This design comes from an exercise in tuning for small area, a short achievable clock period and few clock cycles on the open sky130 flow, not from production work.
Where RTL was checked, it was by simulation tests only, not by an equivalence proof against the original.
Not every run is shown, and edits may drop behaviour that the tests do not exercise.
The RTL of runs 5, 6 and 10 was laid out without a check of its function.

run_1/critical_path.png
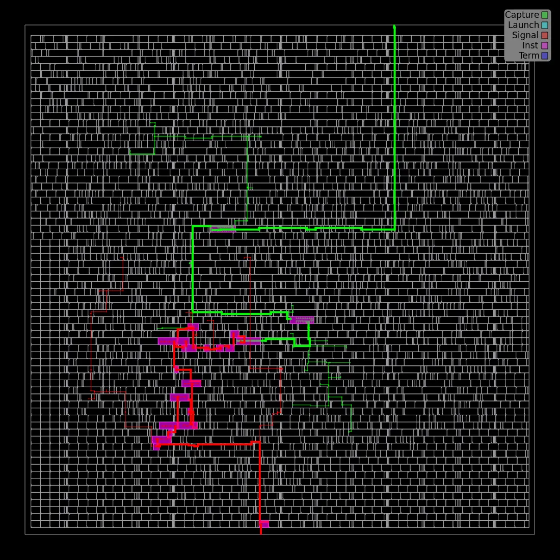
run_1/pinout.png
Pins as bars across the die edge, other pins in gray.
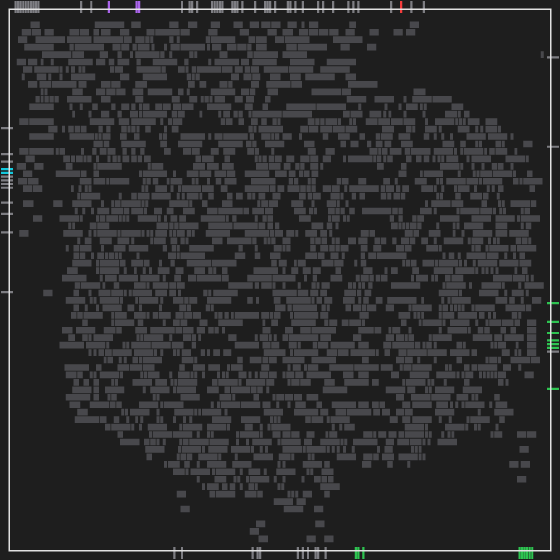
run_1/clock_wires.png
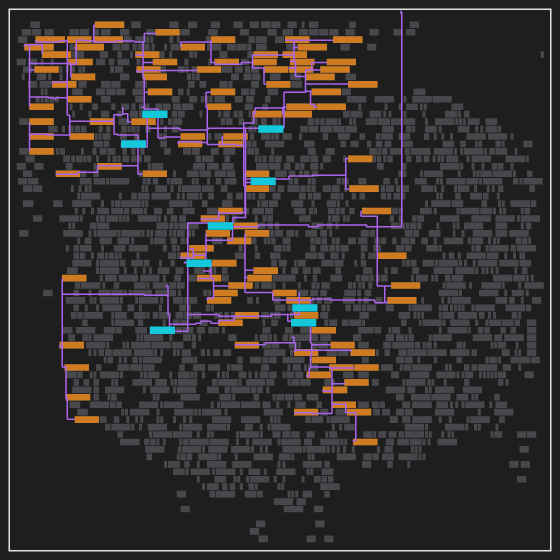
==> design.v <==
`timescale 1ns / 1ps
module matrix_alu (
    input wire clk,
    input wire rst_n,
    input wire        start,
    input wire [2:0]  opcode,      
    input wire [15:0] scalar_val,  
    input wire [1:0]  slot_a_idx,  
    input wire [1:0]  slot_b_idx,  
    output reg        done,        
    output reg        error,       
    output reg [1:0]  mem_rd_slot, 
    output reg [2:0]  mem_rd_row,
    output reg [2:0]  mem_rd_col,
    input  wire [15:0] mem_rd_data, 
    input wire [2:0]  mem_current_m, 
    input wire [2:0]  mem_current_n,
    output wire [1:0]  mem_wr_slot, 
    output reg [2:0]  mem_wr_row,
    output reg [2:0]  mem_wr_col,
    output reg [15:0] mem_wr_data,
    output reg        mem_wr_we,
    output reg [2:0]  mem_res_m,   
    output reg [2:0]  mem_res_n,
    output reg        mem_dim_we   
);
    localparam OP_ADD = 3'b000;
    localparam OP_SUB = 3'b001;
    localparam OP_MUL = 3'b010;
    localparam OP_SCA = 3'b011;
    localparam OP_TRA = 3'b100;
    localparam SLOT_C = 2'd2;
    localparam S_IDLE        = 0;
    localparam S_GET_DIM_A   = 1;
    localparam S_GET_DIM_B   = 2;
    localparam S_CHECK       = 3;
    localparam S_INIT_CALC   = 4;
    localparam S_READ_OP1    = 5; 
    localparam S_READ_OP2    = 6; 
    localparam S_MAT_MUL_ACC = 7; 
    localparam S_WRITE       = 8; 
    localparam S_DONE        = 9;
    localparam S_ERROR       = 10;
    reg [3:0] state;
    reg [2:0] dim_ma, dim_na, dim_mb, dim_nb;
    reg [2:0] i, j, k;
    reg signed [15:0] reg_op_a;
    reg signed [15:0] reg_op_b;
    reg signed [31:0] accumulator; 
    assign mem_wr_slot = SLOT_C;
    always @(posedge clk or negedge rst_n) begin
        if (!rst_n) begin
            state <= S_IDLE;
            done <= 0; error <= 0;
            mem_wr_we <= 0; mem_dim_we <= 0;
            i <= 0; j <= 0; k <= 0;
            mem_res_m <= 0; mem_res_n <= 0;
            dim_ma <=0; dim_na<=0; dim_mb<=0; dim_nb<=0;
            reg_op_a <= 0; reg_op_b <= 0; accumulator <= 0;
        end else begin
            mem_wr_we <= 0;
            mem_dim_we <= 0;
            done <= 0;
            if (start) error <= 0;
            case (state)
                S_IDLE: if (start) state <= S_GET_DIM_A;
                S_GET_DIM_A: begin
                    dim_ma <= mem_current_m; 
                    dim_na <= mem_current_n;
                    state <= S_GET_DIM_B;
                end
                S_GET_DIM_B: begin
                    dim_mb <= mem_current_m;
                    dim_nb <= mem_current_n;
                    state <= S_CHECK; 
                end
                S_CHECK: begin
                    case (opcode)
                        OP_ADD, OP_SUB: begin
                            if (dim_ma == dim_mb && dim_na == dim_nb) begin
                                mem_res_m <= dim_ma; mem_res_n <= dim_na;
                                state <= S_INIT_CALC;
                            end else state <= S_ERROR;
                        end
                        OP_MUL: begin
                            if (dim_na == dim_mb) begin  
                                mem_res_m <= dim_ma; mem_res_n <= dim_nb;
                                state <= S_INIT_CALC;
                            end else state <= S_ERROR;
                        end
                        OP_TRA: begin
                            mem_res_m <= dim_na; mem_res_n <= dim_ma; 
                            state <= S_INIT_CALC;
                        end
                        OP_SCA: begin
                            mem_res_m <= dim_ma; mem_res_n <= dim_na;
                            state <= S_INIT_CALC;
                        end
                        default: state <= S_ERROR;
                    endcase
                end
                S_INIT_CALC: begin
                    mem_dim_we <= 1;  
                    i <= 0; j <= 0; k <= 0;
                    accumulator <= 0;
                    state <= S_READ_OP1;
                end
                S_READ_OP1: begin
                    reg_op_a <= mem_rd_data;  
                    if (opcode == OP_TRA || opcode == OP_SCA) begin
                        state <= S_WRITE; 
                    end else if (opcode == OP_MUL) begin
                        state <= S_MAT_MUL_ACC; 
                    end else begin
                        state <= S_READ_OP2; 
                    end
                end
                S_READ_OP2: begin
                    reg_op_b <= mem_rd_data;  
                    state <= S_WRITE;
                end
                S_MAT_MUL_ACC: begin
                    accumulator <= accumulator + $signed(reg_op_a) * $signed(mem_rd_data);
                    if (k == dim_na - 1) begin
                        state <= S_WRITE;
                    end else begin
                        k <= k + 1;
                        state <= S_READ_OP1;  
                    end
                end
                S_WRITE: begin
                    mem_wr_we <= 1;
                    mem_wr_row <= i;
                    mem_wr_col <= j;
                    case (opcode)
                        OP_ADD: mem_wr_data <= $signed(reg_op_a) + $signed(reg_op_b);
                        OP_SUB: mem_wr_data <= $signed(reg_op_a) - $signed(reg_op_b);
                        OP_SCA: mem_wr_data <= $signed(reg_op_a) * $signed(scalar_val);
                        OP_TRA: mem_wr_data <= reg_op_a;
                        OP_MUL: mem_wr_data <= accumulator[15:0];
                    endcase
                    if (j == mem_res_n - 1) begin
                        j <= 0;
                        if (i == mem_res_m - 1) begin
                            state <= S_DONE;
                        end else begin
                            i <= i + 1;
                            k <= 0; accumulator <= 0;
                            state <= S_READ_OP1;
                        end
                    end else begin
                        j <= j + 1;
                        k <= 0; accumulator <= 0;
                        state <= S_READ_OP1;
                    end
                end
                S_DONE: begin
                    done <= 1;
                    if (!start) state <= S_IDLE;
                end
                S_ERROR: begin
                    error <= 1;
                    if (!start) state <= S_IDLE;
                end
            endcase
        end
    end
    always @(*) begin
        mem_rd_slot = slot_a_idx;
        mem_rd_row = 0;
        mem_rd_col = 0;
        case (state)
            S_IDLE:      mem_rd_slot = slot_a_idx;
            S_GET_DIM_A: mem_rd_slot = slot_a_idx;  
            S_GET_DIM_B: mem_rd_slot = slot_b_idx;  
            S_READ_OP1: begin
                mem_rd_slot = slot_a_idx;
                if (opcode == OP_TRA) begin
                    mem_rd_row = j;  
                    mem_rd_col = i;
                end else if (opcode == OP_MUL) begin
                    mem_rd_row = i;  
                    mem_rd_col = k;
                end else begin
                    mem_rd_row = i;  
                    mem_rd_col = j;
                end
            end
            S_READ_OP2: begin
                mem_rd_slot = slot_b_idx;
                mem_rd_row = i; 
                mem_rd_col = j;
            end
            S_MAT_MUL_ACC: begin
                mem_rd_slot = slot_b_idx;
                mem_rd_row = k;  
                mem_rd_col = j;
            end
        endcase
    end
endmodule
==> run.sh <==
#!/bin/bash
# synth_recipe.tcl (not shown) runs the flow's synth.tcl, then flattens the netlist and writes it again
# the make line also repeats each setting of config.mk as NAME=value (left out here)
make -C /OpenROAD-flow-scripts/flow DESIGN_CONFIG=/design/flow/config.mk WORK_HOME=/design/flow/orfs CLKGATE_MAP_FILE= SYNTH_SCRIPT=/design/flow/synth_recipe.tcl finish
==> config.mk <==
export PLATFORM = sky130hd
export DESIGN_NAME = matrix_alu
export DESIGN_NICKNAME = matrix_alu
export VERILOG_FILES = /design/flow/design.v
export SDC_FILE = /design/flow/constraint.sdc
export NUM_CORES = 4
export LEC_CHECK = 0
export CAP_MARGIN = 20
export CORE_MARGIN = 2
export CORE_UTILIZATION = 40
export SLEW_MARGIN = 20
==> constraint.sdc <==
create_clock -name core_clock -period 8.0 [get_ports {clk}]
set_input_delay 1.6000 -clock core_clock [delete_from_list [all_inputs] [get_ports {clk}]]
set_output_delay 1.6000 -clock core_clock [all_outputs]
set_load 0.01 [all_outputs]
==> run_results.csv, run 1 <==
group,metric,value,unit
placed_design,placed_cell_area,16300,um2
detailed_routing,drtPass1Iterations,6,
logic_synthesis,synth_warnings,1,
setup_path,crit_path_start,"mem_rd_data[5]",
outcome,outcome,"finished clean",
clock_network,path_clk_slew,0.08,ns
timing,post-route-period-util,90.6,%
timing,slew-limit-headroom,40.6,%
logic_synthesis,syn_inst,1659,
timing,hold_violations,0,
logic_synthesis,syn-cell-area,14900,um2
clock_network,clock-sinks,105,
detailed_routing,route.detailed.drc,0,
logic_synthesis,avgSynthCellArea,9.00,um2
setup_path,critPathMaxFanout,13,
setup_path,cp-end-kind,"flip-flop",
timing,final-max-slew-violation-count,0,
setup_path,rr_worst_depth,19,
layout,final_common_cell,"inv_1",
floorplanning,coreArea,36700,um2
job,maxCapViolations,0,
logic_synthesis,synth_nets,2029,
clock_network,postCtsSetupBuffers,0,
detailed_routing,drtAntennaViolNets,0,
setup_path,r2r-end,"mem_wr_data[13]",
detailed_routing,finalWirelength,40000,um
floorplanning,num_rows,70,
clock_network,htree_levels,3,
layout,final_cell_mix,"327 x inv_1, 183 x nand2_1, 173 x fa_1",
layout,drive_above_1_share,5.59,%
logic_synthesis,async_flop_share,79.0,%
hold_path,hp-class,"flip-flop to flip-flop",
layout,num_antenna_cells,0,
setup_path,crit_arrival,7.50,ns
global_routing,grt_pass1_wl,65700,um
layout,fin_nets,2081,
logic_synthesis,ys_seq_elements,105,
Testbench counts for the RTL of run 1, summed over its fixed seeds: cycles 16,084.
-- critical_path.png (at the start) --
Setup TNS: 0 ns
Final Non-Filler Cells: 2184
PnR worst setup slack: 0.755 ns

-- pinout.png (at the start) --
Key: slot_a_idx = cyan [pins 2, direction input, edge left]; scalar_val = green [pins 16, direction input, edge 9 bottom, 7 right]; clk = red [pins 1, direction input, edge top]; mem_wr_row = purple [pins 3, direction output, edge top]
All pins by edge: 47 top, 20 bottom, 13 left, 10 right.
Die Ht: 197 um
port bufs: 87
die width: 197 um

-- clock_wires.png (at the start) --
Key: flip-flops = orange [count 105]; clock-net drivers = cyan [count 9]; clock wires = purple [length 1630 um]
There are 10 routed clock nets.
Clock Skews: 0.0191 ns
Skew-Pair Late Insertion Delay: 0.37 ns

[run 1: registers in the layout, indices dropped and copies added (netlist names)]
| name | cells |
|---|---|
| mem_res_m | 3 |
| state | 4 |
| error | 1 |
| done | 1 |
| accumulator | 16 |
| dim_nb | 3 |
| dim_ma | 3 |
| mem_wr_col | 3 |
| mem_wr_data | 16 |
| mem_wr_row | 3 |
| i | 3 |
| j | 3 |
| reg_op_a | 16 |
| reg_op_b | 16 |
| mem_wr_we | 1 |
| k | 3 |
| dim_na | 3 |
| mem_res_n | 3 |
| dim_mb | 3 |
| mem_dim_we | 1 |
[run 1: kinds of logic after synthesis]
family,share of synthesized area [%]
and+or+nand+nor,14.6
buffers and inverters,10.2
adders and majority gates,35.8
AOI/OAI and AO/OA,9.91
xor gates and xnor gates,7.31
DFF,18.3
muxes,3.83
other,0.0503
[run 1: synthesized netlist by cell type, drive strengths merged (6+ instances only)]
cell | number | area [um2]
inv | 327 | 1230
nand2 | 183 | 687
fa | 173 | 3460
ha | 149 | 1860
and2 | 137 | 857
xnor2 | 85 | 752
dfrtp | 83 | 2080
clkbuf | 60 | 225
o21ai | 52 | 260
a21oi | 45 | 233
nor2 | 42 | 158
mux2 | 41 | 462
xor2 | 31 | 272
edfxtp | 22 | 661
nor3 | 20 | 100
a21o | 14 | 105
a22o | 12 | 105
buf | 12 | 66.3
nor2b | 12 | 75.1
mux2i | 11 | 110
nand3 | 10 | 50.1
nand2b | 9 | 56.3
o21a | 9 | 67.6
a211oi | 7 | 52.6
a21boi | 7 | 52.6
a31oi | 7 | 43.8
o21bai | 7 | 52.6
o22ai | 7 | 43.8
a222oi | 6 | 60.1
a22oi | 6 | 45.0
or3 | 6 | 37.5
[run 1: routing by layer]
metal	wire length [um]	global-route usage (%)
met4	822	5.24
met2	19300	36.7
met3	2100	2.75
met1	17700	29.5
met5	0	0
[run 1: critical path: stages]
cell,delay (ns)
clkdlybuf4s50_1,0.76
and2_1,0.36
fa_1,0.50
inv_1,0.05
fa_1,0.56
fa_1,0.44
fa_1,0.50
inv_1,0.06
fa_1,0.54
inv_1,0.06
fa_1,0.53
inv_1,0.04
ha_1,0.36
o2111a_1,0.17
a221o_1,0.39
a21oi_1,0.16
o21bai_1,0.09
xnor2_1,0.13
a22o_1,0.18
[run 1: through the flow]
step                      hold WS (ns)  util, %
after detailed placement         0.505     44.3
after global placement           0.490     44.3
after floorplan                  0.469        -
final                            0.519     45.2
after CTS                        0.523     45.2
after global routing             0.545     45.2
[run 1: worst min path at each step]
| stage | slack [ns] | cells after the start | endpoint | from |
|---|---|---|---|---|
| after floorplan | 0.47 | 2 | accumulator[12] | accumulator[12] |
| after global placement | 0.49 | 1 | reg_op_a[4] | reg_op_a[4] |
| after detailed placement | 0.51 | 2 | mem_res_m[0] | mem_res_m[0] |
| after CTS | 0.52 | 1 | reg_op_a[4] | reg_op_a[4] |
| after global routing | 0.54 | 1 | reg_op_a[4] | reg_op_a[4] |
| final | 0.52 | 1 | reg_op_a[4] | reg_op_a[4] |
[run 1: cell type report]
class	count	area, um2
timing repair buffer	113	1060
tap	468	586
inverter	328	1230
sequential	105	2740
multi-input combinational	1154	10700
clock inverter	6	85.1
clock buffer	10	229
fill	3596	20100
run_1/sizing.png
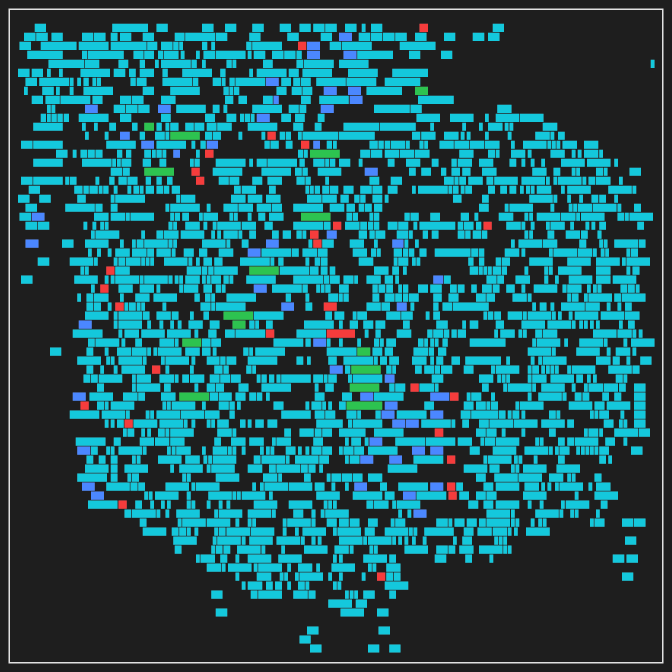

## Run 2: what changed since run 1
==> design.v (replaced) <==
`timescale 1ns / 1ps
module matrix_alu (
    input wire clk,
    input wire rst_n,
    input wire        start,
    input wire [2:0]  opcode,
    input wire [15:0] scalar_val,
    input wire [1:0]  slot_a_idx,
    input wire [1:0]  slot_b_idx,
    output reg        done,
    output reg        error,
    output reg [1:0]  mem_rd_slot,
    output reg [2:0]  mem_rd_row,
    output reg [2:0]  mem_rd_col,
    input  wire [15:0] mem_rd_data,
    input wire [2:0]  mem_current_m,
    input wire [2:0]  mem_current_n,
    output wire [1:0]  mem_wr_slot,
    output reg [2:0]  mem_wr_row,
    output reg [2:0]  mem_wr_col,
    output reg [15:0] mem_wr_data,
    output reg        mem_wr_we,
    output reg [2:0]  mem_res_m,
    output reg [2:0]  mem_res_n,
    output reg        mem_dim_we
);
    assign mem_wr_slot = 2'd2;
    wire is_add = (opcode == 3'd0);
    wire is_sub = (opcode == 3'd1);
    wire is_mul = (opcode == 3'd2);
    wire is_sca = (opcode == 3'd3);
    wire is_tra = (opcode == 3'd4);
    wire bad_op = opcode[2] & (opcode[1] | opcode[0]);
    wire two_ph = ~opcode[2] & ~(opcode[1] & opcode[0]);    
    reg       rd_act;      
    reg       c1;          
    reg       phb;         
    reg       phbm;        
    reg [2:0] i, j, k;
    reg [2:0] dma, dna;    
    reg        e_cmp, e_first, e_last;
    reg [15:0] rd_reg, a_reg;
    always @(*) begin
        mem_rd_slot = phb ? slot_b_idx : slot_a_idx;
        mem_rd_row  = phbm ? k : i;
        mem_rd_col  = phbm ? j : k;
    end
    wire       go     = start & ~bad_op;
    wire       rd_now = go | rd_act;
    wire [2:0] ma_e   = start ? mem_current_m : dma;
    wire [2:0] na_e   = start ? mem_current_n : dna;
    wire [2:0] nb_e   = c1 ? mem_current_n : mem_res_n;
    wire mism = c1 & (((is_add | is_sub) & ((mem_current_m != dma) | (mem_current_n != dna))) |
                      (is_mul & (mem_current_m != dna)));
    wire i_max = (i == ma_e - 3'd1);
    wire k_max = (k == na_e - 3'd1);
    wire j_max = (j == nb_e - 3'd1);
    wire adv = rd_now & (phb | ~two_ph) & ~mism;
    wire end_rd = adv & i_max & k_max & (~is_mul | j_max);
    always @(posedge clk or negedge rst_n) begin
        if (!rst_n) begin
            rd_act <= 1'b0; c1 <= 1'b0; phb <= 1'b0; phbm <= 1'b0;
            i <= 3'd0; j <= 3'd0; k <= 3'd0;
            dma <= 3'd0; dna <= 3'd0;
            e_cmp <= 1'b0; e_first <= 1'b0; e_last <= 1'b0;
            mem_wr_we <= 1'b0; mem_wr_row <= 3'd0; mem_wr_col <= 3'd0;
            mem_res_m <= 3'd0; mem_res_n <= 3'd0; mem_dim_we <= 1'b0;
            done <= 1'b0; error <= 1'b0;
        end else begin
            c1 <= go & two_ph;
            if (start) begin
                dma <= mem_current_m;
                dna <= mem_current_n;
                mem_res_m <= is_tra ? mem_current_n : mem_current_m;
                mem_res_n <= is_tra ? mem_current_m : mem_current_n;
            end
            if (c1 & is_mul) mem_res_n <= mem_current_n;
            if (mism | end_rd) rd_act <= 1'b0;
            else if (rd_now) rd_act <= 1'b1;
            if (rd_now & two_ph & ~mism) begin
                phb  <= ~phb;
                phbm <= ~phb & is_mul;
            end else begin
                phb  <= 1'b0;
                phbm <= 1'b0;
            end
            if (adv) begin
                if (is_tra) begin
                    if (i_max) begin
                        i <= 3'd0;
                        k <= k_max ? 3'd0 : k + 3'd1;
                    end else i <= i + 3'd1;
                end else if (k_max) begin
                    k <= 3'd0;
                    if (~is_mul | j_max) begin
                        j <= 3'd0;
                        i <= i_max ? 3'd0 : i + 3'd1;
                    end else j <= j + 3'd1;
                end else k <= k + 3'd1;
            end
            e_cmp   <= adv;
            e_first <= ~is_mul | (k == 3'd0);
            e_last  <= ~is_mul | k_max;
            mem_wr_we <= e_cmp & e_last;
            done <= 1'b0;
            if (mem_wr_we) begin
                if (mem_wr_col == mem_res_n - 3'd1) begin
                    mem_wr_col <= 3'd0;
                    if (mem_wr_row == mem_res_m - 3'd1) begin
                        mem_wr_row <= 3'd0;
                        done <= 1'b1;
                    end else mem_wr_row <= mem_wr_row + 3'd1;
                end else mem_wr_col <= mem_wr_col + 3'd1;
            end
            mem_dim_we <= (go & ~two_ph) | (c1 & two_ph & ~mism);
            if (start) error <= bad_op;
            else if (mism) error <= 1'b1;
        end
    end
    wire [15:0] prod = a_reg * rd_reg;
    wire [15:0] base = e_first ? 16'd0 : mem_wr_data;
    always @(posedge clk) begin
        rd_reg <= mem_rd_data;
        if (start | (rd_now & two_ph & ~phb))
            a_reg <= is_sca ? scalar_val : mem_rd_data;
        if (e_cmp) begin
            if (is_add)      mem_wr_data <= a_reg + rd_reg;
            else if (is_sub) mem_wr_data <= a_reg - rd_reg;
            else if (is_tra) mem_wr_data <= rd_reg;
            else             mem_wr_data <= base + prod;
        end
    end
endmodule
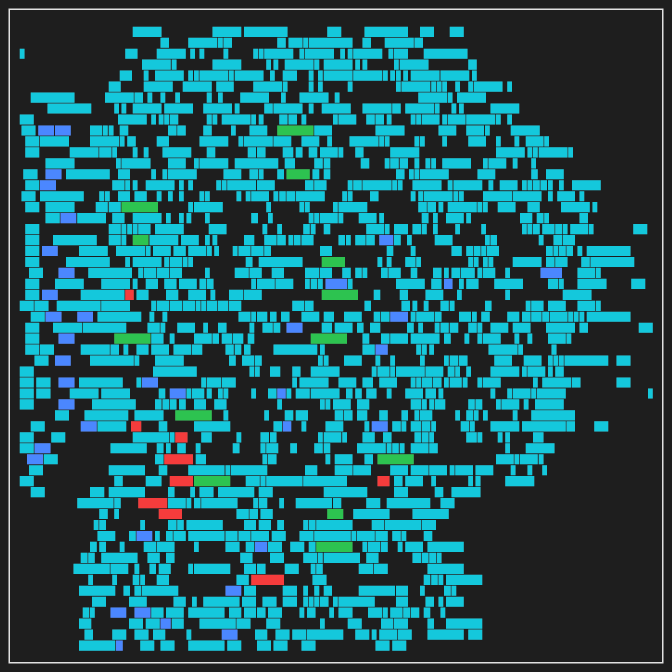
run_2/sizing.png
Key: x1 and smaller = cyan [cells 1107, share 95%, most used inv_1]; x2 = blue [cells 37, share 3.2%, most used mux2_2]; x6 and larger = green [cells 13, share 1.1%, most used clkbuf_16]; x3 and x4 = red [cells 9, share 0.77%, most used clkinv_4]
PnR worst setup slack: 1.60 ns
cell area after layout: 11300 um2

==> run 2 against run 1 <==
Effect of this change:
- count of clock-buffer cells in the layout fell by 1
- largest cell class unchanged
- sequential share of layout area grew 3.2 points
- synthesized cell count down 33%
- first-iteration DRC count fell by 3.6%
- still clean on timing, DRC and antenna
==> run_results.csv, run 2 <==
group,metric,value,unit
logic_synthesis,synth_top_area_share,19.3,%
floorplanning,coreArea,24400,um2
outcome,outcome,"finished clean",
detailed_routing,drtPass1Iterations,4,
hold_path,hold_end,"mem_wr_we",
layout,final_cell_mix,"192 x inv_1, 130 x nand2_1, 96 x fa_1",
timing,hold_ws,0.445,ns
floorplanning,num_rows,57,
setup_path,crit_chain,"inv_1, nor2_1, fa_1, fa_1, ha_1, fa_1, inv_1, fa_1, fa_1, inv_1, ha_1, o21ai_0, a21oi_1, o41ai_1, o21ai_0, a31oi_1, xnor2_1, o211ai_1",
clock_network,clock_latency,0.37,ns
logic_synthesis,ys_seq_elements,86,
logic_synthesis,ys_top_cells_by_count,"192 x inv_1, 130 x nand2_1, 96 x fa_1",
setup_path,r2r-end,"mem_wr_data[15]",
timing,slew-limit-headroom,23.3,%
placed_design,placed_cell_area,11000,um2
setup_path,crit_arrival,6.50,ns
global_routing,grt_util_met3,2.48,%
job,maxCapViolations,0,
setup_path,cp_slowest_cell,"o41ai_1",
layout,stdcell_count,1490,
setup_path,slowest_delay,0.77,ns
setup_path,rr_worst_depth,18,
timing,hold_violations,0,
timing,setup_tns,0,ns
logic_synthesis,synth_nets,1345,
clock_network,path_clk_slew,0.08,ns
logic_synthesis,async_flop_share,44.2,%
layout,fin_nets,1398,
clock_network,postCtsSetupBuffers,0,
clock_network,htree_levels,3,
floorplanning,die_h,162,um
layout,final_util,46.5,%
timing,post-route-period-util,80.1,%
setup_path,crit_buf_inv,3,
setup_path,cp-end-kind,"flip-flop",
hold_path,hold_path_depth,1,
logic_synthesis,avgSynthCellArea,8.99,um2
logic_synthesis,syn-cell-area,9960,um2
logic_synthesis,synth_area_leaders,"fa_1 19%, ha_1 12%, edfxtp_1 9.6%",
global_routing,grt_pass1_wl,42400,um
detailed_routing,route.detailed.drc,0,
setup_path,critPathMaxFanout,11,
timing,finClkSkew,0.0152,ns
Testbench counts for the RTL of run 2, summed over its fixed seeds: cycles 10,321.
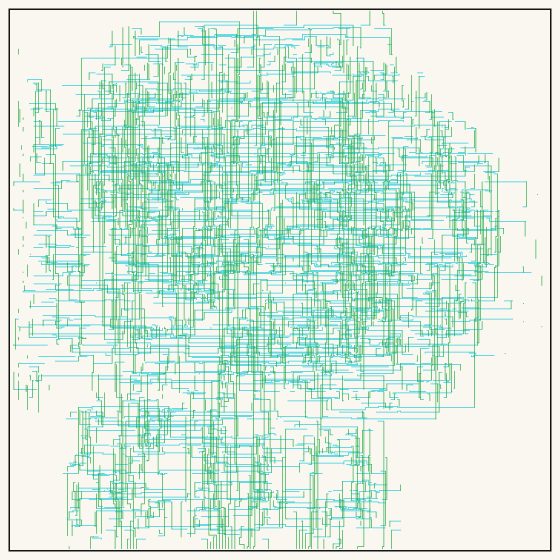
run_2/layers.png
Only two layers are drawn.
Key: M2 = green [wire length 12000 um]; M1 = cyan [wire length 12400 um]
vias after detailed routing: 7688
final wirelength: 26300 um
Total GRT Usage: 21.0%
wire per inst: 17.7 um

==> run 2: worst max path at each step <==
stage,end,slack (ns),cells after the start
after floorplan,mem_wr_data[14],2.72,17
after detailed placement,mem_wr_data[15],1.74,18
after global placement,mem_wr_data[15],1.82,18
after CTS,mem_wr_data[15],1.74,18
after global routing,mem_wr_data[15],1.52,18
final,mem_wr_data[15],1.60,18
==> run 2: cells by family after synthesis <==
kind of cell | after synthesis | share of synthesized area (%)
AOI/OAI and AO/OA | 169 | 11.6
adders and majority gates | 189 | 31.0
buffers and inverters | 238 | 9.31
other | 2 | 0.0754
and+or+nand+nor | 312 | 14.9
muxes | 40 | 4.45
DFF | 86 | 22.4
xor gates and xnor gates | 72 | 6.33
==> run 2: final cells by class <==
cell class | instances | area [um2]
fill | 2416 | 13100
multi-input combinational | 784 | 6800
sequential | 86 | 2230
timing repair buffer | 88 | 873
inverter | 192 | 721
tap | 324 | 405
clock buffer | 9 | 225
clock inverter | 7 | 78.8
==> run 2: per-layer routing <==
metal  vias up  share of wire, %
met2       257                45
li1       3681                 -
met1      3714                47
met5         -                 0
met4         0               2.2
met3        36               5.3
==> run 2: worst register-to-register path, stage by stage (launching register included) <==
cell	delay [ns]
edfxtp_1	0.72
inv_1	0.41
nor2_1	0.22
fa_1	0.44
fa_1	0.45
ha_1	0.21
fa_1	0.47
inv_1	0.06
fa_1	0.49
fa_1	0.49
inv_1	0.04
ha_1	0.32
o21ai_0	0.09
a21oi_1	0.08
o41ai_1	0.77
o21ai_0	0.34
a31oi_1	0.28
xnor2_1	0.17
o211ai_1	0.10
run_2/critical_path.png
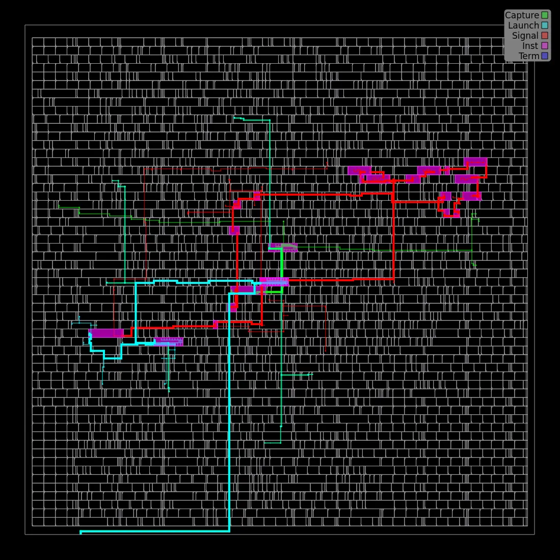

## Run 3: what changed since run 2
--- a/config.mk
+++ b/config.mk
@@ -8,4 +8,5 @@
 export CAP_MARGIN = 20
 export CORE_MARGIN = 2
 export CORE_UTILIZATION = 40
+export SETUP_SLACK_MARGIN = 4
 export SLEW_MARGIN = 20
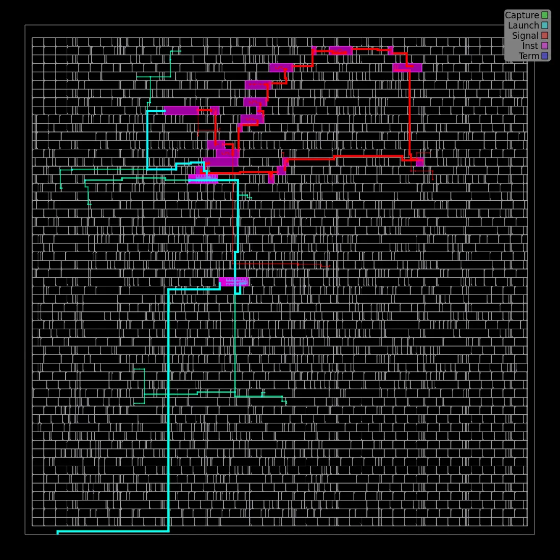
run_3/critical_path.png
Final Non-Filler Cells: 1542
Final Critical Period: 5.40 ns
fin util: 50.8%

==> run 3 against run 2 <==
Effect of this change:
- non-clock buffer count is 52 higher
- final cell count is 3.5% higher
- cell area up 9.3%
- clock skew fell by 0.0045 ns
- via count is 3.9% higher
- critical endpoint is now mem_wr_data[14]
==> run_results.csv, run 3 <==
group,metric,value,unit
logic_synthesis,ys_seq_elements,86,
setup_path,cp-end-kind,"flip-flop",
timing,slew-limit-headroom,22.2,%
timing,final-max-slew-violation-count,0,
hold_path,hp-class,"flip-flop to flip-flop",
timing,hold_ws,0.448,ns
layout,final_area,12400,um2
layout,num_antenna_cells,0,
timing,hold_violations,0,
outcome,outcome,"finished clean",
floorplanning,coreArea,24400,um2
clock_network,path_clk_slew,0.07,ns
logic_synthesis,synth_area_leaders,"fa_1 19%, ha_1 12%, edfxtp_1 9.6%",
layout,n_fill_cell,2326,
placed_design,placed_cell_area,11200,um2
detailed_routing,route.detailed.drc,0,
clock_network,clock_latency,0.35,ns
setup_path,critPathTopFamily,"adder cells",
setup_path,critPathMaxFanout,4,
floorplanning,die-width,162,um
logic_synthesis,async_flop_share,44.2,%
setup_path,crit_buf_inv,5,
layout,final_cell_mix,"181 x inv_1, 126 x nand2_1, 89 x fa_1",
layout,drive_above_1_share,17.7,%
logic_synthesis,synth_top_area_share,19.3,%
floorplanning,num_rows,57,
job,maxCapViolations,0,
detailed_routing,drtPass1Iterations,8,
layout,final_common_cell,"inv_1",
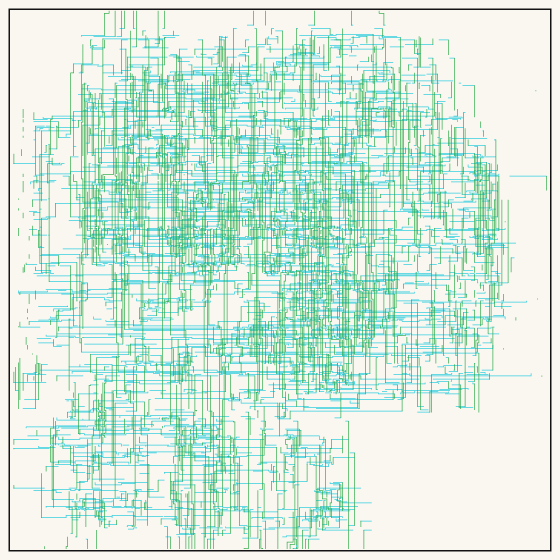
run_3/layers.png
Only two layers are drawn.
Key: M1 = cyan [wire length 12600 um]; M2 = green [wire length 12700 um]
Total GRT Usage: 21.7%
wire per inst: 18.1 um
vias after detailed routing: 7984
final wirelength: 27900 um

-- run 3: cell counts after synthesis --
Identical to the previous run, type by type.
-- run 3: layer usage --
layer / vias up / GRT usage (%) / part of all wire, %
met2: 264 / 34.9 / 46
li1: 3782 / - / -
met4: 0 / 5.79 / 2.0
met5: - / 0 / 0
met1: 3900 / 30.4 / 45
met3: 38 / 3.86 / 6.9
-- run 3: what timing repair did --
item | 4_1_cts | 5_1_grt
resized for setup | 80 | 34
gates cloned | 0 | 0
pin swaps | 43 | 28
buffers inserted | 45 | 6
setup endpoints to repair | 26 | 19
hold buffers | 0 | 0
-- run 3: per-stage QoR --
step,util [%],setup slack (ns)
final,50.8,2.60
after global routing,50.8,2.40
after CTS,49.9,2.59
after detailed placement,46.0,2.27
after global placement,46.0,2.29
after floorplan,-,2.92
-- run 3: final cells by class --
cell class | count | area (um2) | area share, %
Multi-Input combinational cell | 784 | 7380 | 59.5
Sequential cell | 86 | 2250 | 18.1
Timing Repair Buffer | 140 | 1320 | 10.7
Inverter | 192 | 724 | 5.85
Tap cell | 324 | 405 | 3.27
Clock buffer | 12 | 278 | 2.24
Clock inverter | 4 | 35.0 | 0.283
-- run 3: kinds of logic after synthesis --
family	count (synthesis)	synth area share, %
AOI/OAI and AO/OA	169	11.6
xor gates and xnor gates	72	6.33
other	2	0.0754
adders and majority gates	189	31.0
and+or+nand+nor	312	14.9
muxes	40	4.45
DFF	86	22.4
buffers and inverters	238	9.31
-- run 3: final timing paths --
path / startpoint / end / slack, ns / cells after the start
max: a_reg[6] / mem_wr_data[14] / 2.60 / 18
min: e_last / mem_wr_we / 0.45 / 1
max reg2reg: a_reg[6] / mem_wr_data[14] / 2.60 / 18
min reg2reg: e_last / mem_wr_we / 0.45 / 1
max in group asynchronous: rst_n / c1 / 6.09 / 1
min in group asynchronous: rst_n / i[1] / 1.36 / 1
run_3/clock_wires.png
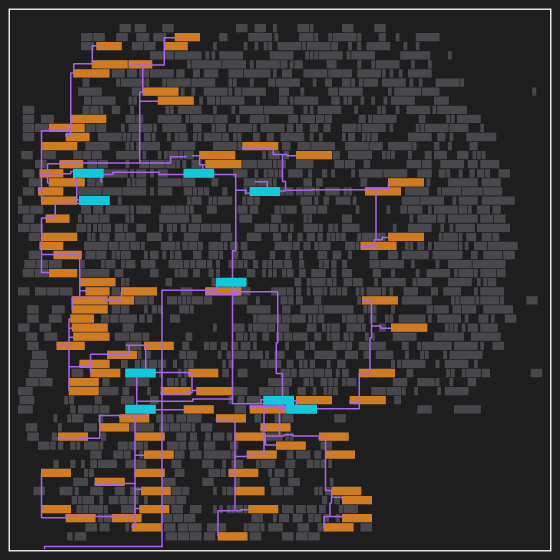

## Run 4: what changed since run 3
--- a/config.mk
+++ b/config.mk
@@ -8,5 +8,5 @@
 export CAP_MARGIN = 20
 export CORE_MARGIN = 2
 export CORE_UTILIZATION = 40
-export SETUP_SLACK_MARGIN = 4
+export SETUP_SLACK_MARGIN = 2.5
 export SLEW_MARGIN = 20
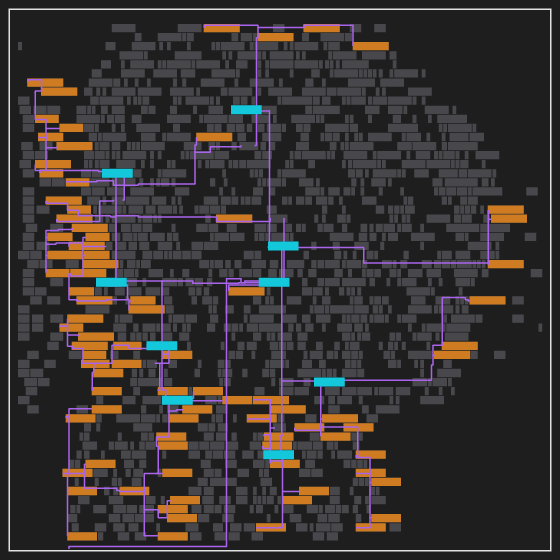
run_4/clock_wires.png
Key: clock-net drivers = cyan [count 9]; flip-flops = orange [count 86]; clock wires = purple [length 1460 um]
There are 10 routed clock nets.
Clock Skews: 0.0162 ns

==> run 4 against run 3 <==
Effect of this change:
- still clean
- die area did not move
- synthesized area unchanged
- fmax fell by 2.2%
- synthesized cell count did not move
- worst setup slack got worse by 0.12 ns
- global-route usage down 0.21 points
- register-to-register slack got worse by 0.12 ns
- largest cell class unchanged
==> run_results.csv, run 4 <==
group,metric,value,unit
outcome,outcome,"finished clean",
logic_synthesis,ys_seq_elements,86,
setup_path,cp-end-kind,"flip-flop",
timing,setup_tns,0,ns
clock_network,path_clk_slew,0.08,ns
clock_network,clock-sinks,86,
logic_synthesis,syn-cell-area,9960,um2
setup_path,crit_chain,"buf_6, ha_1, inv_1, fa_1, fa_1, inv_1, fa_1, fa_1, inv_1, fa_1, fa_2, xnor2_2, xnor2_2, xnor2_1, xnor2_1, xnor2_1, xnor2_1, o211ai_1",
detailed_routing,vias,7901,
clock_network,htree_levels,3,
logic_synthesis,synth_top_area_share,19.3,%
timing,post-route-period-util,69.0,%
global_routing,grtUsageTotal,21.5,%
setup_path,critPathMaxFanout,4,
setup_path,slowest_delay,0.53,ns
layout,final_common_cell,"inv_1",
layout,final_cell_mix,"189 x inv_1, 130 x nand2_1, 91 x fa_1",
floorplanning,coreArea,24400,um2
floorplanning,num_rows,57,
setup_path,rr_startpoint,"a_reg[7]",
hold_path,worst_hold_startpoint,"e_last",
logic_synthesis,synth_area_leaders,"fa_1 19%, ha_1 12%, edfxtp_1 9.6%",
hold_path,hp-class,"flip-flop to flip-flop",
logic_synthesis,avgSynthCellArea,8.99,um2
setup_path,cp_slowest_cell,"fa_1",
detailed_routing,wl_met1,12600,um
timing,final-max-slew-violation-count,0,
detailed_routing,met2WireLength,12500,um
layout,final-seq-area,2250,um2
job,maxCapViolations,0,
hold_path,hold_path_depth,1,
detailed_routing,drtPass1Iterations,5,
setup_path,rrSetupSlack,2.48,ns
detailed_routing,finalWirelength,27300,um
placed_design,port_buffers,87,
clock_network,holdBufCountCts,0,
detailed_routing,wl_met3,1730,um
timing,slew-limit-headroom,23.1,%
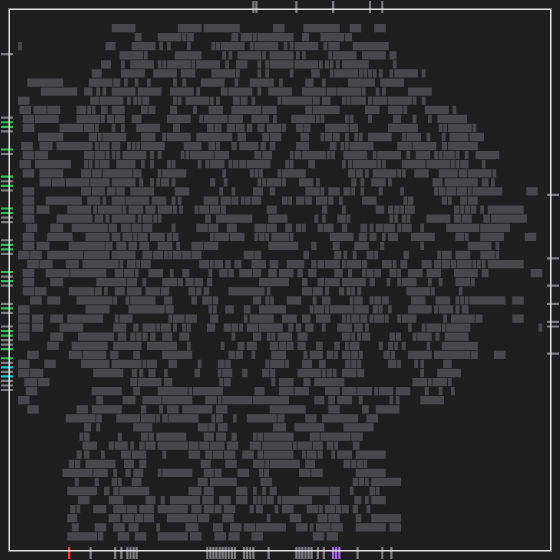
run_4/pinout.png
Pins as bars across the die edge, other pins in gray.
Key: scalar_val = green [pins 16, direction input, edge left]; mem_wr_row = purple [pins 3, direction output, edge bottom]; clk = red [pins 1, direction input, edge bottom]; slot_a_idx = cyan [pins 2, direction input, edge left]
die width: 162 um
Die Ht: 162 um

==> run 4: cell counts after synthesis <==
No cell type changed its count.
==> run 4: metrics by stage <==
stage | cell area [um2] | hold slack (ns)
6_report | 11900 | 0.445
5_1_grt | 11900 | 0.463
4_1_cts | 11700 | 0.449
3_5_place_dp | 11000 | 0.440
3_3_place_gp | 11000 | 0.438
2_1_floorplan | 9960 | 0.428
==> run 4: what timing repair did <==
item | in CTS | in global routing
pin swaps | 9 | 19
hold endpoints to repair | 0 | 0
gates cloned | 0 | 0
resized for setup | 27 | 26
endpoints found under the setup margin | 6 | 5
buffers inserted | 28 | 13
==> run 4: cells by family (layout without fill, tap and decap cells) <==
| group | after synthesis | count (layout) | synth area share, % |
|---|---|---|---|
| DFF | 86 | 86 | 22.4 |
| muxes | 40 | 40 | 4.45 |
| other | 2 | 2 | 0.0754 |
| AOI/OAI and AO/OA | 169 | 169 | 11.6 |
| buffers and inverters | 238 | 337 | 9.31 |
| adders and majority gates | 189 | 189 | 31.0 |
| xor gates and xnor gates | 72 | 72 | 6.33 |
| and+or+nand+nor | 312 | 312 | 14.9 |
==> run 4: worst max-delay path by stage <==
stage	start	end	slack, ns	cells after the start
floorplan	rd_reg[1]	mem_wr_data[14]	2.72	17
global placement	a_reg[1]	mem_wr_data[15]	1.82	18
detailed placement	a_reg[1]	mem_wr_data[15]	1.74	18
CTS	a_reg[8]	mem_wr_data[14]	2.49	18
global route	a_reg[7]	mem_wr_data[15]	2.37	18
finish	a_reg[7]	mem_wr_data[15]	2.48	18
==> run 4: area by class of cell <==
class / count / share of cell area, %
inverter: 192 / 6.09
clock inverter: 7 / 0.662
tap: 324 / 3.41
multi-input combinational: 784 / 58.8
timing repair buffer: 129 / 10.3
sequential: 86 / 18.9
clock buffer: 9 / 1.89
==> run 4: critical path: cells and delay by family, from the launching register on <==
kind / cells / cell delay [ns]
compound gates: 1 / 0.11
xor+xnor: 6 / 1.14
fa+ha+maj: 7 / 3.13
buf+inv: 4 / 0.41
flops: 1 / 0.47
==> run 4: per-layer routing <==
metal  track usage [%]  up-vias
met5                 0        -
met1              30.8     3802
met2              34.3      291
met4              6.28        0
met3              2.73       38
li1                  -     3770
run_4/sizing.png
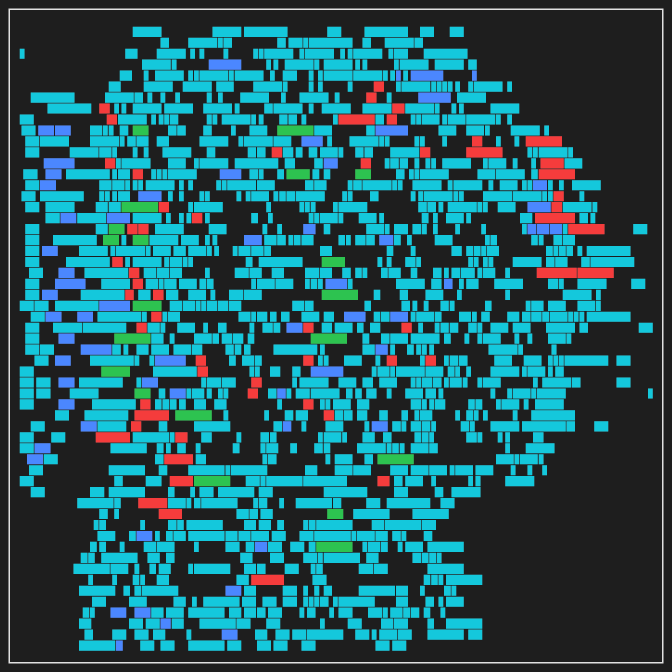

==> run 5: a larger rewrite; changed files in full <==
==> design.v <==
`timescale 1ns / 1ps
module matrix_alu (
    input wire clk,
    input wire rst_n,
    input wire        start,
    input wire [2:0]  opcode,
    input wire [15:0] scalar_val,
    input wire [1:0]  slot_a_idx,
    input wire [1:0]  slot_b_idx,
    output reg        done,
    output reg        error,
    output reg [1:0]  mem_rd_slot,
    output reg [2:0]  mem_rd_row,
    output reg [2:0]  mem_rd_col,
    input  wire [15:0] mem_rd_data,
    input wire [2:0]  mem_current_m,
    input wire [2:0]  mem_current_n,
    output wire [1:0]  mem_wr_slot,
    output reg [2:0]  mem_wr_row,
    output reg [2:0]  mem_wr_col,
    output reg [15:0] mem_wr_data,
    output reg        mem_wr_we,
    output reg [2:0]  mem_res_m,
    output reg [2:0]  mem_res_n,
    output reg        mem_dim_we
);
    assign mem_wr_slot = 2'd2;
    wire is_add = (opcode == 3'd0);
    wire is_sub = (opcode == 3'd1);
    wire is_mul = (opcode == 3'd2);
    wire is_sca = (opcode == 3'd3);
    wire is_tra = (opcode == 3'd4);
    wire bad_op = opcode[2] & (opcode[1] | opcode[0]);
    wire two_ph = ~opcode[2];                   
    wire mulsca = is_mul | is_sca;
    reg       s1;          
    reg       rd_act;      
    reg       c1;          
    reg       phb;         
    reg       phbm;        
    reg [2:0] i, j, k;
    reg [2:0] dma, dna;    
    reg        e1, e2, e_first, e_last, e2_last, f_v;
    reg [15:0] a_hold, b_cur, cs_s, cs_c;
    reg [3:0]  bo, bt, bn;    
    always @(*) begin
        mem_rd_row = phbm ? k : i;
        mem_rd_col = phbm ? j : k;
    end
    wire       go     = start & ~bad_op;
    wire       rd_now = s1 | rd_act;
    wire [2:0] ma_e   = s1 ? mem_current_m : dma;
    wire [2:0] na_e   = s1 ? mem_current_n : dna;
    wire [2:0] nb_e   = c1 ? mem_current_n : mem_res_n;
    wire mism = c1 & (((is_add | is_sub) & ((mem_current_m != dma) | (mem_current_n != dna))) |
                      (is_mul & (mem_current_m != dna)));
    wire i_max = (i == ma_e - 3'd1);
    wire k_max = (k == na_e - 3'd1);
    wire j_max = (j == nb_e - 3'd1);
    wire adv    = rd_now & (phb | ~two_ph) & ~mism;
    wire end_rd = adv & i_max & k_max & (~is_mul | j_max);
    wire nphb   = rd_now & two_ph & ~mism & ~phb;
    always @(posedge clk or negedge rst_n) begin
        if (!rst_n) begin
            s1 <= 1'b0; rd_act <= 1'b0; c1 <= 1'b0; phb <= 1'b0; phbm <= 1'b0;
            mem_rd_slot <= 2'd0;
            i <= 3'd0; j <= 3'd0; k <= 3'd0;
            dma <= 3'd0; dna <= 3'd0;
            e1 <= 1'b0; e2 <= 1'b0; e_first <= 1'b0; e_last <= 1'b0; e2_last <= 1'b0; f_v <= 1'b0;
            mem_wr_we <= 1'b0; mem_wr_row <= 3'd0; mem_wr_col <= 3'd0;
            mem_res_m <= 3'd0; mem_res_n <= 3'd0; mem_dim_we <= 1'b0;
            done <= 1'b0; error <= 1'b0;
        end else begin
            s1 <= go;
            c1 <= s1 & two_ph;
            if (s1) begin
                dma <= mem_current_m;
                dna <= mem_current_n;
                mem_res_m <= is_tra ? mem_current_n : mem_current_m;
                mem_res_n <= is_tra ? mem_current_m : mem_current_n;
            end
            if (c1 & is_mul) mem_res_n <= mem_current_n;
            if (mism | end_rd) rd_act <= 1'b0;
            else if (rd_now) rd_act <= 1'b1;
            phb  <= nphb;
            phbm <= nphb & is_mul;
            mem_rd_slot <= (nphb & ~is_sca) ? slot_b_idx : slot_a_idx;
            if (adv) begin
                if (is_tra) begin
                    if (i_max) begin
                        i <= 3'd0;
                        k <= k_max ? 3'd0 : k + 3'd1;
                    end else i <= i + 3'd1;
                end else if (k_max) begin
                    k <= 3'd0;
                    if (~is_mul | j_max) begin
                        j <= 3'd0;
                        i <= i_max ? 3'd0 : i + 3'd1;
                    end else j <= j + 3'd1;
                end else k <= k + 3'd1;
            end
            e1      <= adv & mulsca;
            e_first <= ~is_mul | (k == 3'd0);
            e_last  <= ~is_mul | k_max;
            e2      <= e1;
            e2_last <= e_last;
            f_v     <= e2 & e2_last;
            mem_wr_we <= (adv & ~mulsca) | f_v;
            done <= 1'b0;
            if (mem_wr_we) begin
                if (mem_wr_col == mem_res_n - 3'd1) begin
                    mem_wr_col <= 3'd0;
                    if (mem_wr_row == mem_res_m - 3'd1) begin
                        mem_wr_row <= 3'd0;
                        done <= 1'b1;
                    end else mem_wr_row <= mem_wr_row + 3'd1;
                end else mem_wr_col <= mem_wr_col + 3'd1;
            end
            mem_dim_we <= (s1 & ~two_ph) | (c1 & two_ph & ~mism);
            if (start) error <= bad_op;
            else if (mism) error <= 1'b1;
        end
    end
    wire [8:0] bsrc = phb ? {a_hold[7:0], 1'b0} : a_hold[15:7];
    integer d;
    wire acc_en = ~(e1 & e_first);
    wire t0 = (bo[0] & b_cur[0]) ^ bn[0];
    wire t1 = ((bo[0] & b_cur[1]) | (bt[0] & b_cur[0])) ^ bn[0];
    wire t2 = ((bo[0] & b_cur[2]) | (bt[0] & b_cur[1])) ^ bn[0];
    wire t3 = ((bo[0] & b_cur[3]) | (bt[0] & b_cur[2])) ^ bn[0];
    wire t4 = ((bo[0] & b_cur[4]) | (bt[0] & b_cur[3])) ^ bn[0];
    wire t5 = ((bo[0] & b_cur[5]) | (bt[0] & b_cur[4])) ^ bn[0];
    wire t6 = ((bo[0] & b_cur[6]) | (bt[0] & b_cur[5])) ^ bn[0];
    wire t7 = ((bo[0] & b_cur[7]) | (bt[0] & b_cur[6])) ^ bn[0];
    wire t8 = ((bo[0] & b_cur[8]) | (bt[0] & b_cur[7])) ^ bn[0];
    wire t9 = ((bo[0] & b_cur[9]) | (bt[0] & b_cur[8])) ^ bn[0];
    wire t10 = ((bo[0] & b_cur[10]) | (bt[0] & b_cur[9])) ^ bn[0];
    wire t11 = ((bo[0] & b_cur[11]) | (bt[0] & b_cur[10])) ^ bn[0];
    wire t12 = ((bo[0] & b_cur[12]) | (bt[0] & b_cur[11])) ^ bn[0];
    wire t13 = ((bo[0] & b_cur[13]) | (bt[0] & b_cur[12])) ^ bn[0];
    wire t14 = ((bo[0] & b_cur[14]) | (bt[0] & b_cur[13])) ^ bn[0];
    wire t15 = ((bo[0] & b_cur[15]) | (bt[0] & b_cur[14])) ^ bn[0];
    wire t16 = bn[0];
    wire t17 = (bo[1] & b_cur[0]) ^ bn[1];
    wire t18 = ((bo[1] & b_cur[1]) | (bt[1] & b_cur[0])) ^ bn[1];
    wire t19 = ((bo[1] & b_cur[2]) | (bt[1] & b_cur[1])) ^ bn[1];
    wire t20 = ((bo[1] & b_cur[3]) | (bt[1] & b_cur[2])) ^ bn[1];
    wire t21 = ((bo[1] & b_cur[4]) | (bt[1] & b_cur[3])) ^ bn[1];
    wire t22 = ((bo[1] & b_cur[5]) | (bt[1] & b_cur[4])) ^ bn[1];
    wire t23 = ((bo[1] & b_cur[6]) | (bt[1] & b_cur[5])) ^ bn[1];
    wire t24 = ((bo[1] & b_cur[7]) | (bt[1] & b_cur[6])) ^ bn[1];
    wire t25 = ((bo[1] & b_cur[8]) | (bt[1] & b_cur[7])) ^ bn[1];
    wire t26 = ((bo[1] & b_cur[9]) | (bt[1] & b_cur[8])) ^ bn[1];
    wire t27 = ((bo[1] & b_cur[10]) | (bt[1] & b_cur[9])) ^ bn[1];
    wire t28 = ((bo[1] & b_cur[11]) | (bt[1] & b_cur[10])) ^ bn[1];
    wire t29 = ((bo[1] & b_cur[12]) | (bt[1] & b_cur[11])) ^ bn[1];
    wire t30 = ((bo[1] & b_cur[13]) | (bt[1] & b_cur[12])) ^ bn[1];
    wire t31 = bn[1];
    wire t32 = (bo[2] & b_cur[0]) ^ bn[2];
    wire t33 = ((bo[2] & b_cur[1]) | (bt[2] & b_cur[0])) ^ bn[2];
    wire t34 = ((bo[2] & b_cur[2]) | (bt[2] & b_cur[1])) ^ bn[2];
    wire t35 = ((bo[2] & b_cur[3]) | (bt[2] & b_cur[2])) ^ bn[2];
    wire t36 = ((bo[2] & b_cur[4]) | (bt[2] & b_cur[3])) ^ bn[2];
    wire t37 = ((bo[2] & b_cur[5]) | (bt[2] & b_cur[4])) ^ bn[2];
    wire t38 = ((bo[2] & b_cur[6]) | (bt[2] & b_cur[5])) ^ bn[2];
    wire t39 = ((bo[2] & b_cur[7]) | (bt[2] & b_cur[6])) ^ bn[2];
    wire t40 = ((bo[2] & b_cur[8]) | (bt[2] & b_cur[7])) ^ bn[2];
    wire t41 = ((bo[2] & b_cur[9]) | (bt[2] & b_cur[8])) ^ bn[2];
    wire t42 = ((bo[2] & b_cur[10]) | (bt[2] & b_cur[9])) ^ bn[2];
    wire t43 = ((bo[2] & b_cur[11]) | (bt[2] & b_cur[10])) ^ bn[2];
    wire t44 = bn[2];
    wire t45 = (bo[3] & b_cur[0]) ^ bn[3];
    wire t46 = ((bo[3] & b_cur[1]) | (bt[3] & b_cur[0])) ^ bn[3];
    wire t47 = ((bo[3] & b_cur[2]) | (bt[3] & b_cur[1])) ^ bn[3];
    wire t48 = ((bo[3] & b_cur[3]) | (bt[3] & b_cur[2])) ^ bn[3];
    wire t49 = ((bo[3] & b_cur[4]) | (bt[3] & b_cur[3])) ^ bn[3];
    wire t50 = ((bo[3] & b_cur[5]) | (bt[3] & b_cur[4])) ^ bn[3];
    wire t51 = ((bo[3] & b_cur[6]) | (bt[3] & b_cur[5])) ^ bn[3];
    wire t52 = ((bo[3] & b_cur[7]) | (bt[3] & b_cur[6])) ^ bn[3];
    wire t53 = ((bo[3] & b_cur[8]) | (bt[3] & b_cur[7])) ^ bn[3];
    wire t54 = ((bo[3] & b_cur[9]) | (bt[3] & b_cur[8])) ^ bn[3];
    wire t55 = bn[3];
    wire t56 = acc_en & cs_s[0];
    wire t57 = acc_en & cs_c[0];
    wire t58 = acc_en & cs_s[1];
    wire t59 = acc_en & cs_c[1];
    wire t60 = acc_en & cs_s[2];
    wire t61 = acc_en & cs_c[2];
    wire t62 = acc_en & cs_s[3];
    wire t63 = acc_en & cs_c[3];
    wire t64 = acc_en & cs_s[4];
    wire t65 = acc_en & cs_c[4];
    wire t66 = acc_en & cs_s[5];
    wire t67 = acc_en & cs_c[5];
    wire t68 = acc_en & cs_s[6];
    wire t69 = acc_en & cs_c[6];
    wire t70 = acc_en & cs_s[7];
    wire t71 = acc_en & cs_c[7];
    wire t72 = acc_en & cs_s[8];
    wire t73 = acc_en & cs_c[8];
    wire t74 = acc_en & cs_s[9];
    wire t75 = acc_en & cs_c[9];
    wire t76 = acc_en & cs_s[10];
    wire t77 = acc_en & cs_c[10];
    wire t78 = acc_en & cs_s[11];
    wire t79 = acc_en & cs_c[11];
    wire t80 = acc_en & cs_s[12];
    wire t81 = acc_en & cs_c[12];
    wire t82 = acc_en & cs_s[13];
    wire t83 = acc_en & cs_c[13];
    wire t84 = acc_en & cs_s[14];
    wire t85 = acc_en & cs_c[14];
    wire t86 = acc_en & cs_s[15];
    wire t87 = acc_en & cs_c[15];
    wire t88 = t16 ^ t56 ^ t57;
    wire t89 = (t16 & t56) | (t16 & t57) | (t56 & t57);
    wire t90 = t58 ^ t59 ^ t1;
    wire t91 = (t58 & t59) | (t58 & t1) | (t59 & t1);
    wire t92 = t31 ^ t60 ^ t61;
    wire t93 = (t31 & t60) | (t31 & t61) | (t60 & t61);
    wire t94 = t17 ^ t2 ^ t91;
    wire t95 = (t17 & t2) | (t17 & t91) | (t2 & t91);
    wire t96 = t62 ^ t63 ^ t18;
    wire t97 = (t62 & t63) | (t62 & t18) | (t63 & t18);
    wire t98 = t3 ^ t93 ^ t96;
    wire t99 = (t3 & t93) | (t3 & t96) | (t93 & t96);
    wire t100 = t44 ^ t64 ^ t65;
    wire t101 = (t44 & t64) | (t44 & t65) | (t64 & t65);
    wire t102 = t19 ^ t32 ^ t4;
    wire t103 = (t19 & t32) | (t19 & t4) | (t32 & t4);
    wire t104 = t100 ^ t97 ^ t102;
    wire t105 = (t100 & t97) | (t100 & t102) | (t97 & t102);
    wire t106 = t66 ^ t67 ^ t20;
    wire t107 = (t66 & t67) | (t66 & t20) | (t67 & t20);
    wire t108 = t33 ^ t5 ^ t101;
    wire t109 = (t33 & t5) | (t33 & t101) | (t5 & t101);
    wire t110 = t103 ^ t106 ^ t108;
    wire t111 = (t103 & t106) | (t103 & t108) | (t106 & t108);
    wire t112 = t55 ^ t68 ^ t69;
    wire t113 = (t55 & t68) | (t55 & t69) | (t68 & t69);
    wire t114 = t21 ^ t34 ^ t45;
    wire t115 = (t21 & t34) | (t21 & t45) | (t34 & t45);
    wire t116 = t6 ^ t107 ^ t112;
    wire t117 = (t6 & t107) | (t6 & t112) | (t107 & t112);
    wire t118 = t114 ^ t109 ^ t116;
    wire t119 = (t114 & t109) | (t114 & t116) | (t109 & t116);
    wire t120 = t70 ^ t71 ^ t22;
    wire t121 = (t70 & t71) | (t70 & t22) | (t71 & t22);
    wire t122 = t35 ^ t46 ^ t7;
    wire t123 = (t35 & t46) | (t35 & t7) | (t46 & t7);
    wire t124 = t113 ^ t115 ^ t120;
    wire t125 = (t113 & t115) | (t113 & t120) | (t115 & t120);
    wire t126 = t122 ^ t117 ^ t124;
    wire t127 = (t122 & t117) | (t122 & t124) | (t117 & t124);
    wire t128 = t72 ^ t73 ^ t23;
    wire t129 = (t72 & t73) | (t72 & t23) | (t73 & t23);
    wire t130 = t36 ^ t47 ^ t8;
    wire t131 = (t36 & t47) | (t36 & t8) | (t47 & t8);
    wire t132 = t121 ^ t123 ^ t128;
    wire t133 = (t121 & t123) | (t121 & t128) | (t123 & t128);
    wire t134 = t130 ^ t125 ^ t132;
    wire t135 = (t130 & t125) | (t130 & t132) | (t125 & t132);
    wire t136 = t74 ^ t75 ^ t24;
    wire t137 = (t74 & t75) | (t74 & t24) | (t75 & t24);
    wire t138 = t37 ^ t48 ^ t9;
    wire t139 = (t37 & t48) | (t37 & t9) | (t48 & t9);
    wire t140 = t129 ^ t131 ^ t136;
    wire t141 = (t129 & t131) | (t129 & t136) | (t131 & t136);
    wire t142 = t138 ^ t133 ^ t140;
    wire t143 = (t138 & t133) | (t138 & t140) | (t133 & t140);
    wire t144 = t76 ^ t77 ^ t10;
    wire t145 = (t76 & t77) | (t76 & t10) | (t77 & t10);
    wire t146 = t25 ^ t38 ^ t49;
    wire t147 = (t25 & t38) | (t25 & t49) | (t38 & t49);
    wire t148 = t137 ^ t139 ^ t144;
    wire t149 = (t137 & t139) | (t137 & t144) | (t139 & t144);
    wire t150 = t146 ^ t141 ^ t148;
    wire t151 = (t146 & t141) | (t146 & t148) | (t141 & t148);
    wire t152 = t78 ^ t79 ^ t11;
    wire t153 = (t78 & t79) | (t78 & t11) | (t79 & t11);
    wire t154 = t26 ^ t39 ^ t50;
    wire t155 = (t26 & t39) | (t26 & t50) | (t39 & t50);
    wire t156 = t145 ^ t147 ^ t152;
    wire t157 = (t145 & t147) | (t145 & t152) | (t147 & t152);
    wire t158 = t154 ^ t149 ^ t156;
    wire t159 = (t154 & t149) | (t154 & t156) | (t149 & t156);
    wire t160 = t80 ^ t81 ^ t12;
    wire t161 = (t80 & t81) | (t80 & t12) | (t81 & t12);
    wire t162 = t27 ^ t40 ^ t51;
    wire t163 = (t27 & t40) | (t27 & t51) | (t40 & t51);
    wire t164 = t153 ^ t155 ^ t160;
    wire t165 = (t153 & t155) | (t153 & t160) | (t155 & t160);
    wire t166 = t162 ^ t157 ^ t164;
    wire t167 = (t162 & t157) | (t162 & t164) | (t157 & t164);
    wire t168 = t82 ^ t83 ^ t13;
    wire t169 = (t82 & t83) | (t82 & t13) | (t83 & t13);
    wire t170 = t28 ^ t41 ^ t52;
    wire t171 = (t28 & t41) | (t28 & t52) | (t41 & t52);
    wire t172 = t161 ^ t163 ^ t168;
    wire t173 = (t161 & t163) | (t161 & t168) | (t163 & t168);
    wire t174 = t170 ^ t165 ^ t172;
    wire t175 = (t170 & t165) | (t170 & t172) | (t165 & t172);
    wire t176 = t84 ^ t85 ^ t14;
    wire t177 = (t84 & t85) | (t84 & t14) | (t85 & t14);
    wire t178 = t29 ^ t42 ^ t53;
    wire t179 = (t29 & t42) | (t29 & t53) | (t42 & t53);
    wire t180 = t169 ^ t171 ^ t176;
    wire t181 = (t169 & t171) | (t169 & t176) | (t171 & t176);
    wire t182 = t178 ^ t173 ^ t180;
    wire t183 = (t178 & t173) | (t178 & t180) | (t173 & t180);
    wire t184 = t86 ^ t87 ^ t15;
    wire t185 = t30 ^ t43 ^ t54;
    wire t186 = t177 ^ t179 ^ t184;
    wire t187 = t185 ^ t181 ^ t186;
    wire t188 = t183 ^ t187;
    wire [15:0] cs_s_n = {t188, t175, t167, t159, t151, t143, t135, t127, t119, t111, t105, t99, t95, t92, t89, t0};
    wire [15:0] cs_c_n = {1'b0, t182, t174, t166, t158, t150, t142, t134, t126, t118, t110, t104, t98, t94, t90, t88};
    always @(posedge clk) begin
        if (start | (rd_now & two_ph & ~phb & ~is_sca))
            a_hold <= is_sca ? scalar_val : mem_rd_data;
        b_cur <= phb ? mem_rd_data : {b_cur[7:0], 8'd0};
        for (d = 0; d < 4; d = d + 1) begin
            bo[d] <= bsrc[2*d+1] ^ bsrc[2*d];
            bt[d] <= (bsrc[2*d+2] & ~bsrc[2*d+1] & ~bsrc[2*d]) | (~bsrc[2*d+2] & bsrc[2*d+1] & bsrc[2*d]);
            bn[d] <= bsrc[2*d+2];
        end
        cs_s <= cs_s_n;
        cs_c <= cs_c_n;
        if (mulsca)      mem_wr_data <= cs_s + cs_c;
        else if (is_add) mem_wr_data <= a_hold + mem_rd_data;
        else if (is_sub) mem_wr_data <= a_hold - mem_rd_data;
        else             mem_wr_data <= mem_rd_data;
    end
endmodule
==> config.mk <==
export PLATFORM = sky130hd
export DESIGN_NAME = matrix_alu
export DESIGN_NICKNAME = matrix_alu
export VERILOG_FILES = /design/flow/design.v
export SDC_FILE = /design/flow/constraint.sdc
export NUM_CORES = 4
export LEC_CHECK = 0
export CAP_MARGIN = 20
export CORE_MARGIN = 2
export CORE_UTILIZATION = 40
export SETUP_SLACK_MARGIN = 5
export SLEW_MARGIN = 20
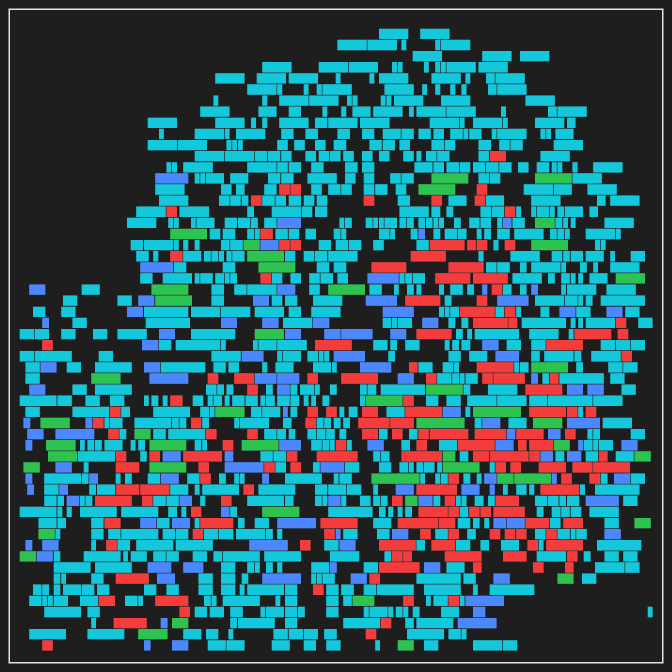
run_5/sizing.png
Key: x1 and smaller = cyan [cells 839, share 72%, most used xnor2_1]; x3 and x4 = red [cells 164, share 14%, most used buf_4]; x2 = blue [cells 114, share 9.8%, most used mux2_2]; x6 and larger = green [cells 47, share 4.0%, most used clkbuf_16]
PnR worst setup slack: 4.55 ns
nonclk buf count: 178

==> run 5 against run 4 <==
Effect of this change:
- global-route usage rose by 1.9 points
- cell area grew 8.8%
- flip-flop and latch count up 49
- sequential share of layout area up 5.4 points
- critical path type is now input port to flip-flop
==> run_results.csv, run 5 <==
group,metric,value,unit
outcome,outcome,"finished clean",
logic_synthesis,yosysMostFrequentCell,"inv_1",
hold_path,worst_hold_startpoint,"e_last",
logic_synthesis,avgSynthCellArea,9.61,um2
floorplanning,num_rows,56,
detailed_routing,wl_met3,2150,um
detailed_routing,top_layer,"met4",
setup_path,rr_worst_depth,10,
floorplanning,coreArea,23600,um2
floorplanning,die-width,160,um
timing,post-route-period-util,43.1,%
layout,drive_above_1_share,27.9,%
global_routing,grt_pass1_wl,46100,um
clock_network,clock-sinks,135,
clock_network,htree_levels,4,
layout,final_common_cell,"xnor2_1",
detailed_routing,drtPass1Iterations,6,
clock_network,path_clk_slew,0.06,ns
detailed_routing,finalWirelength,29700,um
logic_synthesis,synth_area_leaders,"dfxtp_1 16%, dfrtp_1 11%, fa_1 11%",
logic_synthesis,synth_top_area_share,15.5,%
layout,n_fill_cell,2093,
setup_path,rrSetupSlack,5.07,ns
detailed_routing,wl_per_cell,20.0,um
logic_synthesis,synth_warnings,1,
setup_path,critPathMaxFanout,3,
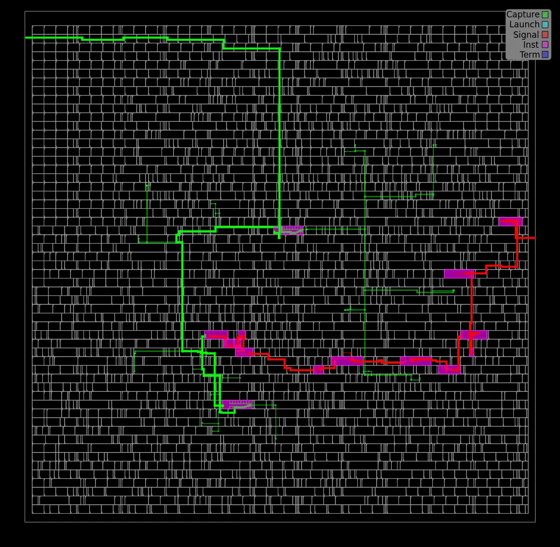
run_5/critical_path.png
fin util: 54.8%
Final Critical Period: 3.45 ns

==> run 5: cell types whose count changed in the layout (fill, tap and decap cells not counted), sizes merged, moves of 32 or more <==
cell	before	now
a22oi	2	49
buf	43	108
clkdlybuf4s50	86	46
dfxtp	16	75
fa	96	51
ha	93	56
inv	194	98
nand2	130	77
xnor2	56	88
==> run 5: kinds of logic (layout without fill, tap and decap cells) <==
logic type               count (synthesis)  in the layout  synth area share (%)
XOR/XNOR                               114            114                  10.3
multiplexers                            62             62                  6.88
AND/OR/NAND/NOR                        219            220                  11.2
AO/OA/AOI/OAI                          219            219                  15.8
flip-flops                             135            135                  31.9
other                                    2              2                0.0776
adder cells (fa/ha/maj)                107            107                  17.8
buffers and inverters                  149            305                  6.09
==> run 5: through the flow <==
| step | cell area [um2] | hold WS (ns) | utilization, % | cells |
|---|---|---|---|---|
| 6_report | 12900 | 0.361 | 54.8 | 1483 |
| 5_1_grt | 12900 | 0.364 | 54.8 | 1483 |
| 4_1_cts | 12400 | 0.360 | 52.6 | 1445 |
| 3_5_place_dp | 11000 | 0.342 | 46.4 | 1364 |
| 3_3_place_gp | 11000 | 0.338 | 46.4 | 1364 |
| 2_1_floorplan | 9940 | 0.331 | - | 1007 |
==> run 5: metal layers <==
metal | vias to the layer above | global-route usage [%]
li1 | 3760 | -
met1 | 3954 | 32.2
met2 | 322 | 36.6
met3 | 54 | 4.82
met4 | 0 | 8.06
met5 | - | 0
==> run 5: layout make-up <==
| class | instances | area (um2) | share of cell area (%) |
|---|---|---|---|
| clock inverter | 13 | 95.1 | 0.734 |
| tap | 319 | 399 | 3.08 |
| sequential | 135 | 3140 | 24.2 |
| inverter | 95 | 380 | 2.94 |
| timing repair buffer | 178 | 1700 | 13.1 |
| multi-input combinational | 724 | 6770 | 52.3 |
| clock buffer | 19 | 464 | 3.58 |
==> run 5: how the worst max path moves through the flow <==
stage                         startpoint               to  slack (ns)
after floorplan           mem_rd_data[0]  mem_wr_data[14]        4.39
after global placement    mem_rd_data[5]  mem_wr_data[14]        3.50
after detailed placement  mem_rd_data[5]  mem_wr_data[14]        3.42
after CTS                 mem_rd_data[0]  mem_wr_data[12]        4.56
after global routing      mem_rd_data[0]  mem_wr_data[14]        4.42
final                     mem_rd_data[0]  mem_wr_data[14]        4.55
==> run 5: what timing repair did <==
item	4_1_cts	5_1_grt
setup endpoints to repair	101	51
hold buffers	0	0
pin swaps	39	40
gates resized for setup	245	62
gates cloned	4	1
buffers inserted	45	37
==> run 5: critical path, stage by stage <==
cell	delay, ns
buf_12	0.11
ha_4	0.15
inv_2	0.05
fa_2	0.22
o21bai_4	0.07
a221oi_4	0.32
a2111oi_4	0.12
o31a_1	0.37
a221oi_2	0.29
or3_1	0.14
a31oi_1	0.07
o32ai_1	0.27
run_5/ff_map.png
The bar under the picture is 50 um long. Other sequential cells in the stronger gray, the rest of the logic in the fainter gray.
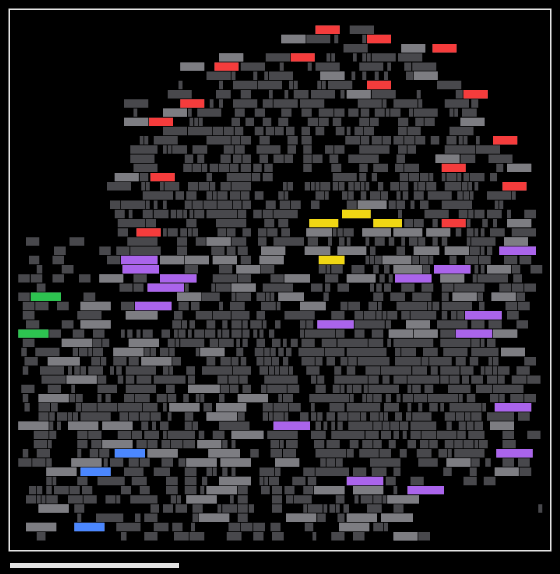

## Run 6: what changed since run 5
--- a/config.mk
+++ b/config.mk
@@ -8,5 +8,5 @@
 export CAP_MARGIN = 20
 export CORE_MARGIN = 2
 export CORE_UTILIZATION = 40
-export SETUP_SLACK_MARGIN = 5
+export SETUP_SLACK_MARGIN = 4
 export SLEW_MARGIN = 20
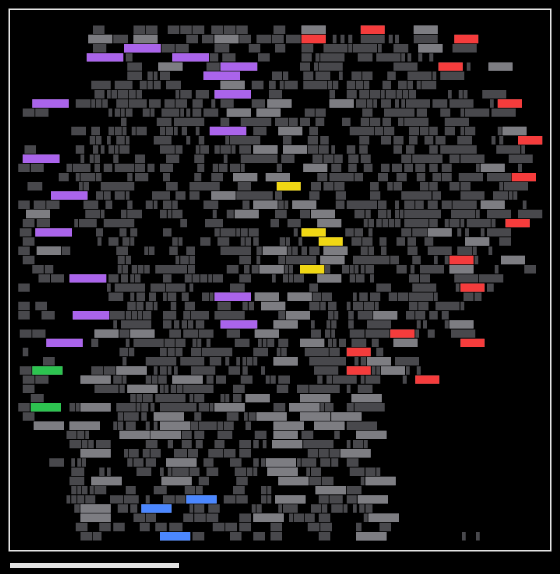
run_6/ff_map.png
The bar under the picture is 50 um long. Other sequential cells in the stronger gray, the rest of the logic in the fainter gray.
Key: cs_c = red [flops 15]; bn = yellow [flops 4, where center]; a_hold = purple [flops 16]; dma = blue [flops 3]; mem_rd_slot = green [flops 2]
fin util: 49.2%
Seq area share: 26.5%
Sequential Area: 3080 um2

==> run 6 against run 5 <==
Effect of this change:
- fmax down 11%
- synthesized area unchanged
- critical path type unchanged
- critical endpoint unchanged
==> run_results.csv, run 6 <==
group,metric,value,unit
detailed_routing,wl_met1,12700,um
logic_synthesis,async_flop_share,32.6,%
hold_path,hold_path_depth,0,
logic_synthesis,yosysMostFrequentCell,"inv_1",
outcome,outcome,"finished clean",
logic_synthesis,synthAdderAreaFrac,17.8,%
placed_design,port_buffers,87,
setup_path,critical_path_depth,11,
timing,finClkSkew,0.0106,ns
timing,hold_ws,0.348,ns
layout,final_cell_mix,"92 x inv_1, 88 x xnor2_1, 77 x clkdlybuf4s50_1",
setup_path,crit_chain,"clkdlybuf4s50_1, inv_1, ha_4, buf_4, a21oi_1, nor2b_1, o31a_1, o41ai_4, o21ai_0, o41ai_2, o32ai_1",
global_routing,grtUsageTotal,21.1,%
floorplanning,num_rows,56,
timing,post-route-period-util,48.7,%
logic_synthesis,ys_top_cells_by_count,"92 x inv_1, 88 x xnor2_1, 76 x nand2_1",
global_routing,grt_pass1_wl,42000,um
job,maxCapViolations,0,
logic_synthesis,synth_compound_area_share,15.8,%
layout,final_common_cell,"inv_1",
clock_network,htree_levels,4,
setup_path,cp-end-kind,"flip-flop",
timing,setup_tns,0,ns
layout,fin_nets,1224,
detailed_routing,top_layer,"met4",
logic_synthesis,synth_warnings,1,
layout,num_antenna_cells,0,
timing,slew-limit-headroom,20.9,%
floorplanning,die-width,160,um
detailed_routing,route.detailed.drc,0,
logic_synthesis,ys_seq_elements,135,
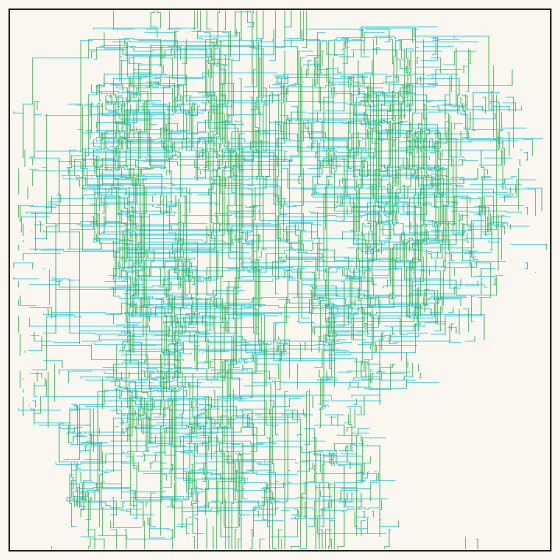
run_6/layers.png
Only two layers are drawn.
Key: M1 = cyan [wire length 12700 um]; M2 = green [wire length 12000 um]
final wirelength: 26200 um
vias after detailed routing: 7443
wire per inst: 18.7 um

## run 6: metal layers
metal,global-route usage (%),vias to the layer above
li1,-,3581
met1,30.4,3623
met2,32.8,212
met3,3.65,27
met4,5.33,0
met5,0,-
## run 6: timing repair
action / in CTS / in global routing
hold buffers: 0 / 0
setup endpoints to repair: 9 / 28
gates resized for setup: 18 / 18
setup buffers: 1 / 3
gates cloned: 0 / 0
pin swaps: 3 / 6
## run 6: cell type report
type	count	area, um2	share of cell area [%]
multi-input cells	723	6130	52.7
flip-flops and latches	135	3080	26.5
repair buffers	97	950	8.17
clock buffers	20	458	3.94
well taps	319	399	3.43
inverters	95	357	3.07
clock inverters	12	245	2.11
## run 6: through the flow
stage	utilization [%]	instances	area, um2
final	49.2	1401	11600
after global routing	49.2	1401	11600
after CTS	48.8	1398	11500
after detailed placement	45.5	1365	10800
after global placement	45.5	1365	10800
after floorplan	-	1007	9680
## run 6: cell families after synthesis
family / Yosys count
compound gates: 219
xor+xnor: 114
fa+ha+maj: 107
buf+inv: 149
flops: 135
mux: 62
other cells: 2
simple gates: 219
## run 6: path summary, 6_finish.rpt
| path | from | to | slack [ns] |
|---|---|---|---|
| max | mem_rd_data[5] | mem_wr_data[14] | 4.11 |
| min | e_last | e2_last | 0.35 |
| max reg2reg | bn[0] | cs_s[15] | 4.71 |
| min reg2reg | e_last | e2_last | 0.35 |
| max in group asynchronous | rst_n | mem_wr_col[0] | 6.44 |
| min in group asynchronous | rst_n | i[2] | 1.17 |
run_6/sizing.png
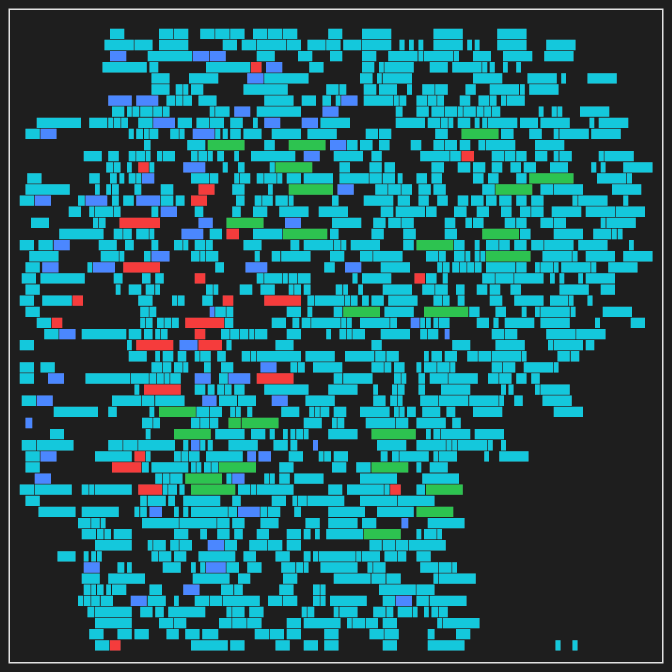

## Run 7: what changed since run 6
--- a/design.v
+++ b/design.v
@@ -40,7 +40,7 @@
     reg       phbm;        
     reg [2:0] i, j, k;
     reg [2:0] dma, dna;    
-    reg        e1, e2, e_first, e_last, e2_last, f_v;
+    reg        e1, e2, e_first, e_last, e2_last, f_v, e_ew;
     reg [15:0] a_hold, b_cur, cs_s, cs_c;
     reg [3:0]  bo, bt, bn;    
     always @(*) begin
@@ -59,32 +59,21 @@
     wire j_max = (j == nb_e - 3'd1);
     wire adv    = rd_now & (phb | ~two_ph) & ~mism;
     wire end_rd = adv & i_max & k_max & (~is_mul | j_max);
-    wire nphb   = rd_now & two_ph & ~mism & ~phb;
+    wire nphb   = (rd_now & two_ph & ~mism & ~phb) | (go & is_sca);
     always @(posedge clk or negedge rst_n) begin
         if (!rst_n) begin
-            s1 <= 1'b0; rd_act <= 1'b0; c1 <= 1'b0; phb <= 1'b0; phbm <= 1'b0;
-            mem_rd_slot <= 2'd0;
+            s1 <= 1'b0; rd_act <= 1'b0; c1 <= 1'b0; phb <= 1'b0;
             i <= 3'd0; j <= 3'd0; k <= 3'd0;
-            dma <= 3'd0; dna <= 3'd0;
-            e1 <= 1'b0; e2 <= 1'b0; e_first <= 1'b0; e_last <= 1'b0; e2_last <= 1'b0; f_v <= 1'b0;
+            e1 <= 1'b0; e2 <= 1'b0; f_v <= 1'b0; e_ew <= 1'b0;
             mem_wr_we <= 1'b0; mem_wr_row <= 3'd0; mem_wr_col <= 3'd0;
-            mem_res_m <= 3'd0; mem_res_n <= 3'd0; mem_dim_we <= 1'b0;
+            mem_dim_we <= 1'b0;
             done <= 1'b0; error <= 1'b0;
         end else begin
             s1 <= go;
             c1 <= s1 & two_ph;
-            if (s1) begin
-                dma <= mem_current_m;
-                dna <= mem_current_n;
-                mem_res_m <= is_tra ? mem_current_n : mem_current_m;
-                mem_res_n <= is_tra ? mem_current_m : mem_current_n;
-            end
-            if (c1 & is_mul) mem_res_n <= mem_current_n;
             if (mism | end_rd) rd_act <= 1'b0;
             else if (rd_now) rd_act <= 1'b1;
             phb  <= nphb;
-            phbm <= nphb & is_mul;
-            mem_rd_slot <= (nphb & ~is_sca) ? slot_b_idx : slot_a_idx;
             if (adv) begin
                 if (is_tra) begin
                     if (i_max) begin
@@ -100,12 +89,10 @@
                 end else k <= k + 3'd1;
             end
             e1      <= adv & mulsca;
-            e_first <= ~is_mul | (k == 3'd0);
-            e_last  <= ~is_mul | k_max;
             e2      <= e1;
-            e2_last <= e_last;
             f_v     <= e2 & e2_last;
-            mem_wr_we <= (adv & ~mulsca) | f_v;
+            e_ew    <= adv & ~mulsca;
+            mem_wr_we <= e_ew | f_v;
             done <= 1'b0;
             if (mem_wr_we) begin
                 if (mem_wr_col == mem_res_n - 3'd1) begin
@@ -316,9 +303,23 @@
     wire [15:0] cs_s_n = {t188, t175, t167, t159, t151, t143, t135, t127, t119, t111, t105, t99, t95, t92, t89, t0};
     wire [15:0] cs_c_n = {1'b0, t182, t174, t166, t158, t150, t142, t134, t126, t118, t110, t104, t98, t94, t90, t88};
     always @(posedge clk) begin
+        if (s1) begin
+            dma <= mem_current_m;
+            dna <= mem_current_n;
+            mem_res_m <= is_tra ? mem_current_n : mem_current_m;
+            mem_res_n <= is_tra ? mem_current_m : mem_current_n;
+        end
+        if (c1 & is_mul) mem_res_n <= mem_current_n;
+        phbm <= nphb & is_mul;
+        mem_rd_slot <= (nphb & ~is_sca) ? slot_b_idx : slot_a_idx;
+        e_first <= ~is_mul | (k == 3'd0);
+        e_last  <= ~is_mul | k_max;
+        e2_last <= e_last;
+    end
+    always @(posedge clk) begin
         if (start | (rd_now & two_ph & ~phb & ~is_sca))
             a_hold <= is_sca ? scalar_val : mem_rd_data;
-        b_cur <= phb ? mem_rd_data : {b_cur[7:0], 8'd0};
+        b_cur <= (phb | ~two_ph) ? mem_rd_data : {b_cur[7:0], 8'd0};
         for (d = 0; d < 4; d = d + 1) begin
             bo[d] <= bsrc[2*d+1] ^ bsrc[2*d];
             bt[d] <= (bsrc[2*d+2] & ~bsrc[2*d+1] & ~bsrc[2*d]) | (~bsrc[2*d+2] & bsrc[2*d+1] & bsrc[2*d]);
@@ -327,8 +328,8 @@
         cs_s <= cs_s_n;
         cs_c <= cs_c_n;
         if (mulsca)      mem_wr_data <= cs_s + cs_c;
-        else if (is_add) mem_wr_data <= a_hold + mem_rd_data;
-        else if (is_sub) mem_wr_data <= a_hold - mem_rd_data;
-        else             mem_wr_data <= mem_rd_data;
+        else if (is_add) mem_wr_data <= a_hold + b_cur;
+        else if (is_sub) mem_wr_data <= a_hold - b_cur;
+        else             mem_wr_data <= b_cur;
     end
 endmodule
--- a/config.mk
+++ b/config.mk
@@ -8,5 +8,5 @@
 export CAP_MARGIN = 20
 export CORE_MARGIN = 2
 export CORE_UTILIZATION = 40
-export SETUP_SLACK_MARGIN = 4
+export SETUP_SLACK_MARGIN = 4.5
 export SLEW_MARGIN = 20
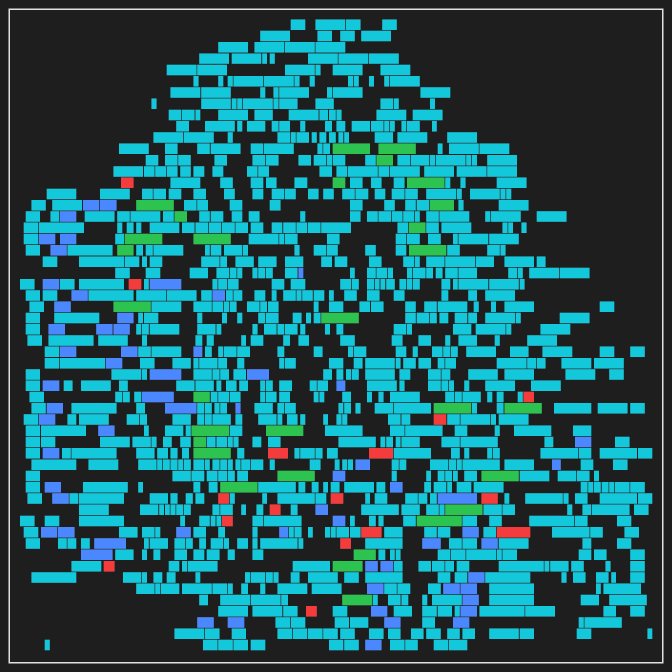
run_7/sizing.png
Key: x2 = blue [cells 64, share 6.1%, most used mux2_2]; x1 and smaller = cyan [cells 941, share 90%, most used xnor2_1]; x6 and larger = green [cells 30, share 2.9%, most used clkbuf_16]; x3 and x4 = red [cells 16, share 1.5%, most used buf_4]
cell area after layout: 11200 um2
nonclk buf count: 96
area added between synthesis and finish: 19.4%
PnR worst setup slack: 4.54 ns

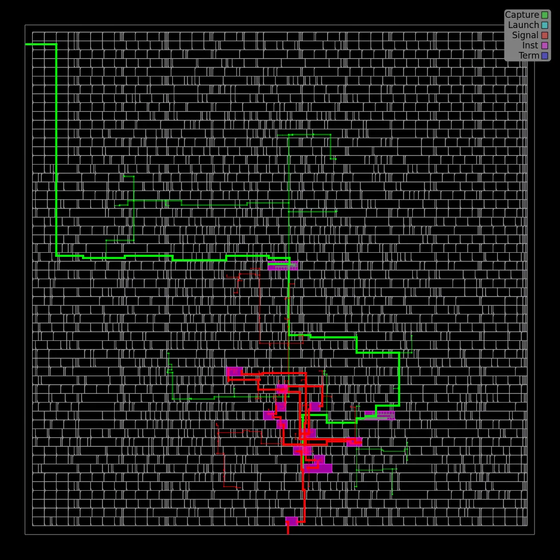
run_7/critical_path.png
Final Non-Filler Cells: 1370
Final Critical Period: 3.46 ns
fin util: 48.2%

==> run 7 against run 6 <==
Effect of this change:
- still clean on timing, DRC and antenna
- first-iteration DRC count down 10%
- cell area fell by 3.5%
- count of clock-buffer cells in the layout down 3
- sequential share of layout area is 1.0 points higher
- fmax increased by 13%
- non-clock buffer count is 1 lower
- final cell count down 2.2%
- highest routed layer unchanged
==> run_results.csv, run 7 <==
group,metric,value,unit
outcome,outcome,"finished clean",
timing,setup_tns,0,ns
timing,finClkSkew,0.00973,ns
setup_path,critPathMaxFanout,26,
detailed_routing,vias,7235,
timing,hold_violations,0,
logic_synthesis,synth.area.mux_share,6.95,%
setup_path,slowest_delay,0.52,ns
logic_synthesis,ys_seq_elements,136,
logic_synthesis,async_flop_share,19.9,%
logic_synthesis,ys_top_cells_by_count,"97 x xnor2_1, 90 x inv_1, 87 x dfxtp_1",
clock_network,clock_latency,0.43,ns
setup_path,rr_startpoint,"bn[0]",
detailed_routing,finalWirelength,24600,um
logic_synthesis,yosysMostFrequentCell,"xnor2_1",
floorplanning,die_h,157,um
floorplanning,num_rows,56,
logic_synthesis,synth_area_leaders,"dfxtp_1 19%, fa_1 11%, xnor2_1 9.0%",
logic_synthesis,synthAdderAreaFrac,18.3,%
setup_path,rrSetupSlack,4.76,ns
logic_synthesis,synth-xor-area-share,11.2,%
logic_synthesis,synth_compound_area_share,14.6,%
timing,hold_ws,0.328,ns
detailed_routing,drtPass1Iterations,6,
logic_synthesis,avgSynthCellArea,9.67,um2
placed_design,dp_cells,1336,
detailed_routing,wl_per_cell,18.0,um
setup_path,cp_slowest_cell,"clkdlybuf4s50_1",
logic_synthesis,syn_inst,971,
logic_synthesis,synth_top_family_by_area,"adder cells",
logic_synthesis,synth_top_area_share,18.5,%
placed_design,port_buffers,87,
setup_path,r2r-end,"cs_s[15]",
floorplanning,coreArea,23300,um2
hold_path,hold_path_depth,0,
logic_synthesis,synthSimpleGateAreaFrac,10.3,%
layout,num_antenna_cells,0,
global_routing,grtUsageTotal,20.6,%
floorplanning,die-width,157,um
setup_path,rr_worst_depth,10,
layout,fin_nets,1193,
detailed_routing,drtAntennaViolNets,0,
setup_path,crit_chain,"clkdlybuf4s50_1, buf_8, nor2b_4, nand2b_2, a31oi_2, o21ai_2, o21ai_2, or2_4, a211o_1, nand2b_4, o21ai_2",
hold_path,worst_hold_startpoint,"e_last",
timing,post-route-period-util,43.2,%
logic_synthesis,syn-cell-area,9390,um2
layout,n_fill_cell,2194,
hold_path,hp-class,"flip-flop to flip-flop",
Testbench counts for the RTL of run 7, summed over its fixed seeds: cycles 11,568.
## run 7: cell count changes after synthesis, sizes merged, moves of 5 or more
| cell | delta |
|---|---|
| mux2i | -10 |
| mux2 | +7 |
| nor3 | -5 |
| nor2 | +8 |
| nand2 | -6 |
| dfrtp | -17 |
| nand3 | -5 |
| buf | -9 |
| edfxtp | +6 |
| and2 | -6 |
| dfxtp | +12 |
| xnor2 | +9 |
## run 7: critical path: cells and delay by family
kind / cells / cell delay [ns]
AND/OR/NAND/NOR: 4 / 0.74
AO/OA/AOI/OAI: 5 / 0.70
buffers and inverters: 2 / 0.74
## run 7: through the flow
step	utilization (%)	area (um2)	setup WS [ns]
2_1_floorplan	-	9390	4.71
3_3_place_gp	45.2	10500	3.82
3_5_place_dp	45.2	10500	3.72
4_1_cts	47.9	11100	4.50
5_1_grt	48.2	11200	4.49
6_report	48.2	11200	4.54
## run 7: how the worst max path moves through the flow
stage / start / end / slack, ns / depth (start not counted)
after floorplan: mem_current_n[1] / i[2] / 4.71 / 8
after global placement: opcode[1] / i[2] / 3.82 / 11
after detailed placement: opcode[1] / i[2] / 3.72 / 11
after CTS: opcode[0] / i[2] / 4.50 / 10
after global routing: opcode[1] / i[2] / 4.49 / 11
final: opcode[1] / i[2] / 4.54 / 11
## run 7: cells by family (layout without fill, tap and decap cells)
family / after synthesis / in the layout
buf+inv: 140 / 220
fa+ha+maj: 107 / 107
compound gates: 205 / 205
other cells: 2 / 2
simple gates: 202 / 202
xor+xnor: 120 / 120
flops: 136 / 136
mux: 59 / 59
## run 7: repair_timing
item	CTS	global route
pin swaps	1	1
setup buffers	0	1
cloned	0	1
setup endpoints to repair	29	19
resized for setup	16	17
## run 7: layout make-up
class / instances / area [um2] / area share, %
Clock inverter: 15 / 163 / 1.45
Inverter: 92 / 345 / 3.08
Tap cell: 319 / 399 / 3.56
Multi-Input combinational cell: 695 / 5810 / 51.8
Sequential cell: 136 / 3090 / 27.5
Clock buffer: 17 / 425 / 3.79
Timing Repair Buffer: 96 / 987 / 8.80
## run 7: layer usage
layer	global-route usage, %	part of all wire [%]
met1	29.0	46
met2	32.3	46
met3	3.50	5.5
met4	6.41	2.2
met5	0	0
run_7/ff_map.png
The bar under the picture is 50 um long. Other sequential cells in the stronger gray, the rest of the logic in the fainter gray.
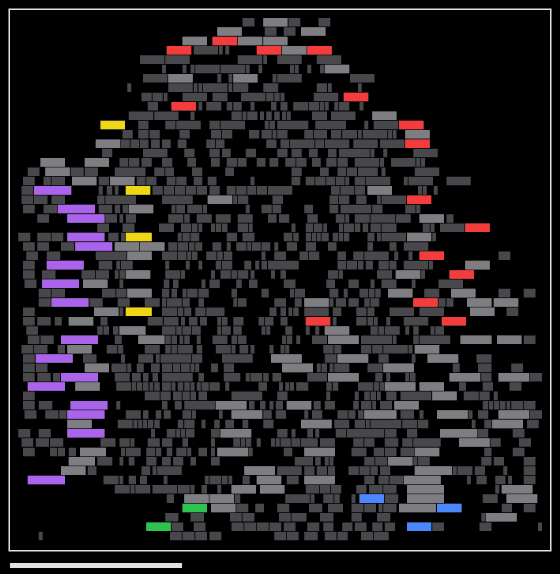

## Run 8: what changed since run 7
--- a/config.mk
+++ b/config.mk
@@ -8,5 +8,5 @@
 export CAP_MARGIN = 20
 export CORE_MARGIN = 2
 export CORE_UTILIZATION = 40
-export SETUP_SLACK_MARGIN = 4.5
+export SETUP_SLACK_MARGIN = 5
 export SLEW_MARGIN = 20
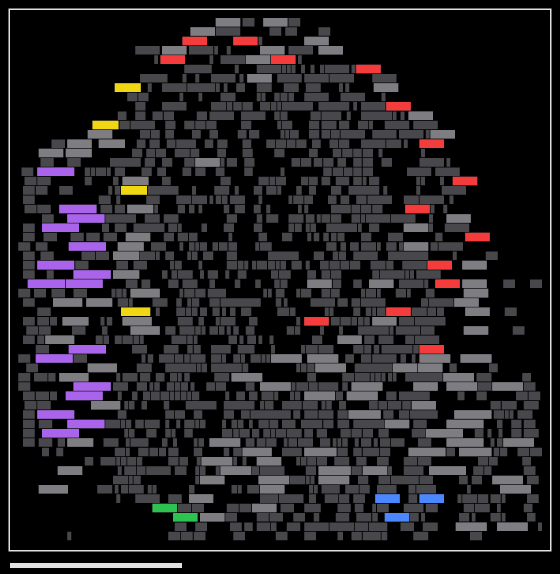
run_8/ff_map.png
The bar under the picture is 50 um long. Other sequential cells in the stronger gray, the rest of the logic in the fainter gray.
Key: mem_rd_slot = green [flops 2]; bn = yellow [flops 4]; cs_c = red [flops 15]; dma = blue [flops 3]; a_hold = purple [flops 16, where middle left]
Another 96 sequential cells are not colored.
Seq area share: 26.4%

==> run 8 against run 7 <==
Effect of this change:
- register-to-register slack gained 0.35 ns
- synthesized cell count is the same
- via count is 2.3% higher
==> run_results.csv, run 8 <==
group,metric,value,unit
floorplanning,coreArea,23300,um2
placed_design,placed_cell_area,10500,um2
layout,stdcell_count,1411,
floorplanning,die_h,157,um
timing,finClkSkew,0.0132,ns
logic_synthesis,avgSynthCellArea,9.67,um2
logic_synthesis,yosysMostFrequentCell,"xnor2_1",
layout,num_antenna_cells,0,
detailed_routing,finalWirelength,25800,um
timing,hold_violations,0,
setup_path,crit_chain,"buf_6, xnor2_2, nand4_1, o31a_1, o21ai_2, o21ai_2, or2_4, a211o_4, nand2b_4, o21ai_2",
hold_path,hp-class,"flip-flop to flip-flop",
logic_synthesis,synth_top_area_share,18.5,%
layout,final_common_cell,"xnor2_1",
setup_path,cp_slowest_cell,"o31a_1",
logic_synthesis,ys_seq_elements,136,
detailed_routing,drtAntennaViolNets,0,
setup_path,cp-end-kind,"flip-flop",
logic_synthesis,synth_warnings,1,
timing,setup_tns,0,ns
setup_path,crit_arrival,3.43,ns
detailed_routing,vias,7403,
clock_network,path_clk_slew,0.07,ns
layout,final_cell_mix,"92 x xnor2_1, 87 x inv_1, 68 x nand2_1",
clock_network,clock-sinks,136,
logic_synthesis,post-synth-top-area-cell,"dfxtp_1",
layout,final_util,51.2,%
timing,min_period,3.07,ns
logic_synthesis,async_flop_share,19.9,%
global_routing,grtUsageTotal,21.5,%
logic_synthesis,ys_top_cells_by_count,"97 x xnor2_1, 90 x inv_1, 87 x dfxtp_1",
setup_path,crit_path_frequent_cell,"o21ai_2",
placed_design,dp_cells,1335,
clock_network,clock_latency,0.44,ns
detailed_routing,drtPass1Iterations,6,
floorplanning,num_rows,56,
layout,fin_nets,1234,
layout,drive_above_1_share,19.8,%
logic_synthesis,synth_nets,1126,
setup_path,critPathTopFamily,"compound AO/OA/AOI/OAI gates",
logic_synthesis,syn-cell-area,9390,um2
setup_path,slowest_delay,0.31,ns
clock_network,holdBufCountCts,0,
setup_path,critPathMaxFanout,5,
detailed_routing,wl_per_cell,18.3,um
detailed_routing,route.detailed.drc,0,
outcome,outcome,"finished clean",
timing,slew-limit-headroom,49.8,%
global_routing,grt_pass1_wl,40500,um
job,maxCapViolations,0,
floorplanning,die-width,157,um
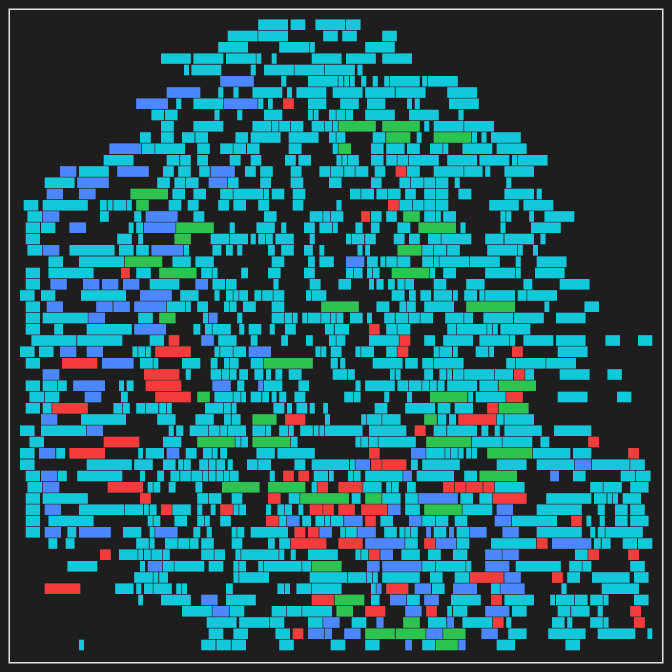
run_8/sizing.png
Key: x3 and x4 = red [cells 72, share 6.6%, most used buf_4]; x1 and smaller = cyan [cells 876, share 80%, most used xnor2_1]; x2 = blue [cells 101, share 9.2%, most used mux2_2]; x6 and larger = green [cells 43, share 3.9%, most used clkbuf_16]
cell area after layout: 11900 um2
PnR worst setup slack: 4.93 ns
area added between synthesis and finish: 26.7%
nonclk buf count: 137

-- run 8: timing repair --
action / in CTS / in global routing
pin swaps: 11 / 17
setup endpoints to repair: 90 / 63
buffers inserted: 23 / 17
gates resized for setup: 122 / 60
gates cloned: 3 / 1
-- run 8: cell families after synthesis --
logic type	Yosys count	share of synthesized area, %
simple gates	202	10.3
flops	136	32.8
compound gates	205	14.6
fa+ha+maj	107	18.3
other cells	2	0.0799
mux	59	6.95
xor+xnor	120	11.2
buf+inv	140	5.86
-- run 8: metal layers --
metal | global-route usage [%] | up-vias | routed length [um] | part of all wire [%]
met4 | 5.19 | 0 | 393 | 1.5
met5 | 0 | - | 0 | 0
li1 | - | 3528 | - | -
met2 | 35.1 | 249 | 12200 | 47
met1 | 29.6 | 3595 | 11800 | 46
met3 | 3.88 | 31 | 1430 | 5.5
-- run 8: worst paths after layout --
| kind | start | endpoint | slack, ns | depth (start not counted) |
|---|---|---|---|---|
| worst max-delay path | mem_current_m[1] | i[2] | 4.93 | 10 |
| worst min-delay path | e_last | e2_last | 0.34 | 0 |
| worst max register to register | b_cur[0] | mem_wr_data[12] | 5.11 | 13 |
| worst min register to register | e_last | e2_last | 0.34 | 0 |
| max in group asynchronous | rst_n | mem_wr_we | 6.15 | 2 |
| min in group asynchronous | rst_n | c1 | 1.55 | 2 |
-- run 8: layout make-up --
class                      instances  area, um2
clock buffer                      17        425
timing repair buffer             137       1410
clock inverter                    15        201
tap                              319        399
multi-input combinational        695       5980
fill                            2177      11400
inverter                          92        348
sequential                       136       3140
run_8/layers.png
Only two layers are drawn.
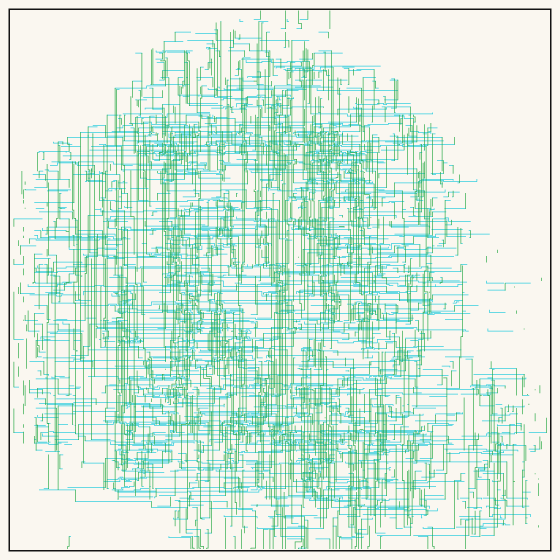

## Run 9: what changed since run 8
--- a/config.mk
+++ b/config.mk
@@ -7,6 +7,7 @@
 export LEC_CHECK = 0
 export CAP_MARGIN = 20
 export CORE_MARGIN = 2
-export CORE_UTILIZATION = 40
+export CORE_UTILIZATION = 60
+export CTS_BUF_LIST = sky130_fd_sc_hd__clkbuf_4 sky130_fd_sc_hd__clkbuf_8
 export SETUP_SLACK_MARGIN = 5
 export SLEW_MARGIN = 20
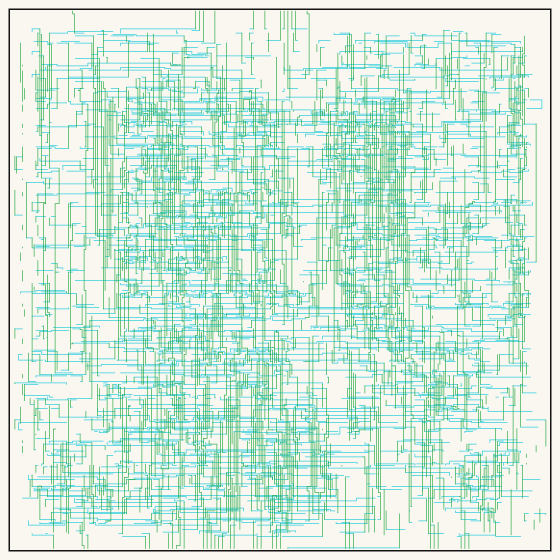
run_9/layers.png
Only two layers are drawn.
Key: M1 = cyan [wire length 10600 um]; M2 = green [wire length 10600 um]
final wirelength: 23300 um
vias after detailed routing: 7399
Total GRT Usage: 29.0%

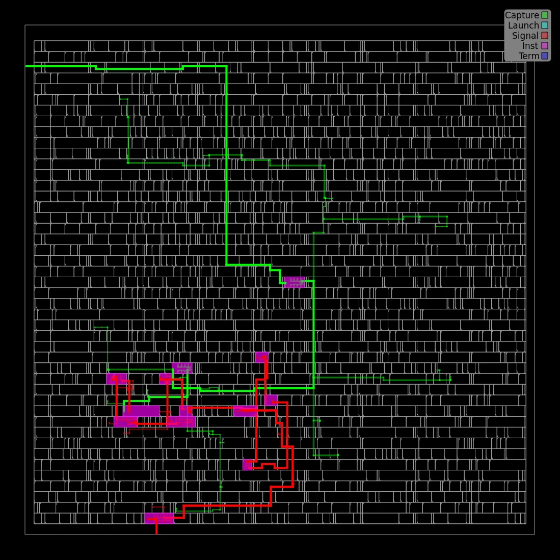
run_9/critical_path.png
Final Non-Filler Cells: 1296
PnR worst setup slack: 4.89 ns
fin util: 75.1%

==> run 9 against run 8 <==
Effect of this change:
- utilization grew 24 points
- die area down 33%
- largest cell class unchanged
- routed wire length shrank 9.5%
- non-clock buffer count decreased by 7
- count of clock-buffer cells in the layout up 1
==> run_results.csv, run 9 <==
group,metric,value,unit
outcome,outcome,"finished clean",
hold_path,hp-class,"flip-flop to flip-flop",
floorplanning,die_h,129,um
timing,hold_ws,0.331,ns
floorplanning,coreArea,15300,um2
logic_synthesis,syn_inst,971,
timing,setup_tns,0,ns
setup_path,cp_slowest_cell,"o31a_1",
detailed_routing,drtPass1Iterations,5,
layout,num_antenna_cells,0,
logic_synthesis,synth_top_area_share,18.5,%
logic_synthesis,synth_warnings,1,
layout,final_cell_mix,"92 x xnor2_1, 88 x inv_1, 69 x nand2_1",
layout,syn_to_final_growth,21.9,%
clock_network,clock-sinks,136,
job,maxCapViolations,0,
logic_synthesis,post-synth-top-area-cell,"dfxtp_1",
floorplanning,die-width,129,um
layout,drive_above_1_share,17.9,%
logic_synthesis,syn-cell-area,9390,um2
timing,post-route-period-util,38.9,%
placed_design,placed_cell_area,10400,um2
clock_network,clock_latency,0.46,ns
setup_path,crit_chain,"buf_12, xnor2_2, nand4_1, o31a_1, o21ai_2, o21ai_2, or2_4, buf_12, nor3_4, o21ai_1, o2bb2ai_1",
layout,fin_nets,1227,
timing,min_period,3.11,ns
timing,hold_violations,0,
placed_design,port_buffers,87,
setup_path,crit_arrival,3.45,ns
detailed_routing,wl_per_cell,18.0,um
layout,final_common_cell,"xnor2_1",
timing,finClkSkew,0.0174,ns
logic_synthesis,async_flop_share,19.9,%
floorplanning,num_rows,45,
timing,final-max-slew-violation-count,0,
global_routing,grt_pass1_wl,37100,um
setup_path,slowest_delay,0.30,ns
logic_synthesis,yosysMostFrequentCell,"xnor2_1",
clock_network,path_clk_slew,0.08,ns
clock_network,holdBufCountCts,0,
==> run 9: worst max-delay path: cells and delay by family <==
family                 cells  cell delay, ns
AO/OA/AOI/OAI              5            0.84
AND/OR/NAND/NOR            3            0.65
buffers and inverters      2            0.24
XOR/XNOR                   1            0.12
==> run 9: routing by layer <==
| layer | vias up | wire length (um) | track usage, % |
|---|---|---|---|
| met1 | 3555 | 10600 | 41.5 |
| met3 | 40 | 1580 | 5.66 |
| met4 | 0 | 548 | 8.95 |
| met2 | 288 | 10600 | 44.9 |
| li1 | 3516 | - | - |
| met5 | - | 0 | 0 |
==> run 9: repair_timing <==
item,CTS,global route
resized for setup,116,51
setup buffers,30,4
cloned,3,0
endpoints found under the setup margin,89,70
pin swaps,12,11
==> run 9: stage by stage <==
step	setup WS, ns	utilization, %	instances
after global placement	3.56	68.0	1227
after detailed placement	3.46	68.0	1227
after floorplan	4.75	-	971
final	4.89	75.1	1296
after CTS	4.96	74.0	1292
after global routing	4.87	75.1	1296
==> run 9: cell type report <==
cell class	count	area [um2]
clock buffer	18	241
clock inverter	14	198
fill	1098	3800
inverter	92	345
multi-input combinational	695	5930
sequential	136	3120
tap	211	264
timing repair buffer	130	1360
==> run 9: cells by family (layout without fill, tap and decap cells) <==
kind of cell,after synthesis,after routing,synth area share [%]
compound gates,205,205,14.6
simple gates,202,202,10.3
buf+inv,140,254,5.86
flops,136,136,32.8
xor+xnor,120,120,11.2
fa+ha+maj,107,107,18.3
mux,59,59,6.95
other cells,2,2,0.0799
==> run 9: final timing paths <==
kind | cells past startpoint | startpoint | endpoint | slack [ns]
min in group asynchronous | 2 | rst_n | i[1] | 1.52
worst max-delay path | 11 | mem_current_m[0] | j[2] | 4.89
worst min register to register | 0 | e_last | e2_last | 0.33
worst max register to register | 12 | a_hold[0] | mem_wr_data[8] | 5.08
worst min-delay path | 0 | e_last | e2_last | 0.33
max in group asynchronous | 2 | rst_n | mem_wr_we | 6.18
run_9/clock_wires.png
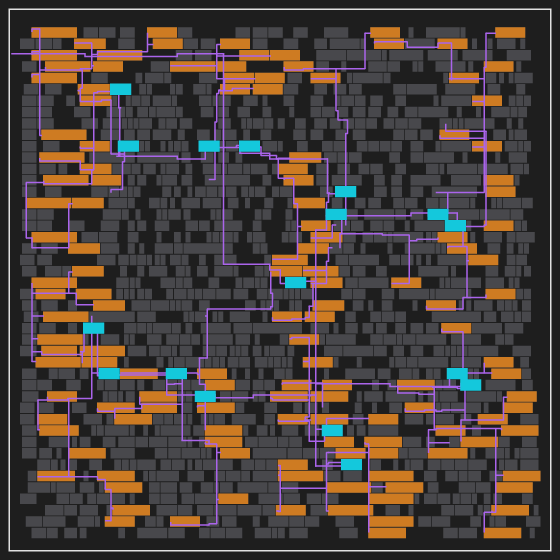

## Run 10: what changed since run 9
--- a/design.v
+++ b/design.v
@@ -57,12 +57,13 @@
     wire i_max = (i == ma_e - 3'd1);
     wire k_max = (k == na_e - 3'd1);
     wire j_max = (j == nb_e - 3'd1);
-    wire adv    = rd_now & (phb | ~two_ph) & ~mism;
+    reg  kill;             
+    wire adv    = rd_now & (phb | ~two_ph) & ~kill;
     wire end_rd = adv & i_max & k_max & (~is_mul | j_max);
-    wire nphb   = (rd_now & two_ph & ~mism & ~phb) | (go & is_sca);
+    wire nphb   = (rd_now & two_ph & ~kill & ~phb) | (go & is_sca);
     always @(posedge clk or negedge rst_n) begin
         if (!rst_n) begin
-            s1 <= 1'b0; rd_act <= 1'b0; c1 <= 1'b0; phb <= 1'b0;
+            s1 <= 1'b0; rd_act <= 1'b0; c1 <= 1'b0; phb <= 1'b0; kill <= 1'b0;
             i <= 3'd0; j <= 3'd0; k <= 3'd0;
             e1 <= 1'b0; e2 <= 1'b0; f_v <= 1'b0; e_ew <= 1'b0;
             mem_wr_we <= 1'b0; mem_wr_row <= 3'd0; mem_wr_col <= 3'd0;
@@ -71,10 +72,13 @@
         end else begin
             s1 <= go;
             c1 <= s1 & two_ph;
-            if (mism | end_rd) rd_act <= 1'b0;
+            kill <= mism;
+            if (kill | end_rd) rd_act <= 1'b0;
             else if (rd_now) rd_act <= 1'b1;
             phb  <= nphb;
-            if (adv) begin
+            if (kill) begin
+                i <= 3'd0; j <= 3'd0; k <= 3'd0;
+            end else if (adv) begin
                 if (is_tra) begin
                     if (i_max) begin
                         i <= 3'd0;
@@ -89,10 +93,10 @@
                 end else k <= k + 3'd1;
             end
             e1      <= adv & mulsca;
-            e2      <= e1;
+            e2      <= e1 & ~kill;
             f_v     <= e2 & e2_last;
             e_ew    <= adv & ~mulsca;
-            mem_wr_we <= e_ew | f_v;
+            mem_wr_we <= (e_ew & ~kill) | f_v;
             done <= 1'b0;
             if (mem_wr_we) begin
                 if (mem_wr_col == mem_res_n - 3'd1) begin
--- a/config.mk
+++ b/config.mk
@@ -7,7 +7,6 @@
 export LEC_CHECK = 0
 export CAP_MARGIN = 20
 export CORE_MARGIN = 2
-export CORE_UTILIZATION = 60
-export CTS_BUF_LIST = sky130_fd_sc_hd__clkbuf_4 sky130_fd_sc_hd__clkbuf_8
+export CORE_UTILIZATION = 40
 export SETUP_SLACK_MARGIN = 5
 export SLEW_MARGIN = 20
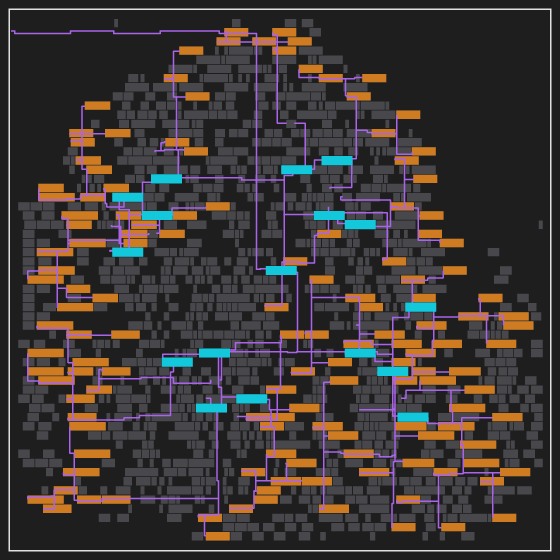
run_10/clock_wires.png
Key: clock wires = purple [length 2100 um]; clock-net drivers = cyan [count 17]; flip-flops = orange [count 137]
Position of the flops: widely spread.
Clock Skews: 0.0142 ns
Skew-Pair Late Insertion Delay: 0.43 ns

==> run 10 against run 9 <==
Effect of this change:
- still clean on timing, DRC and antenna
- global-route usage is 7.6 points lower
- first-iteration DRC count increased by 7.6%
- critical path depth unchanged
- non-clock buffer count grew 7
- sequential share of layout area is 1.6 points lower
- register-to-register slack got worse by 0.07 ns
- synthesized area rose by 4.0%
- critical path type is now flip-flop to flip-flop
==> run_results.csv, run 10 <==
group,metric,value,unit
outcome,outcome,"finished clean",
detailed_routing,top_layer,"met4",
logic_synthesis,synth_top_family_by_area,"adder cells",
hold_path,hp-class,"flip-flop to flip-flop",
logic_synthesis,post-synth-top-area-cell,"dfxtp_1",
layout,drive_above_1_share,19.4,%
global_routing,grt_pass1_wl,42900,um
layout,num_antenna_cells,0,
clock_network,path_clk_slew,0.07,ns
logic_synthesis,synth.area.mux_share,7.31,%
setup_path,critPathTopFamily,"compound AO/OA/AOI/OAI gates",
detailed_routing,met2WireLength,13100,um
timing,final-max-slew-violation-count,0,
detailed_routing,wl_per_cell,18.7,um
logic_synthesis,synth_nets,1183,
setup_path,crit_chain,"buf_4, ha_1, fa_1, and2b_1, o2111ai_1, nand4_1, a31oi_4, o21ai_1, mux2i_1, o31a_1, o32ai_4",
placed_design,port_buffers,87,
timing,post-route-period-util,37.4,%
logic_synthesis,syn-cell-area,9770,um2
logic_synthesis,yosysMostFrequentCell,"xnor2_1",
layout,final_common_cell,"xnor2_1",
logic_synthesis,avgSynthCellArea,9.50,um2
job,maxCapViolations,0,
floorplanning,die_h,160,um
layout,final_cell_mix,"90 x xnor2_1, 81 x inv_1, 71 x nand2_1",
logic_synthesis,ys_seq_elements,137,
logic_synthesis,synthSimpleGateAreaFrac,12.0,%
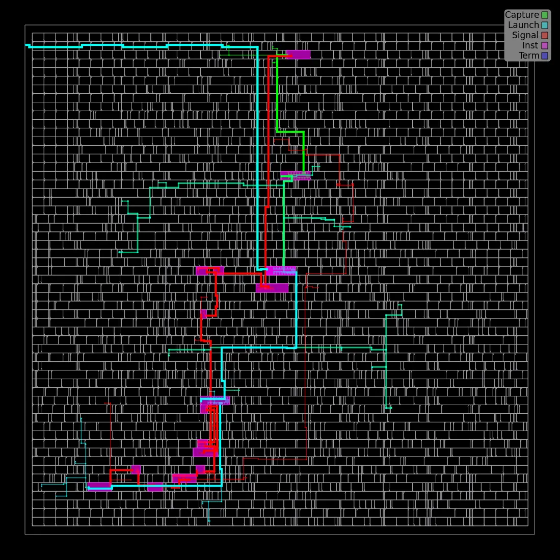
run_10/critical_path.png
Final Critical Period: 2.99 ns
fin util: 50.8%
Final Non-Filler Cells: 1464
PnR worst setup slack: 5.01 ns

==> run 10: kinds of logic after synthesis <==
logic type	count (synthesis)
simple gates	239
compound gates	217
buf+inv	142
flops	137
xor+xnor	119
fa+ha+maj	107
mux	65
other cells	2
==> run 10: repair_timing <==
item / in CTS / in global routing
buffers inserted: 19 / 22
endpoints found under the hold margin: 0 / 0
pin swaps: 14 / 18
cloned: 2 / 1
setup endpoints to repair: 93 / 25
hold buffers: 0 / 0
gates resized for setup: 106 / 48
==> run 10: worst paths after layout <==
kind                          start              end  slack [ns]  depth (start not counted)
max in group asynchronous     rst_n        mem_wr_we        6.11                          2
min in group asynchronous     rst_n       mem_dim_we        1.55                          2
min reg2reg                  e_last          e2_last        0.33                          0
max                        b_cur[0]  mem_wr_data[12]        5.01                         11
max reg2reg                b_cur[0]  mem_wr_data[12]        5.01                         11
min                          e_last          e2_last        0.33                          0
==> run 10: layout make-up <==
cell class / instances / area [um2]
Fill cell: 2208 / 11900
Multi-Input combinational cell: 749 / 6430
Sequential cell: 137 / 3160
Timing Repair Buffer: 137 / 1310
Clock buffer: 21 / 504
Tap cell: 324 / 405
Inverter: 85 / 328
Clock inverter: 11 / 140
==> run 10: layer usage <==
| layer | track usage (%) | up-vias |
|---|---|---|
| met1 | 28.4 | 3858 |
| met4 | 6.39 | 0 |
| met3 | 3.74 | 45 |
| met5 | 0 | - |
| met2 | 36.0 | 270 |
| li1 | - | 3734 |
==> run 10: through the flow <==
| stage | hold WS [ns] | cell area [um2] |
|---|---|---|
| 6_report | 0.326 | 12300 |
| 5_1_grt | 0.331 | 12300 |
| 3_3_place_gp | 0.313 | 11000 |
| 4_1_cts | 0.329 | 11900 |
| 3_5_place_dp | 0.313 | 11000 |
| 2_1_floorplan | 0.310 | 9900 |

==> layout pictures side by side <==
Drive-strength map.
image #1
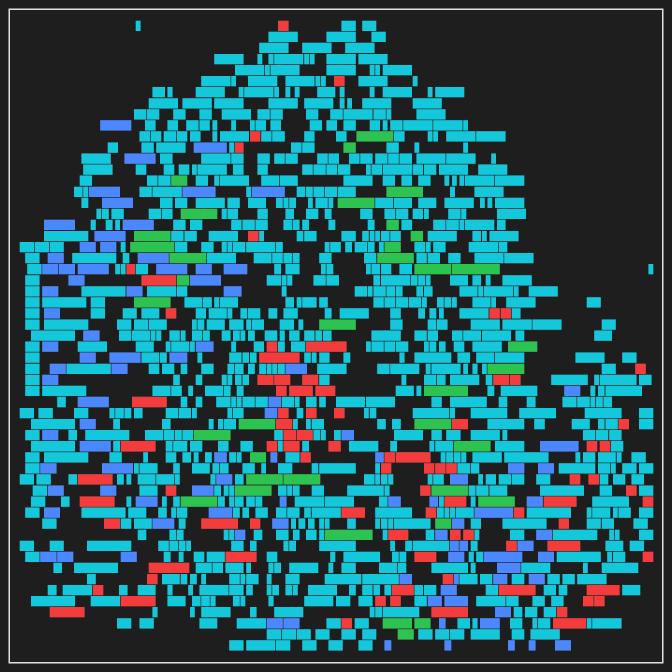
image #2
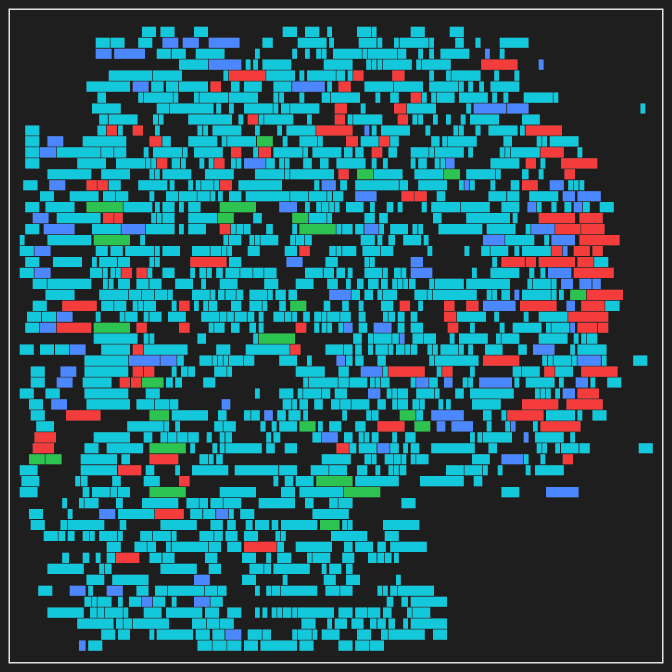
image #3
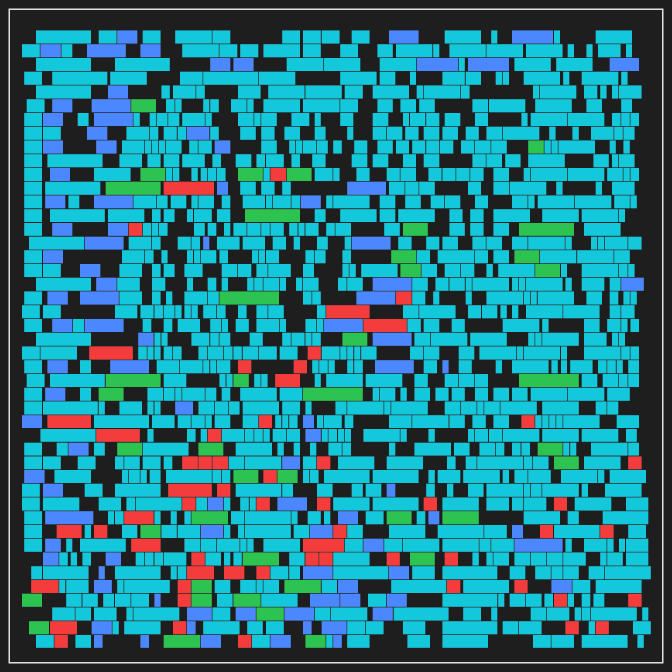
Run 3 is image #2.
Run 10 is image #1.
Run 9 is image #3.

## separate check: timing with driven ports
Ports are ideal in the flow. The routed layouts listed here were re-timed in OpenROAD. Step 1 sets driving cells, clkbuf_16 on the clock port and buf_2 on the other inputs (assumed; they add their load-dependent delay and slew). Step 2 also shifts input and output timing later by t, the mid clock arrival at the registers, as if the neighbouring blocks saw the same clock. a / b / c = ideal ports / drivers / drivers and shift; a / b = the first two.
| run | shift t [ns] | setup WS [ns] | worst register clock-pin slew, ns |
|---|---|---|---|
| run 1 | 0.405 | 0.755 / 0.783 / 0.378 | 0.09 / 0.09 |
| run 2 | 0.405 | 1.595 / 1.595 / 1.595 | 0.08 / 0.08 |
| run 3 | 0.384 | 2.601 / 2.601 / 2.601 | 0.07 / 0.07 |
| run 4 | 0.407 | 2.481 / 2.481 / 2.481 | 0.08 / 0.08 |
| run 5 | 0.473 | 4.552 / 4.546 / 4.073 | 0.07 / 0.07 |
| run 6 | 0.473 | 4.106 / 4.133 / 3.661 | 0.07 / 0.07 |
| run 7 | 0.476 | 4.545 / 4.537 / 4.095 | 0.07 / 0.07 |
| run 8 | 0.477 | 4.935 / 4.942 / 4.465 | 0.07 / 0.07 |
| run 9 | 0.486 | 4.890 / 4.884 / 4.398 | 0.09 / 0.09 |
| run 10 | 0.469 | 5.010 / 4.980 / 4.614 | 0.07 / 0.07 |
After both steps setup and hold are still met in every run listed. For run 9, which loses most, drivers alone change the setup slack by -0.006 ns; drivers and shift together by -0.492 ns.
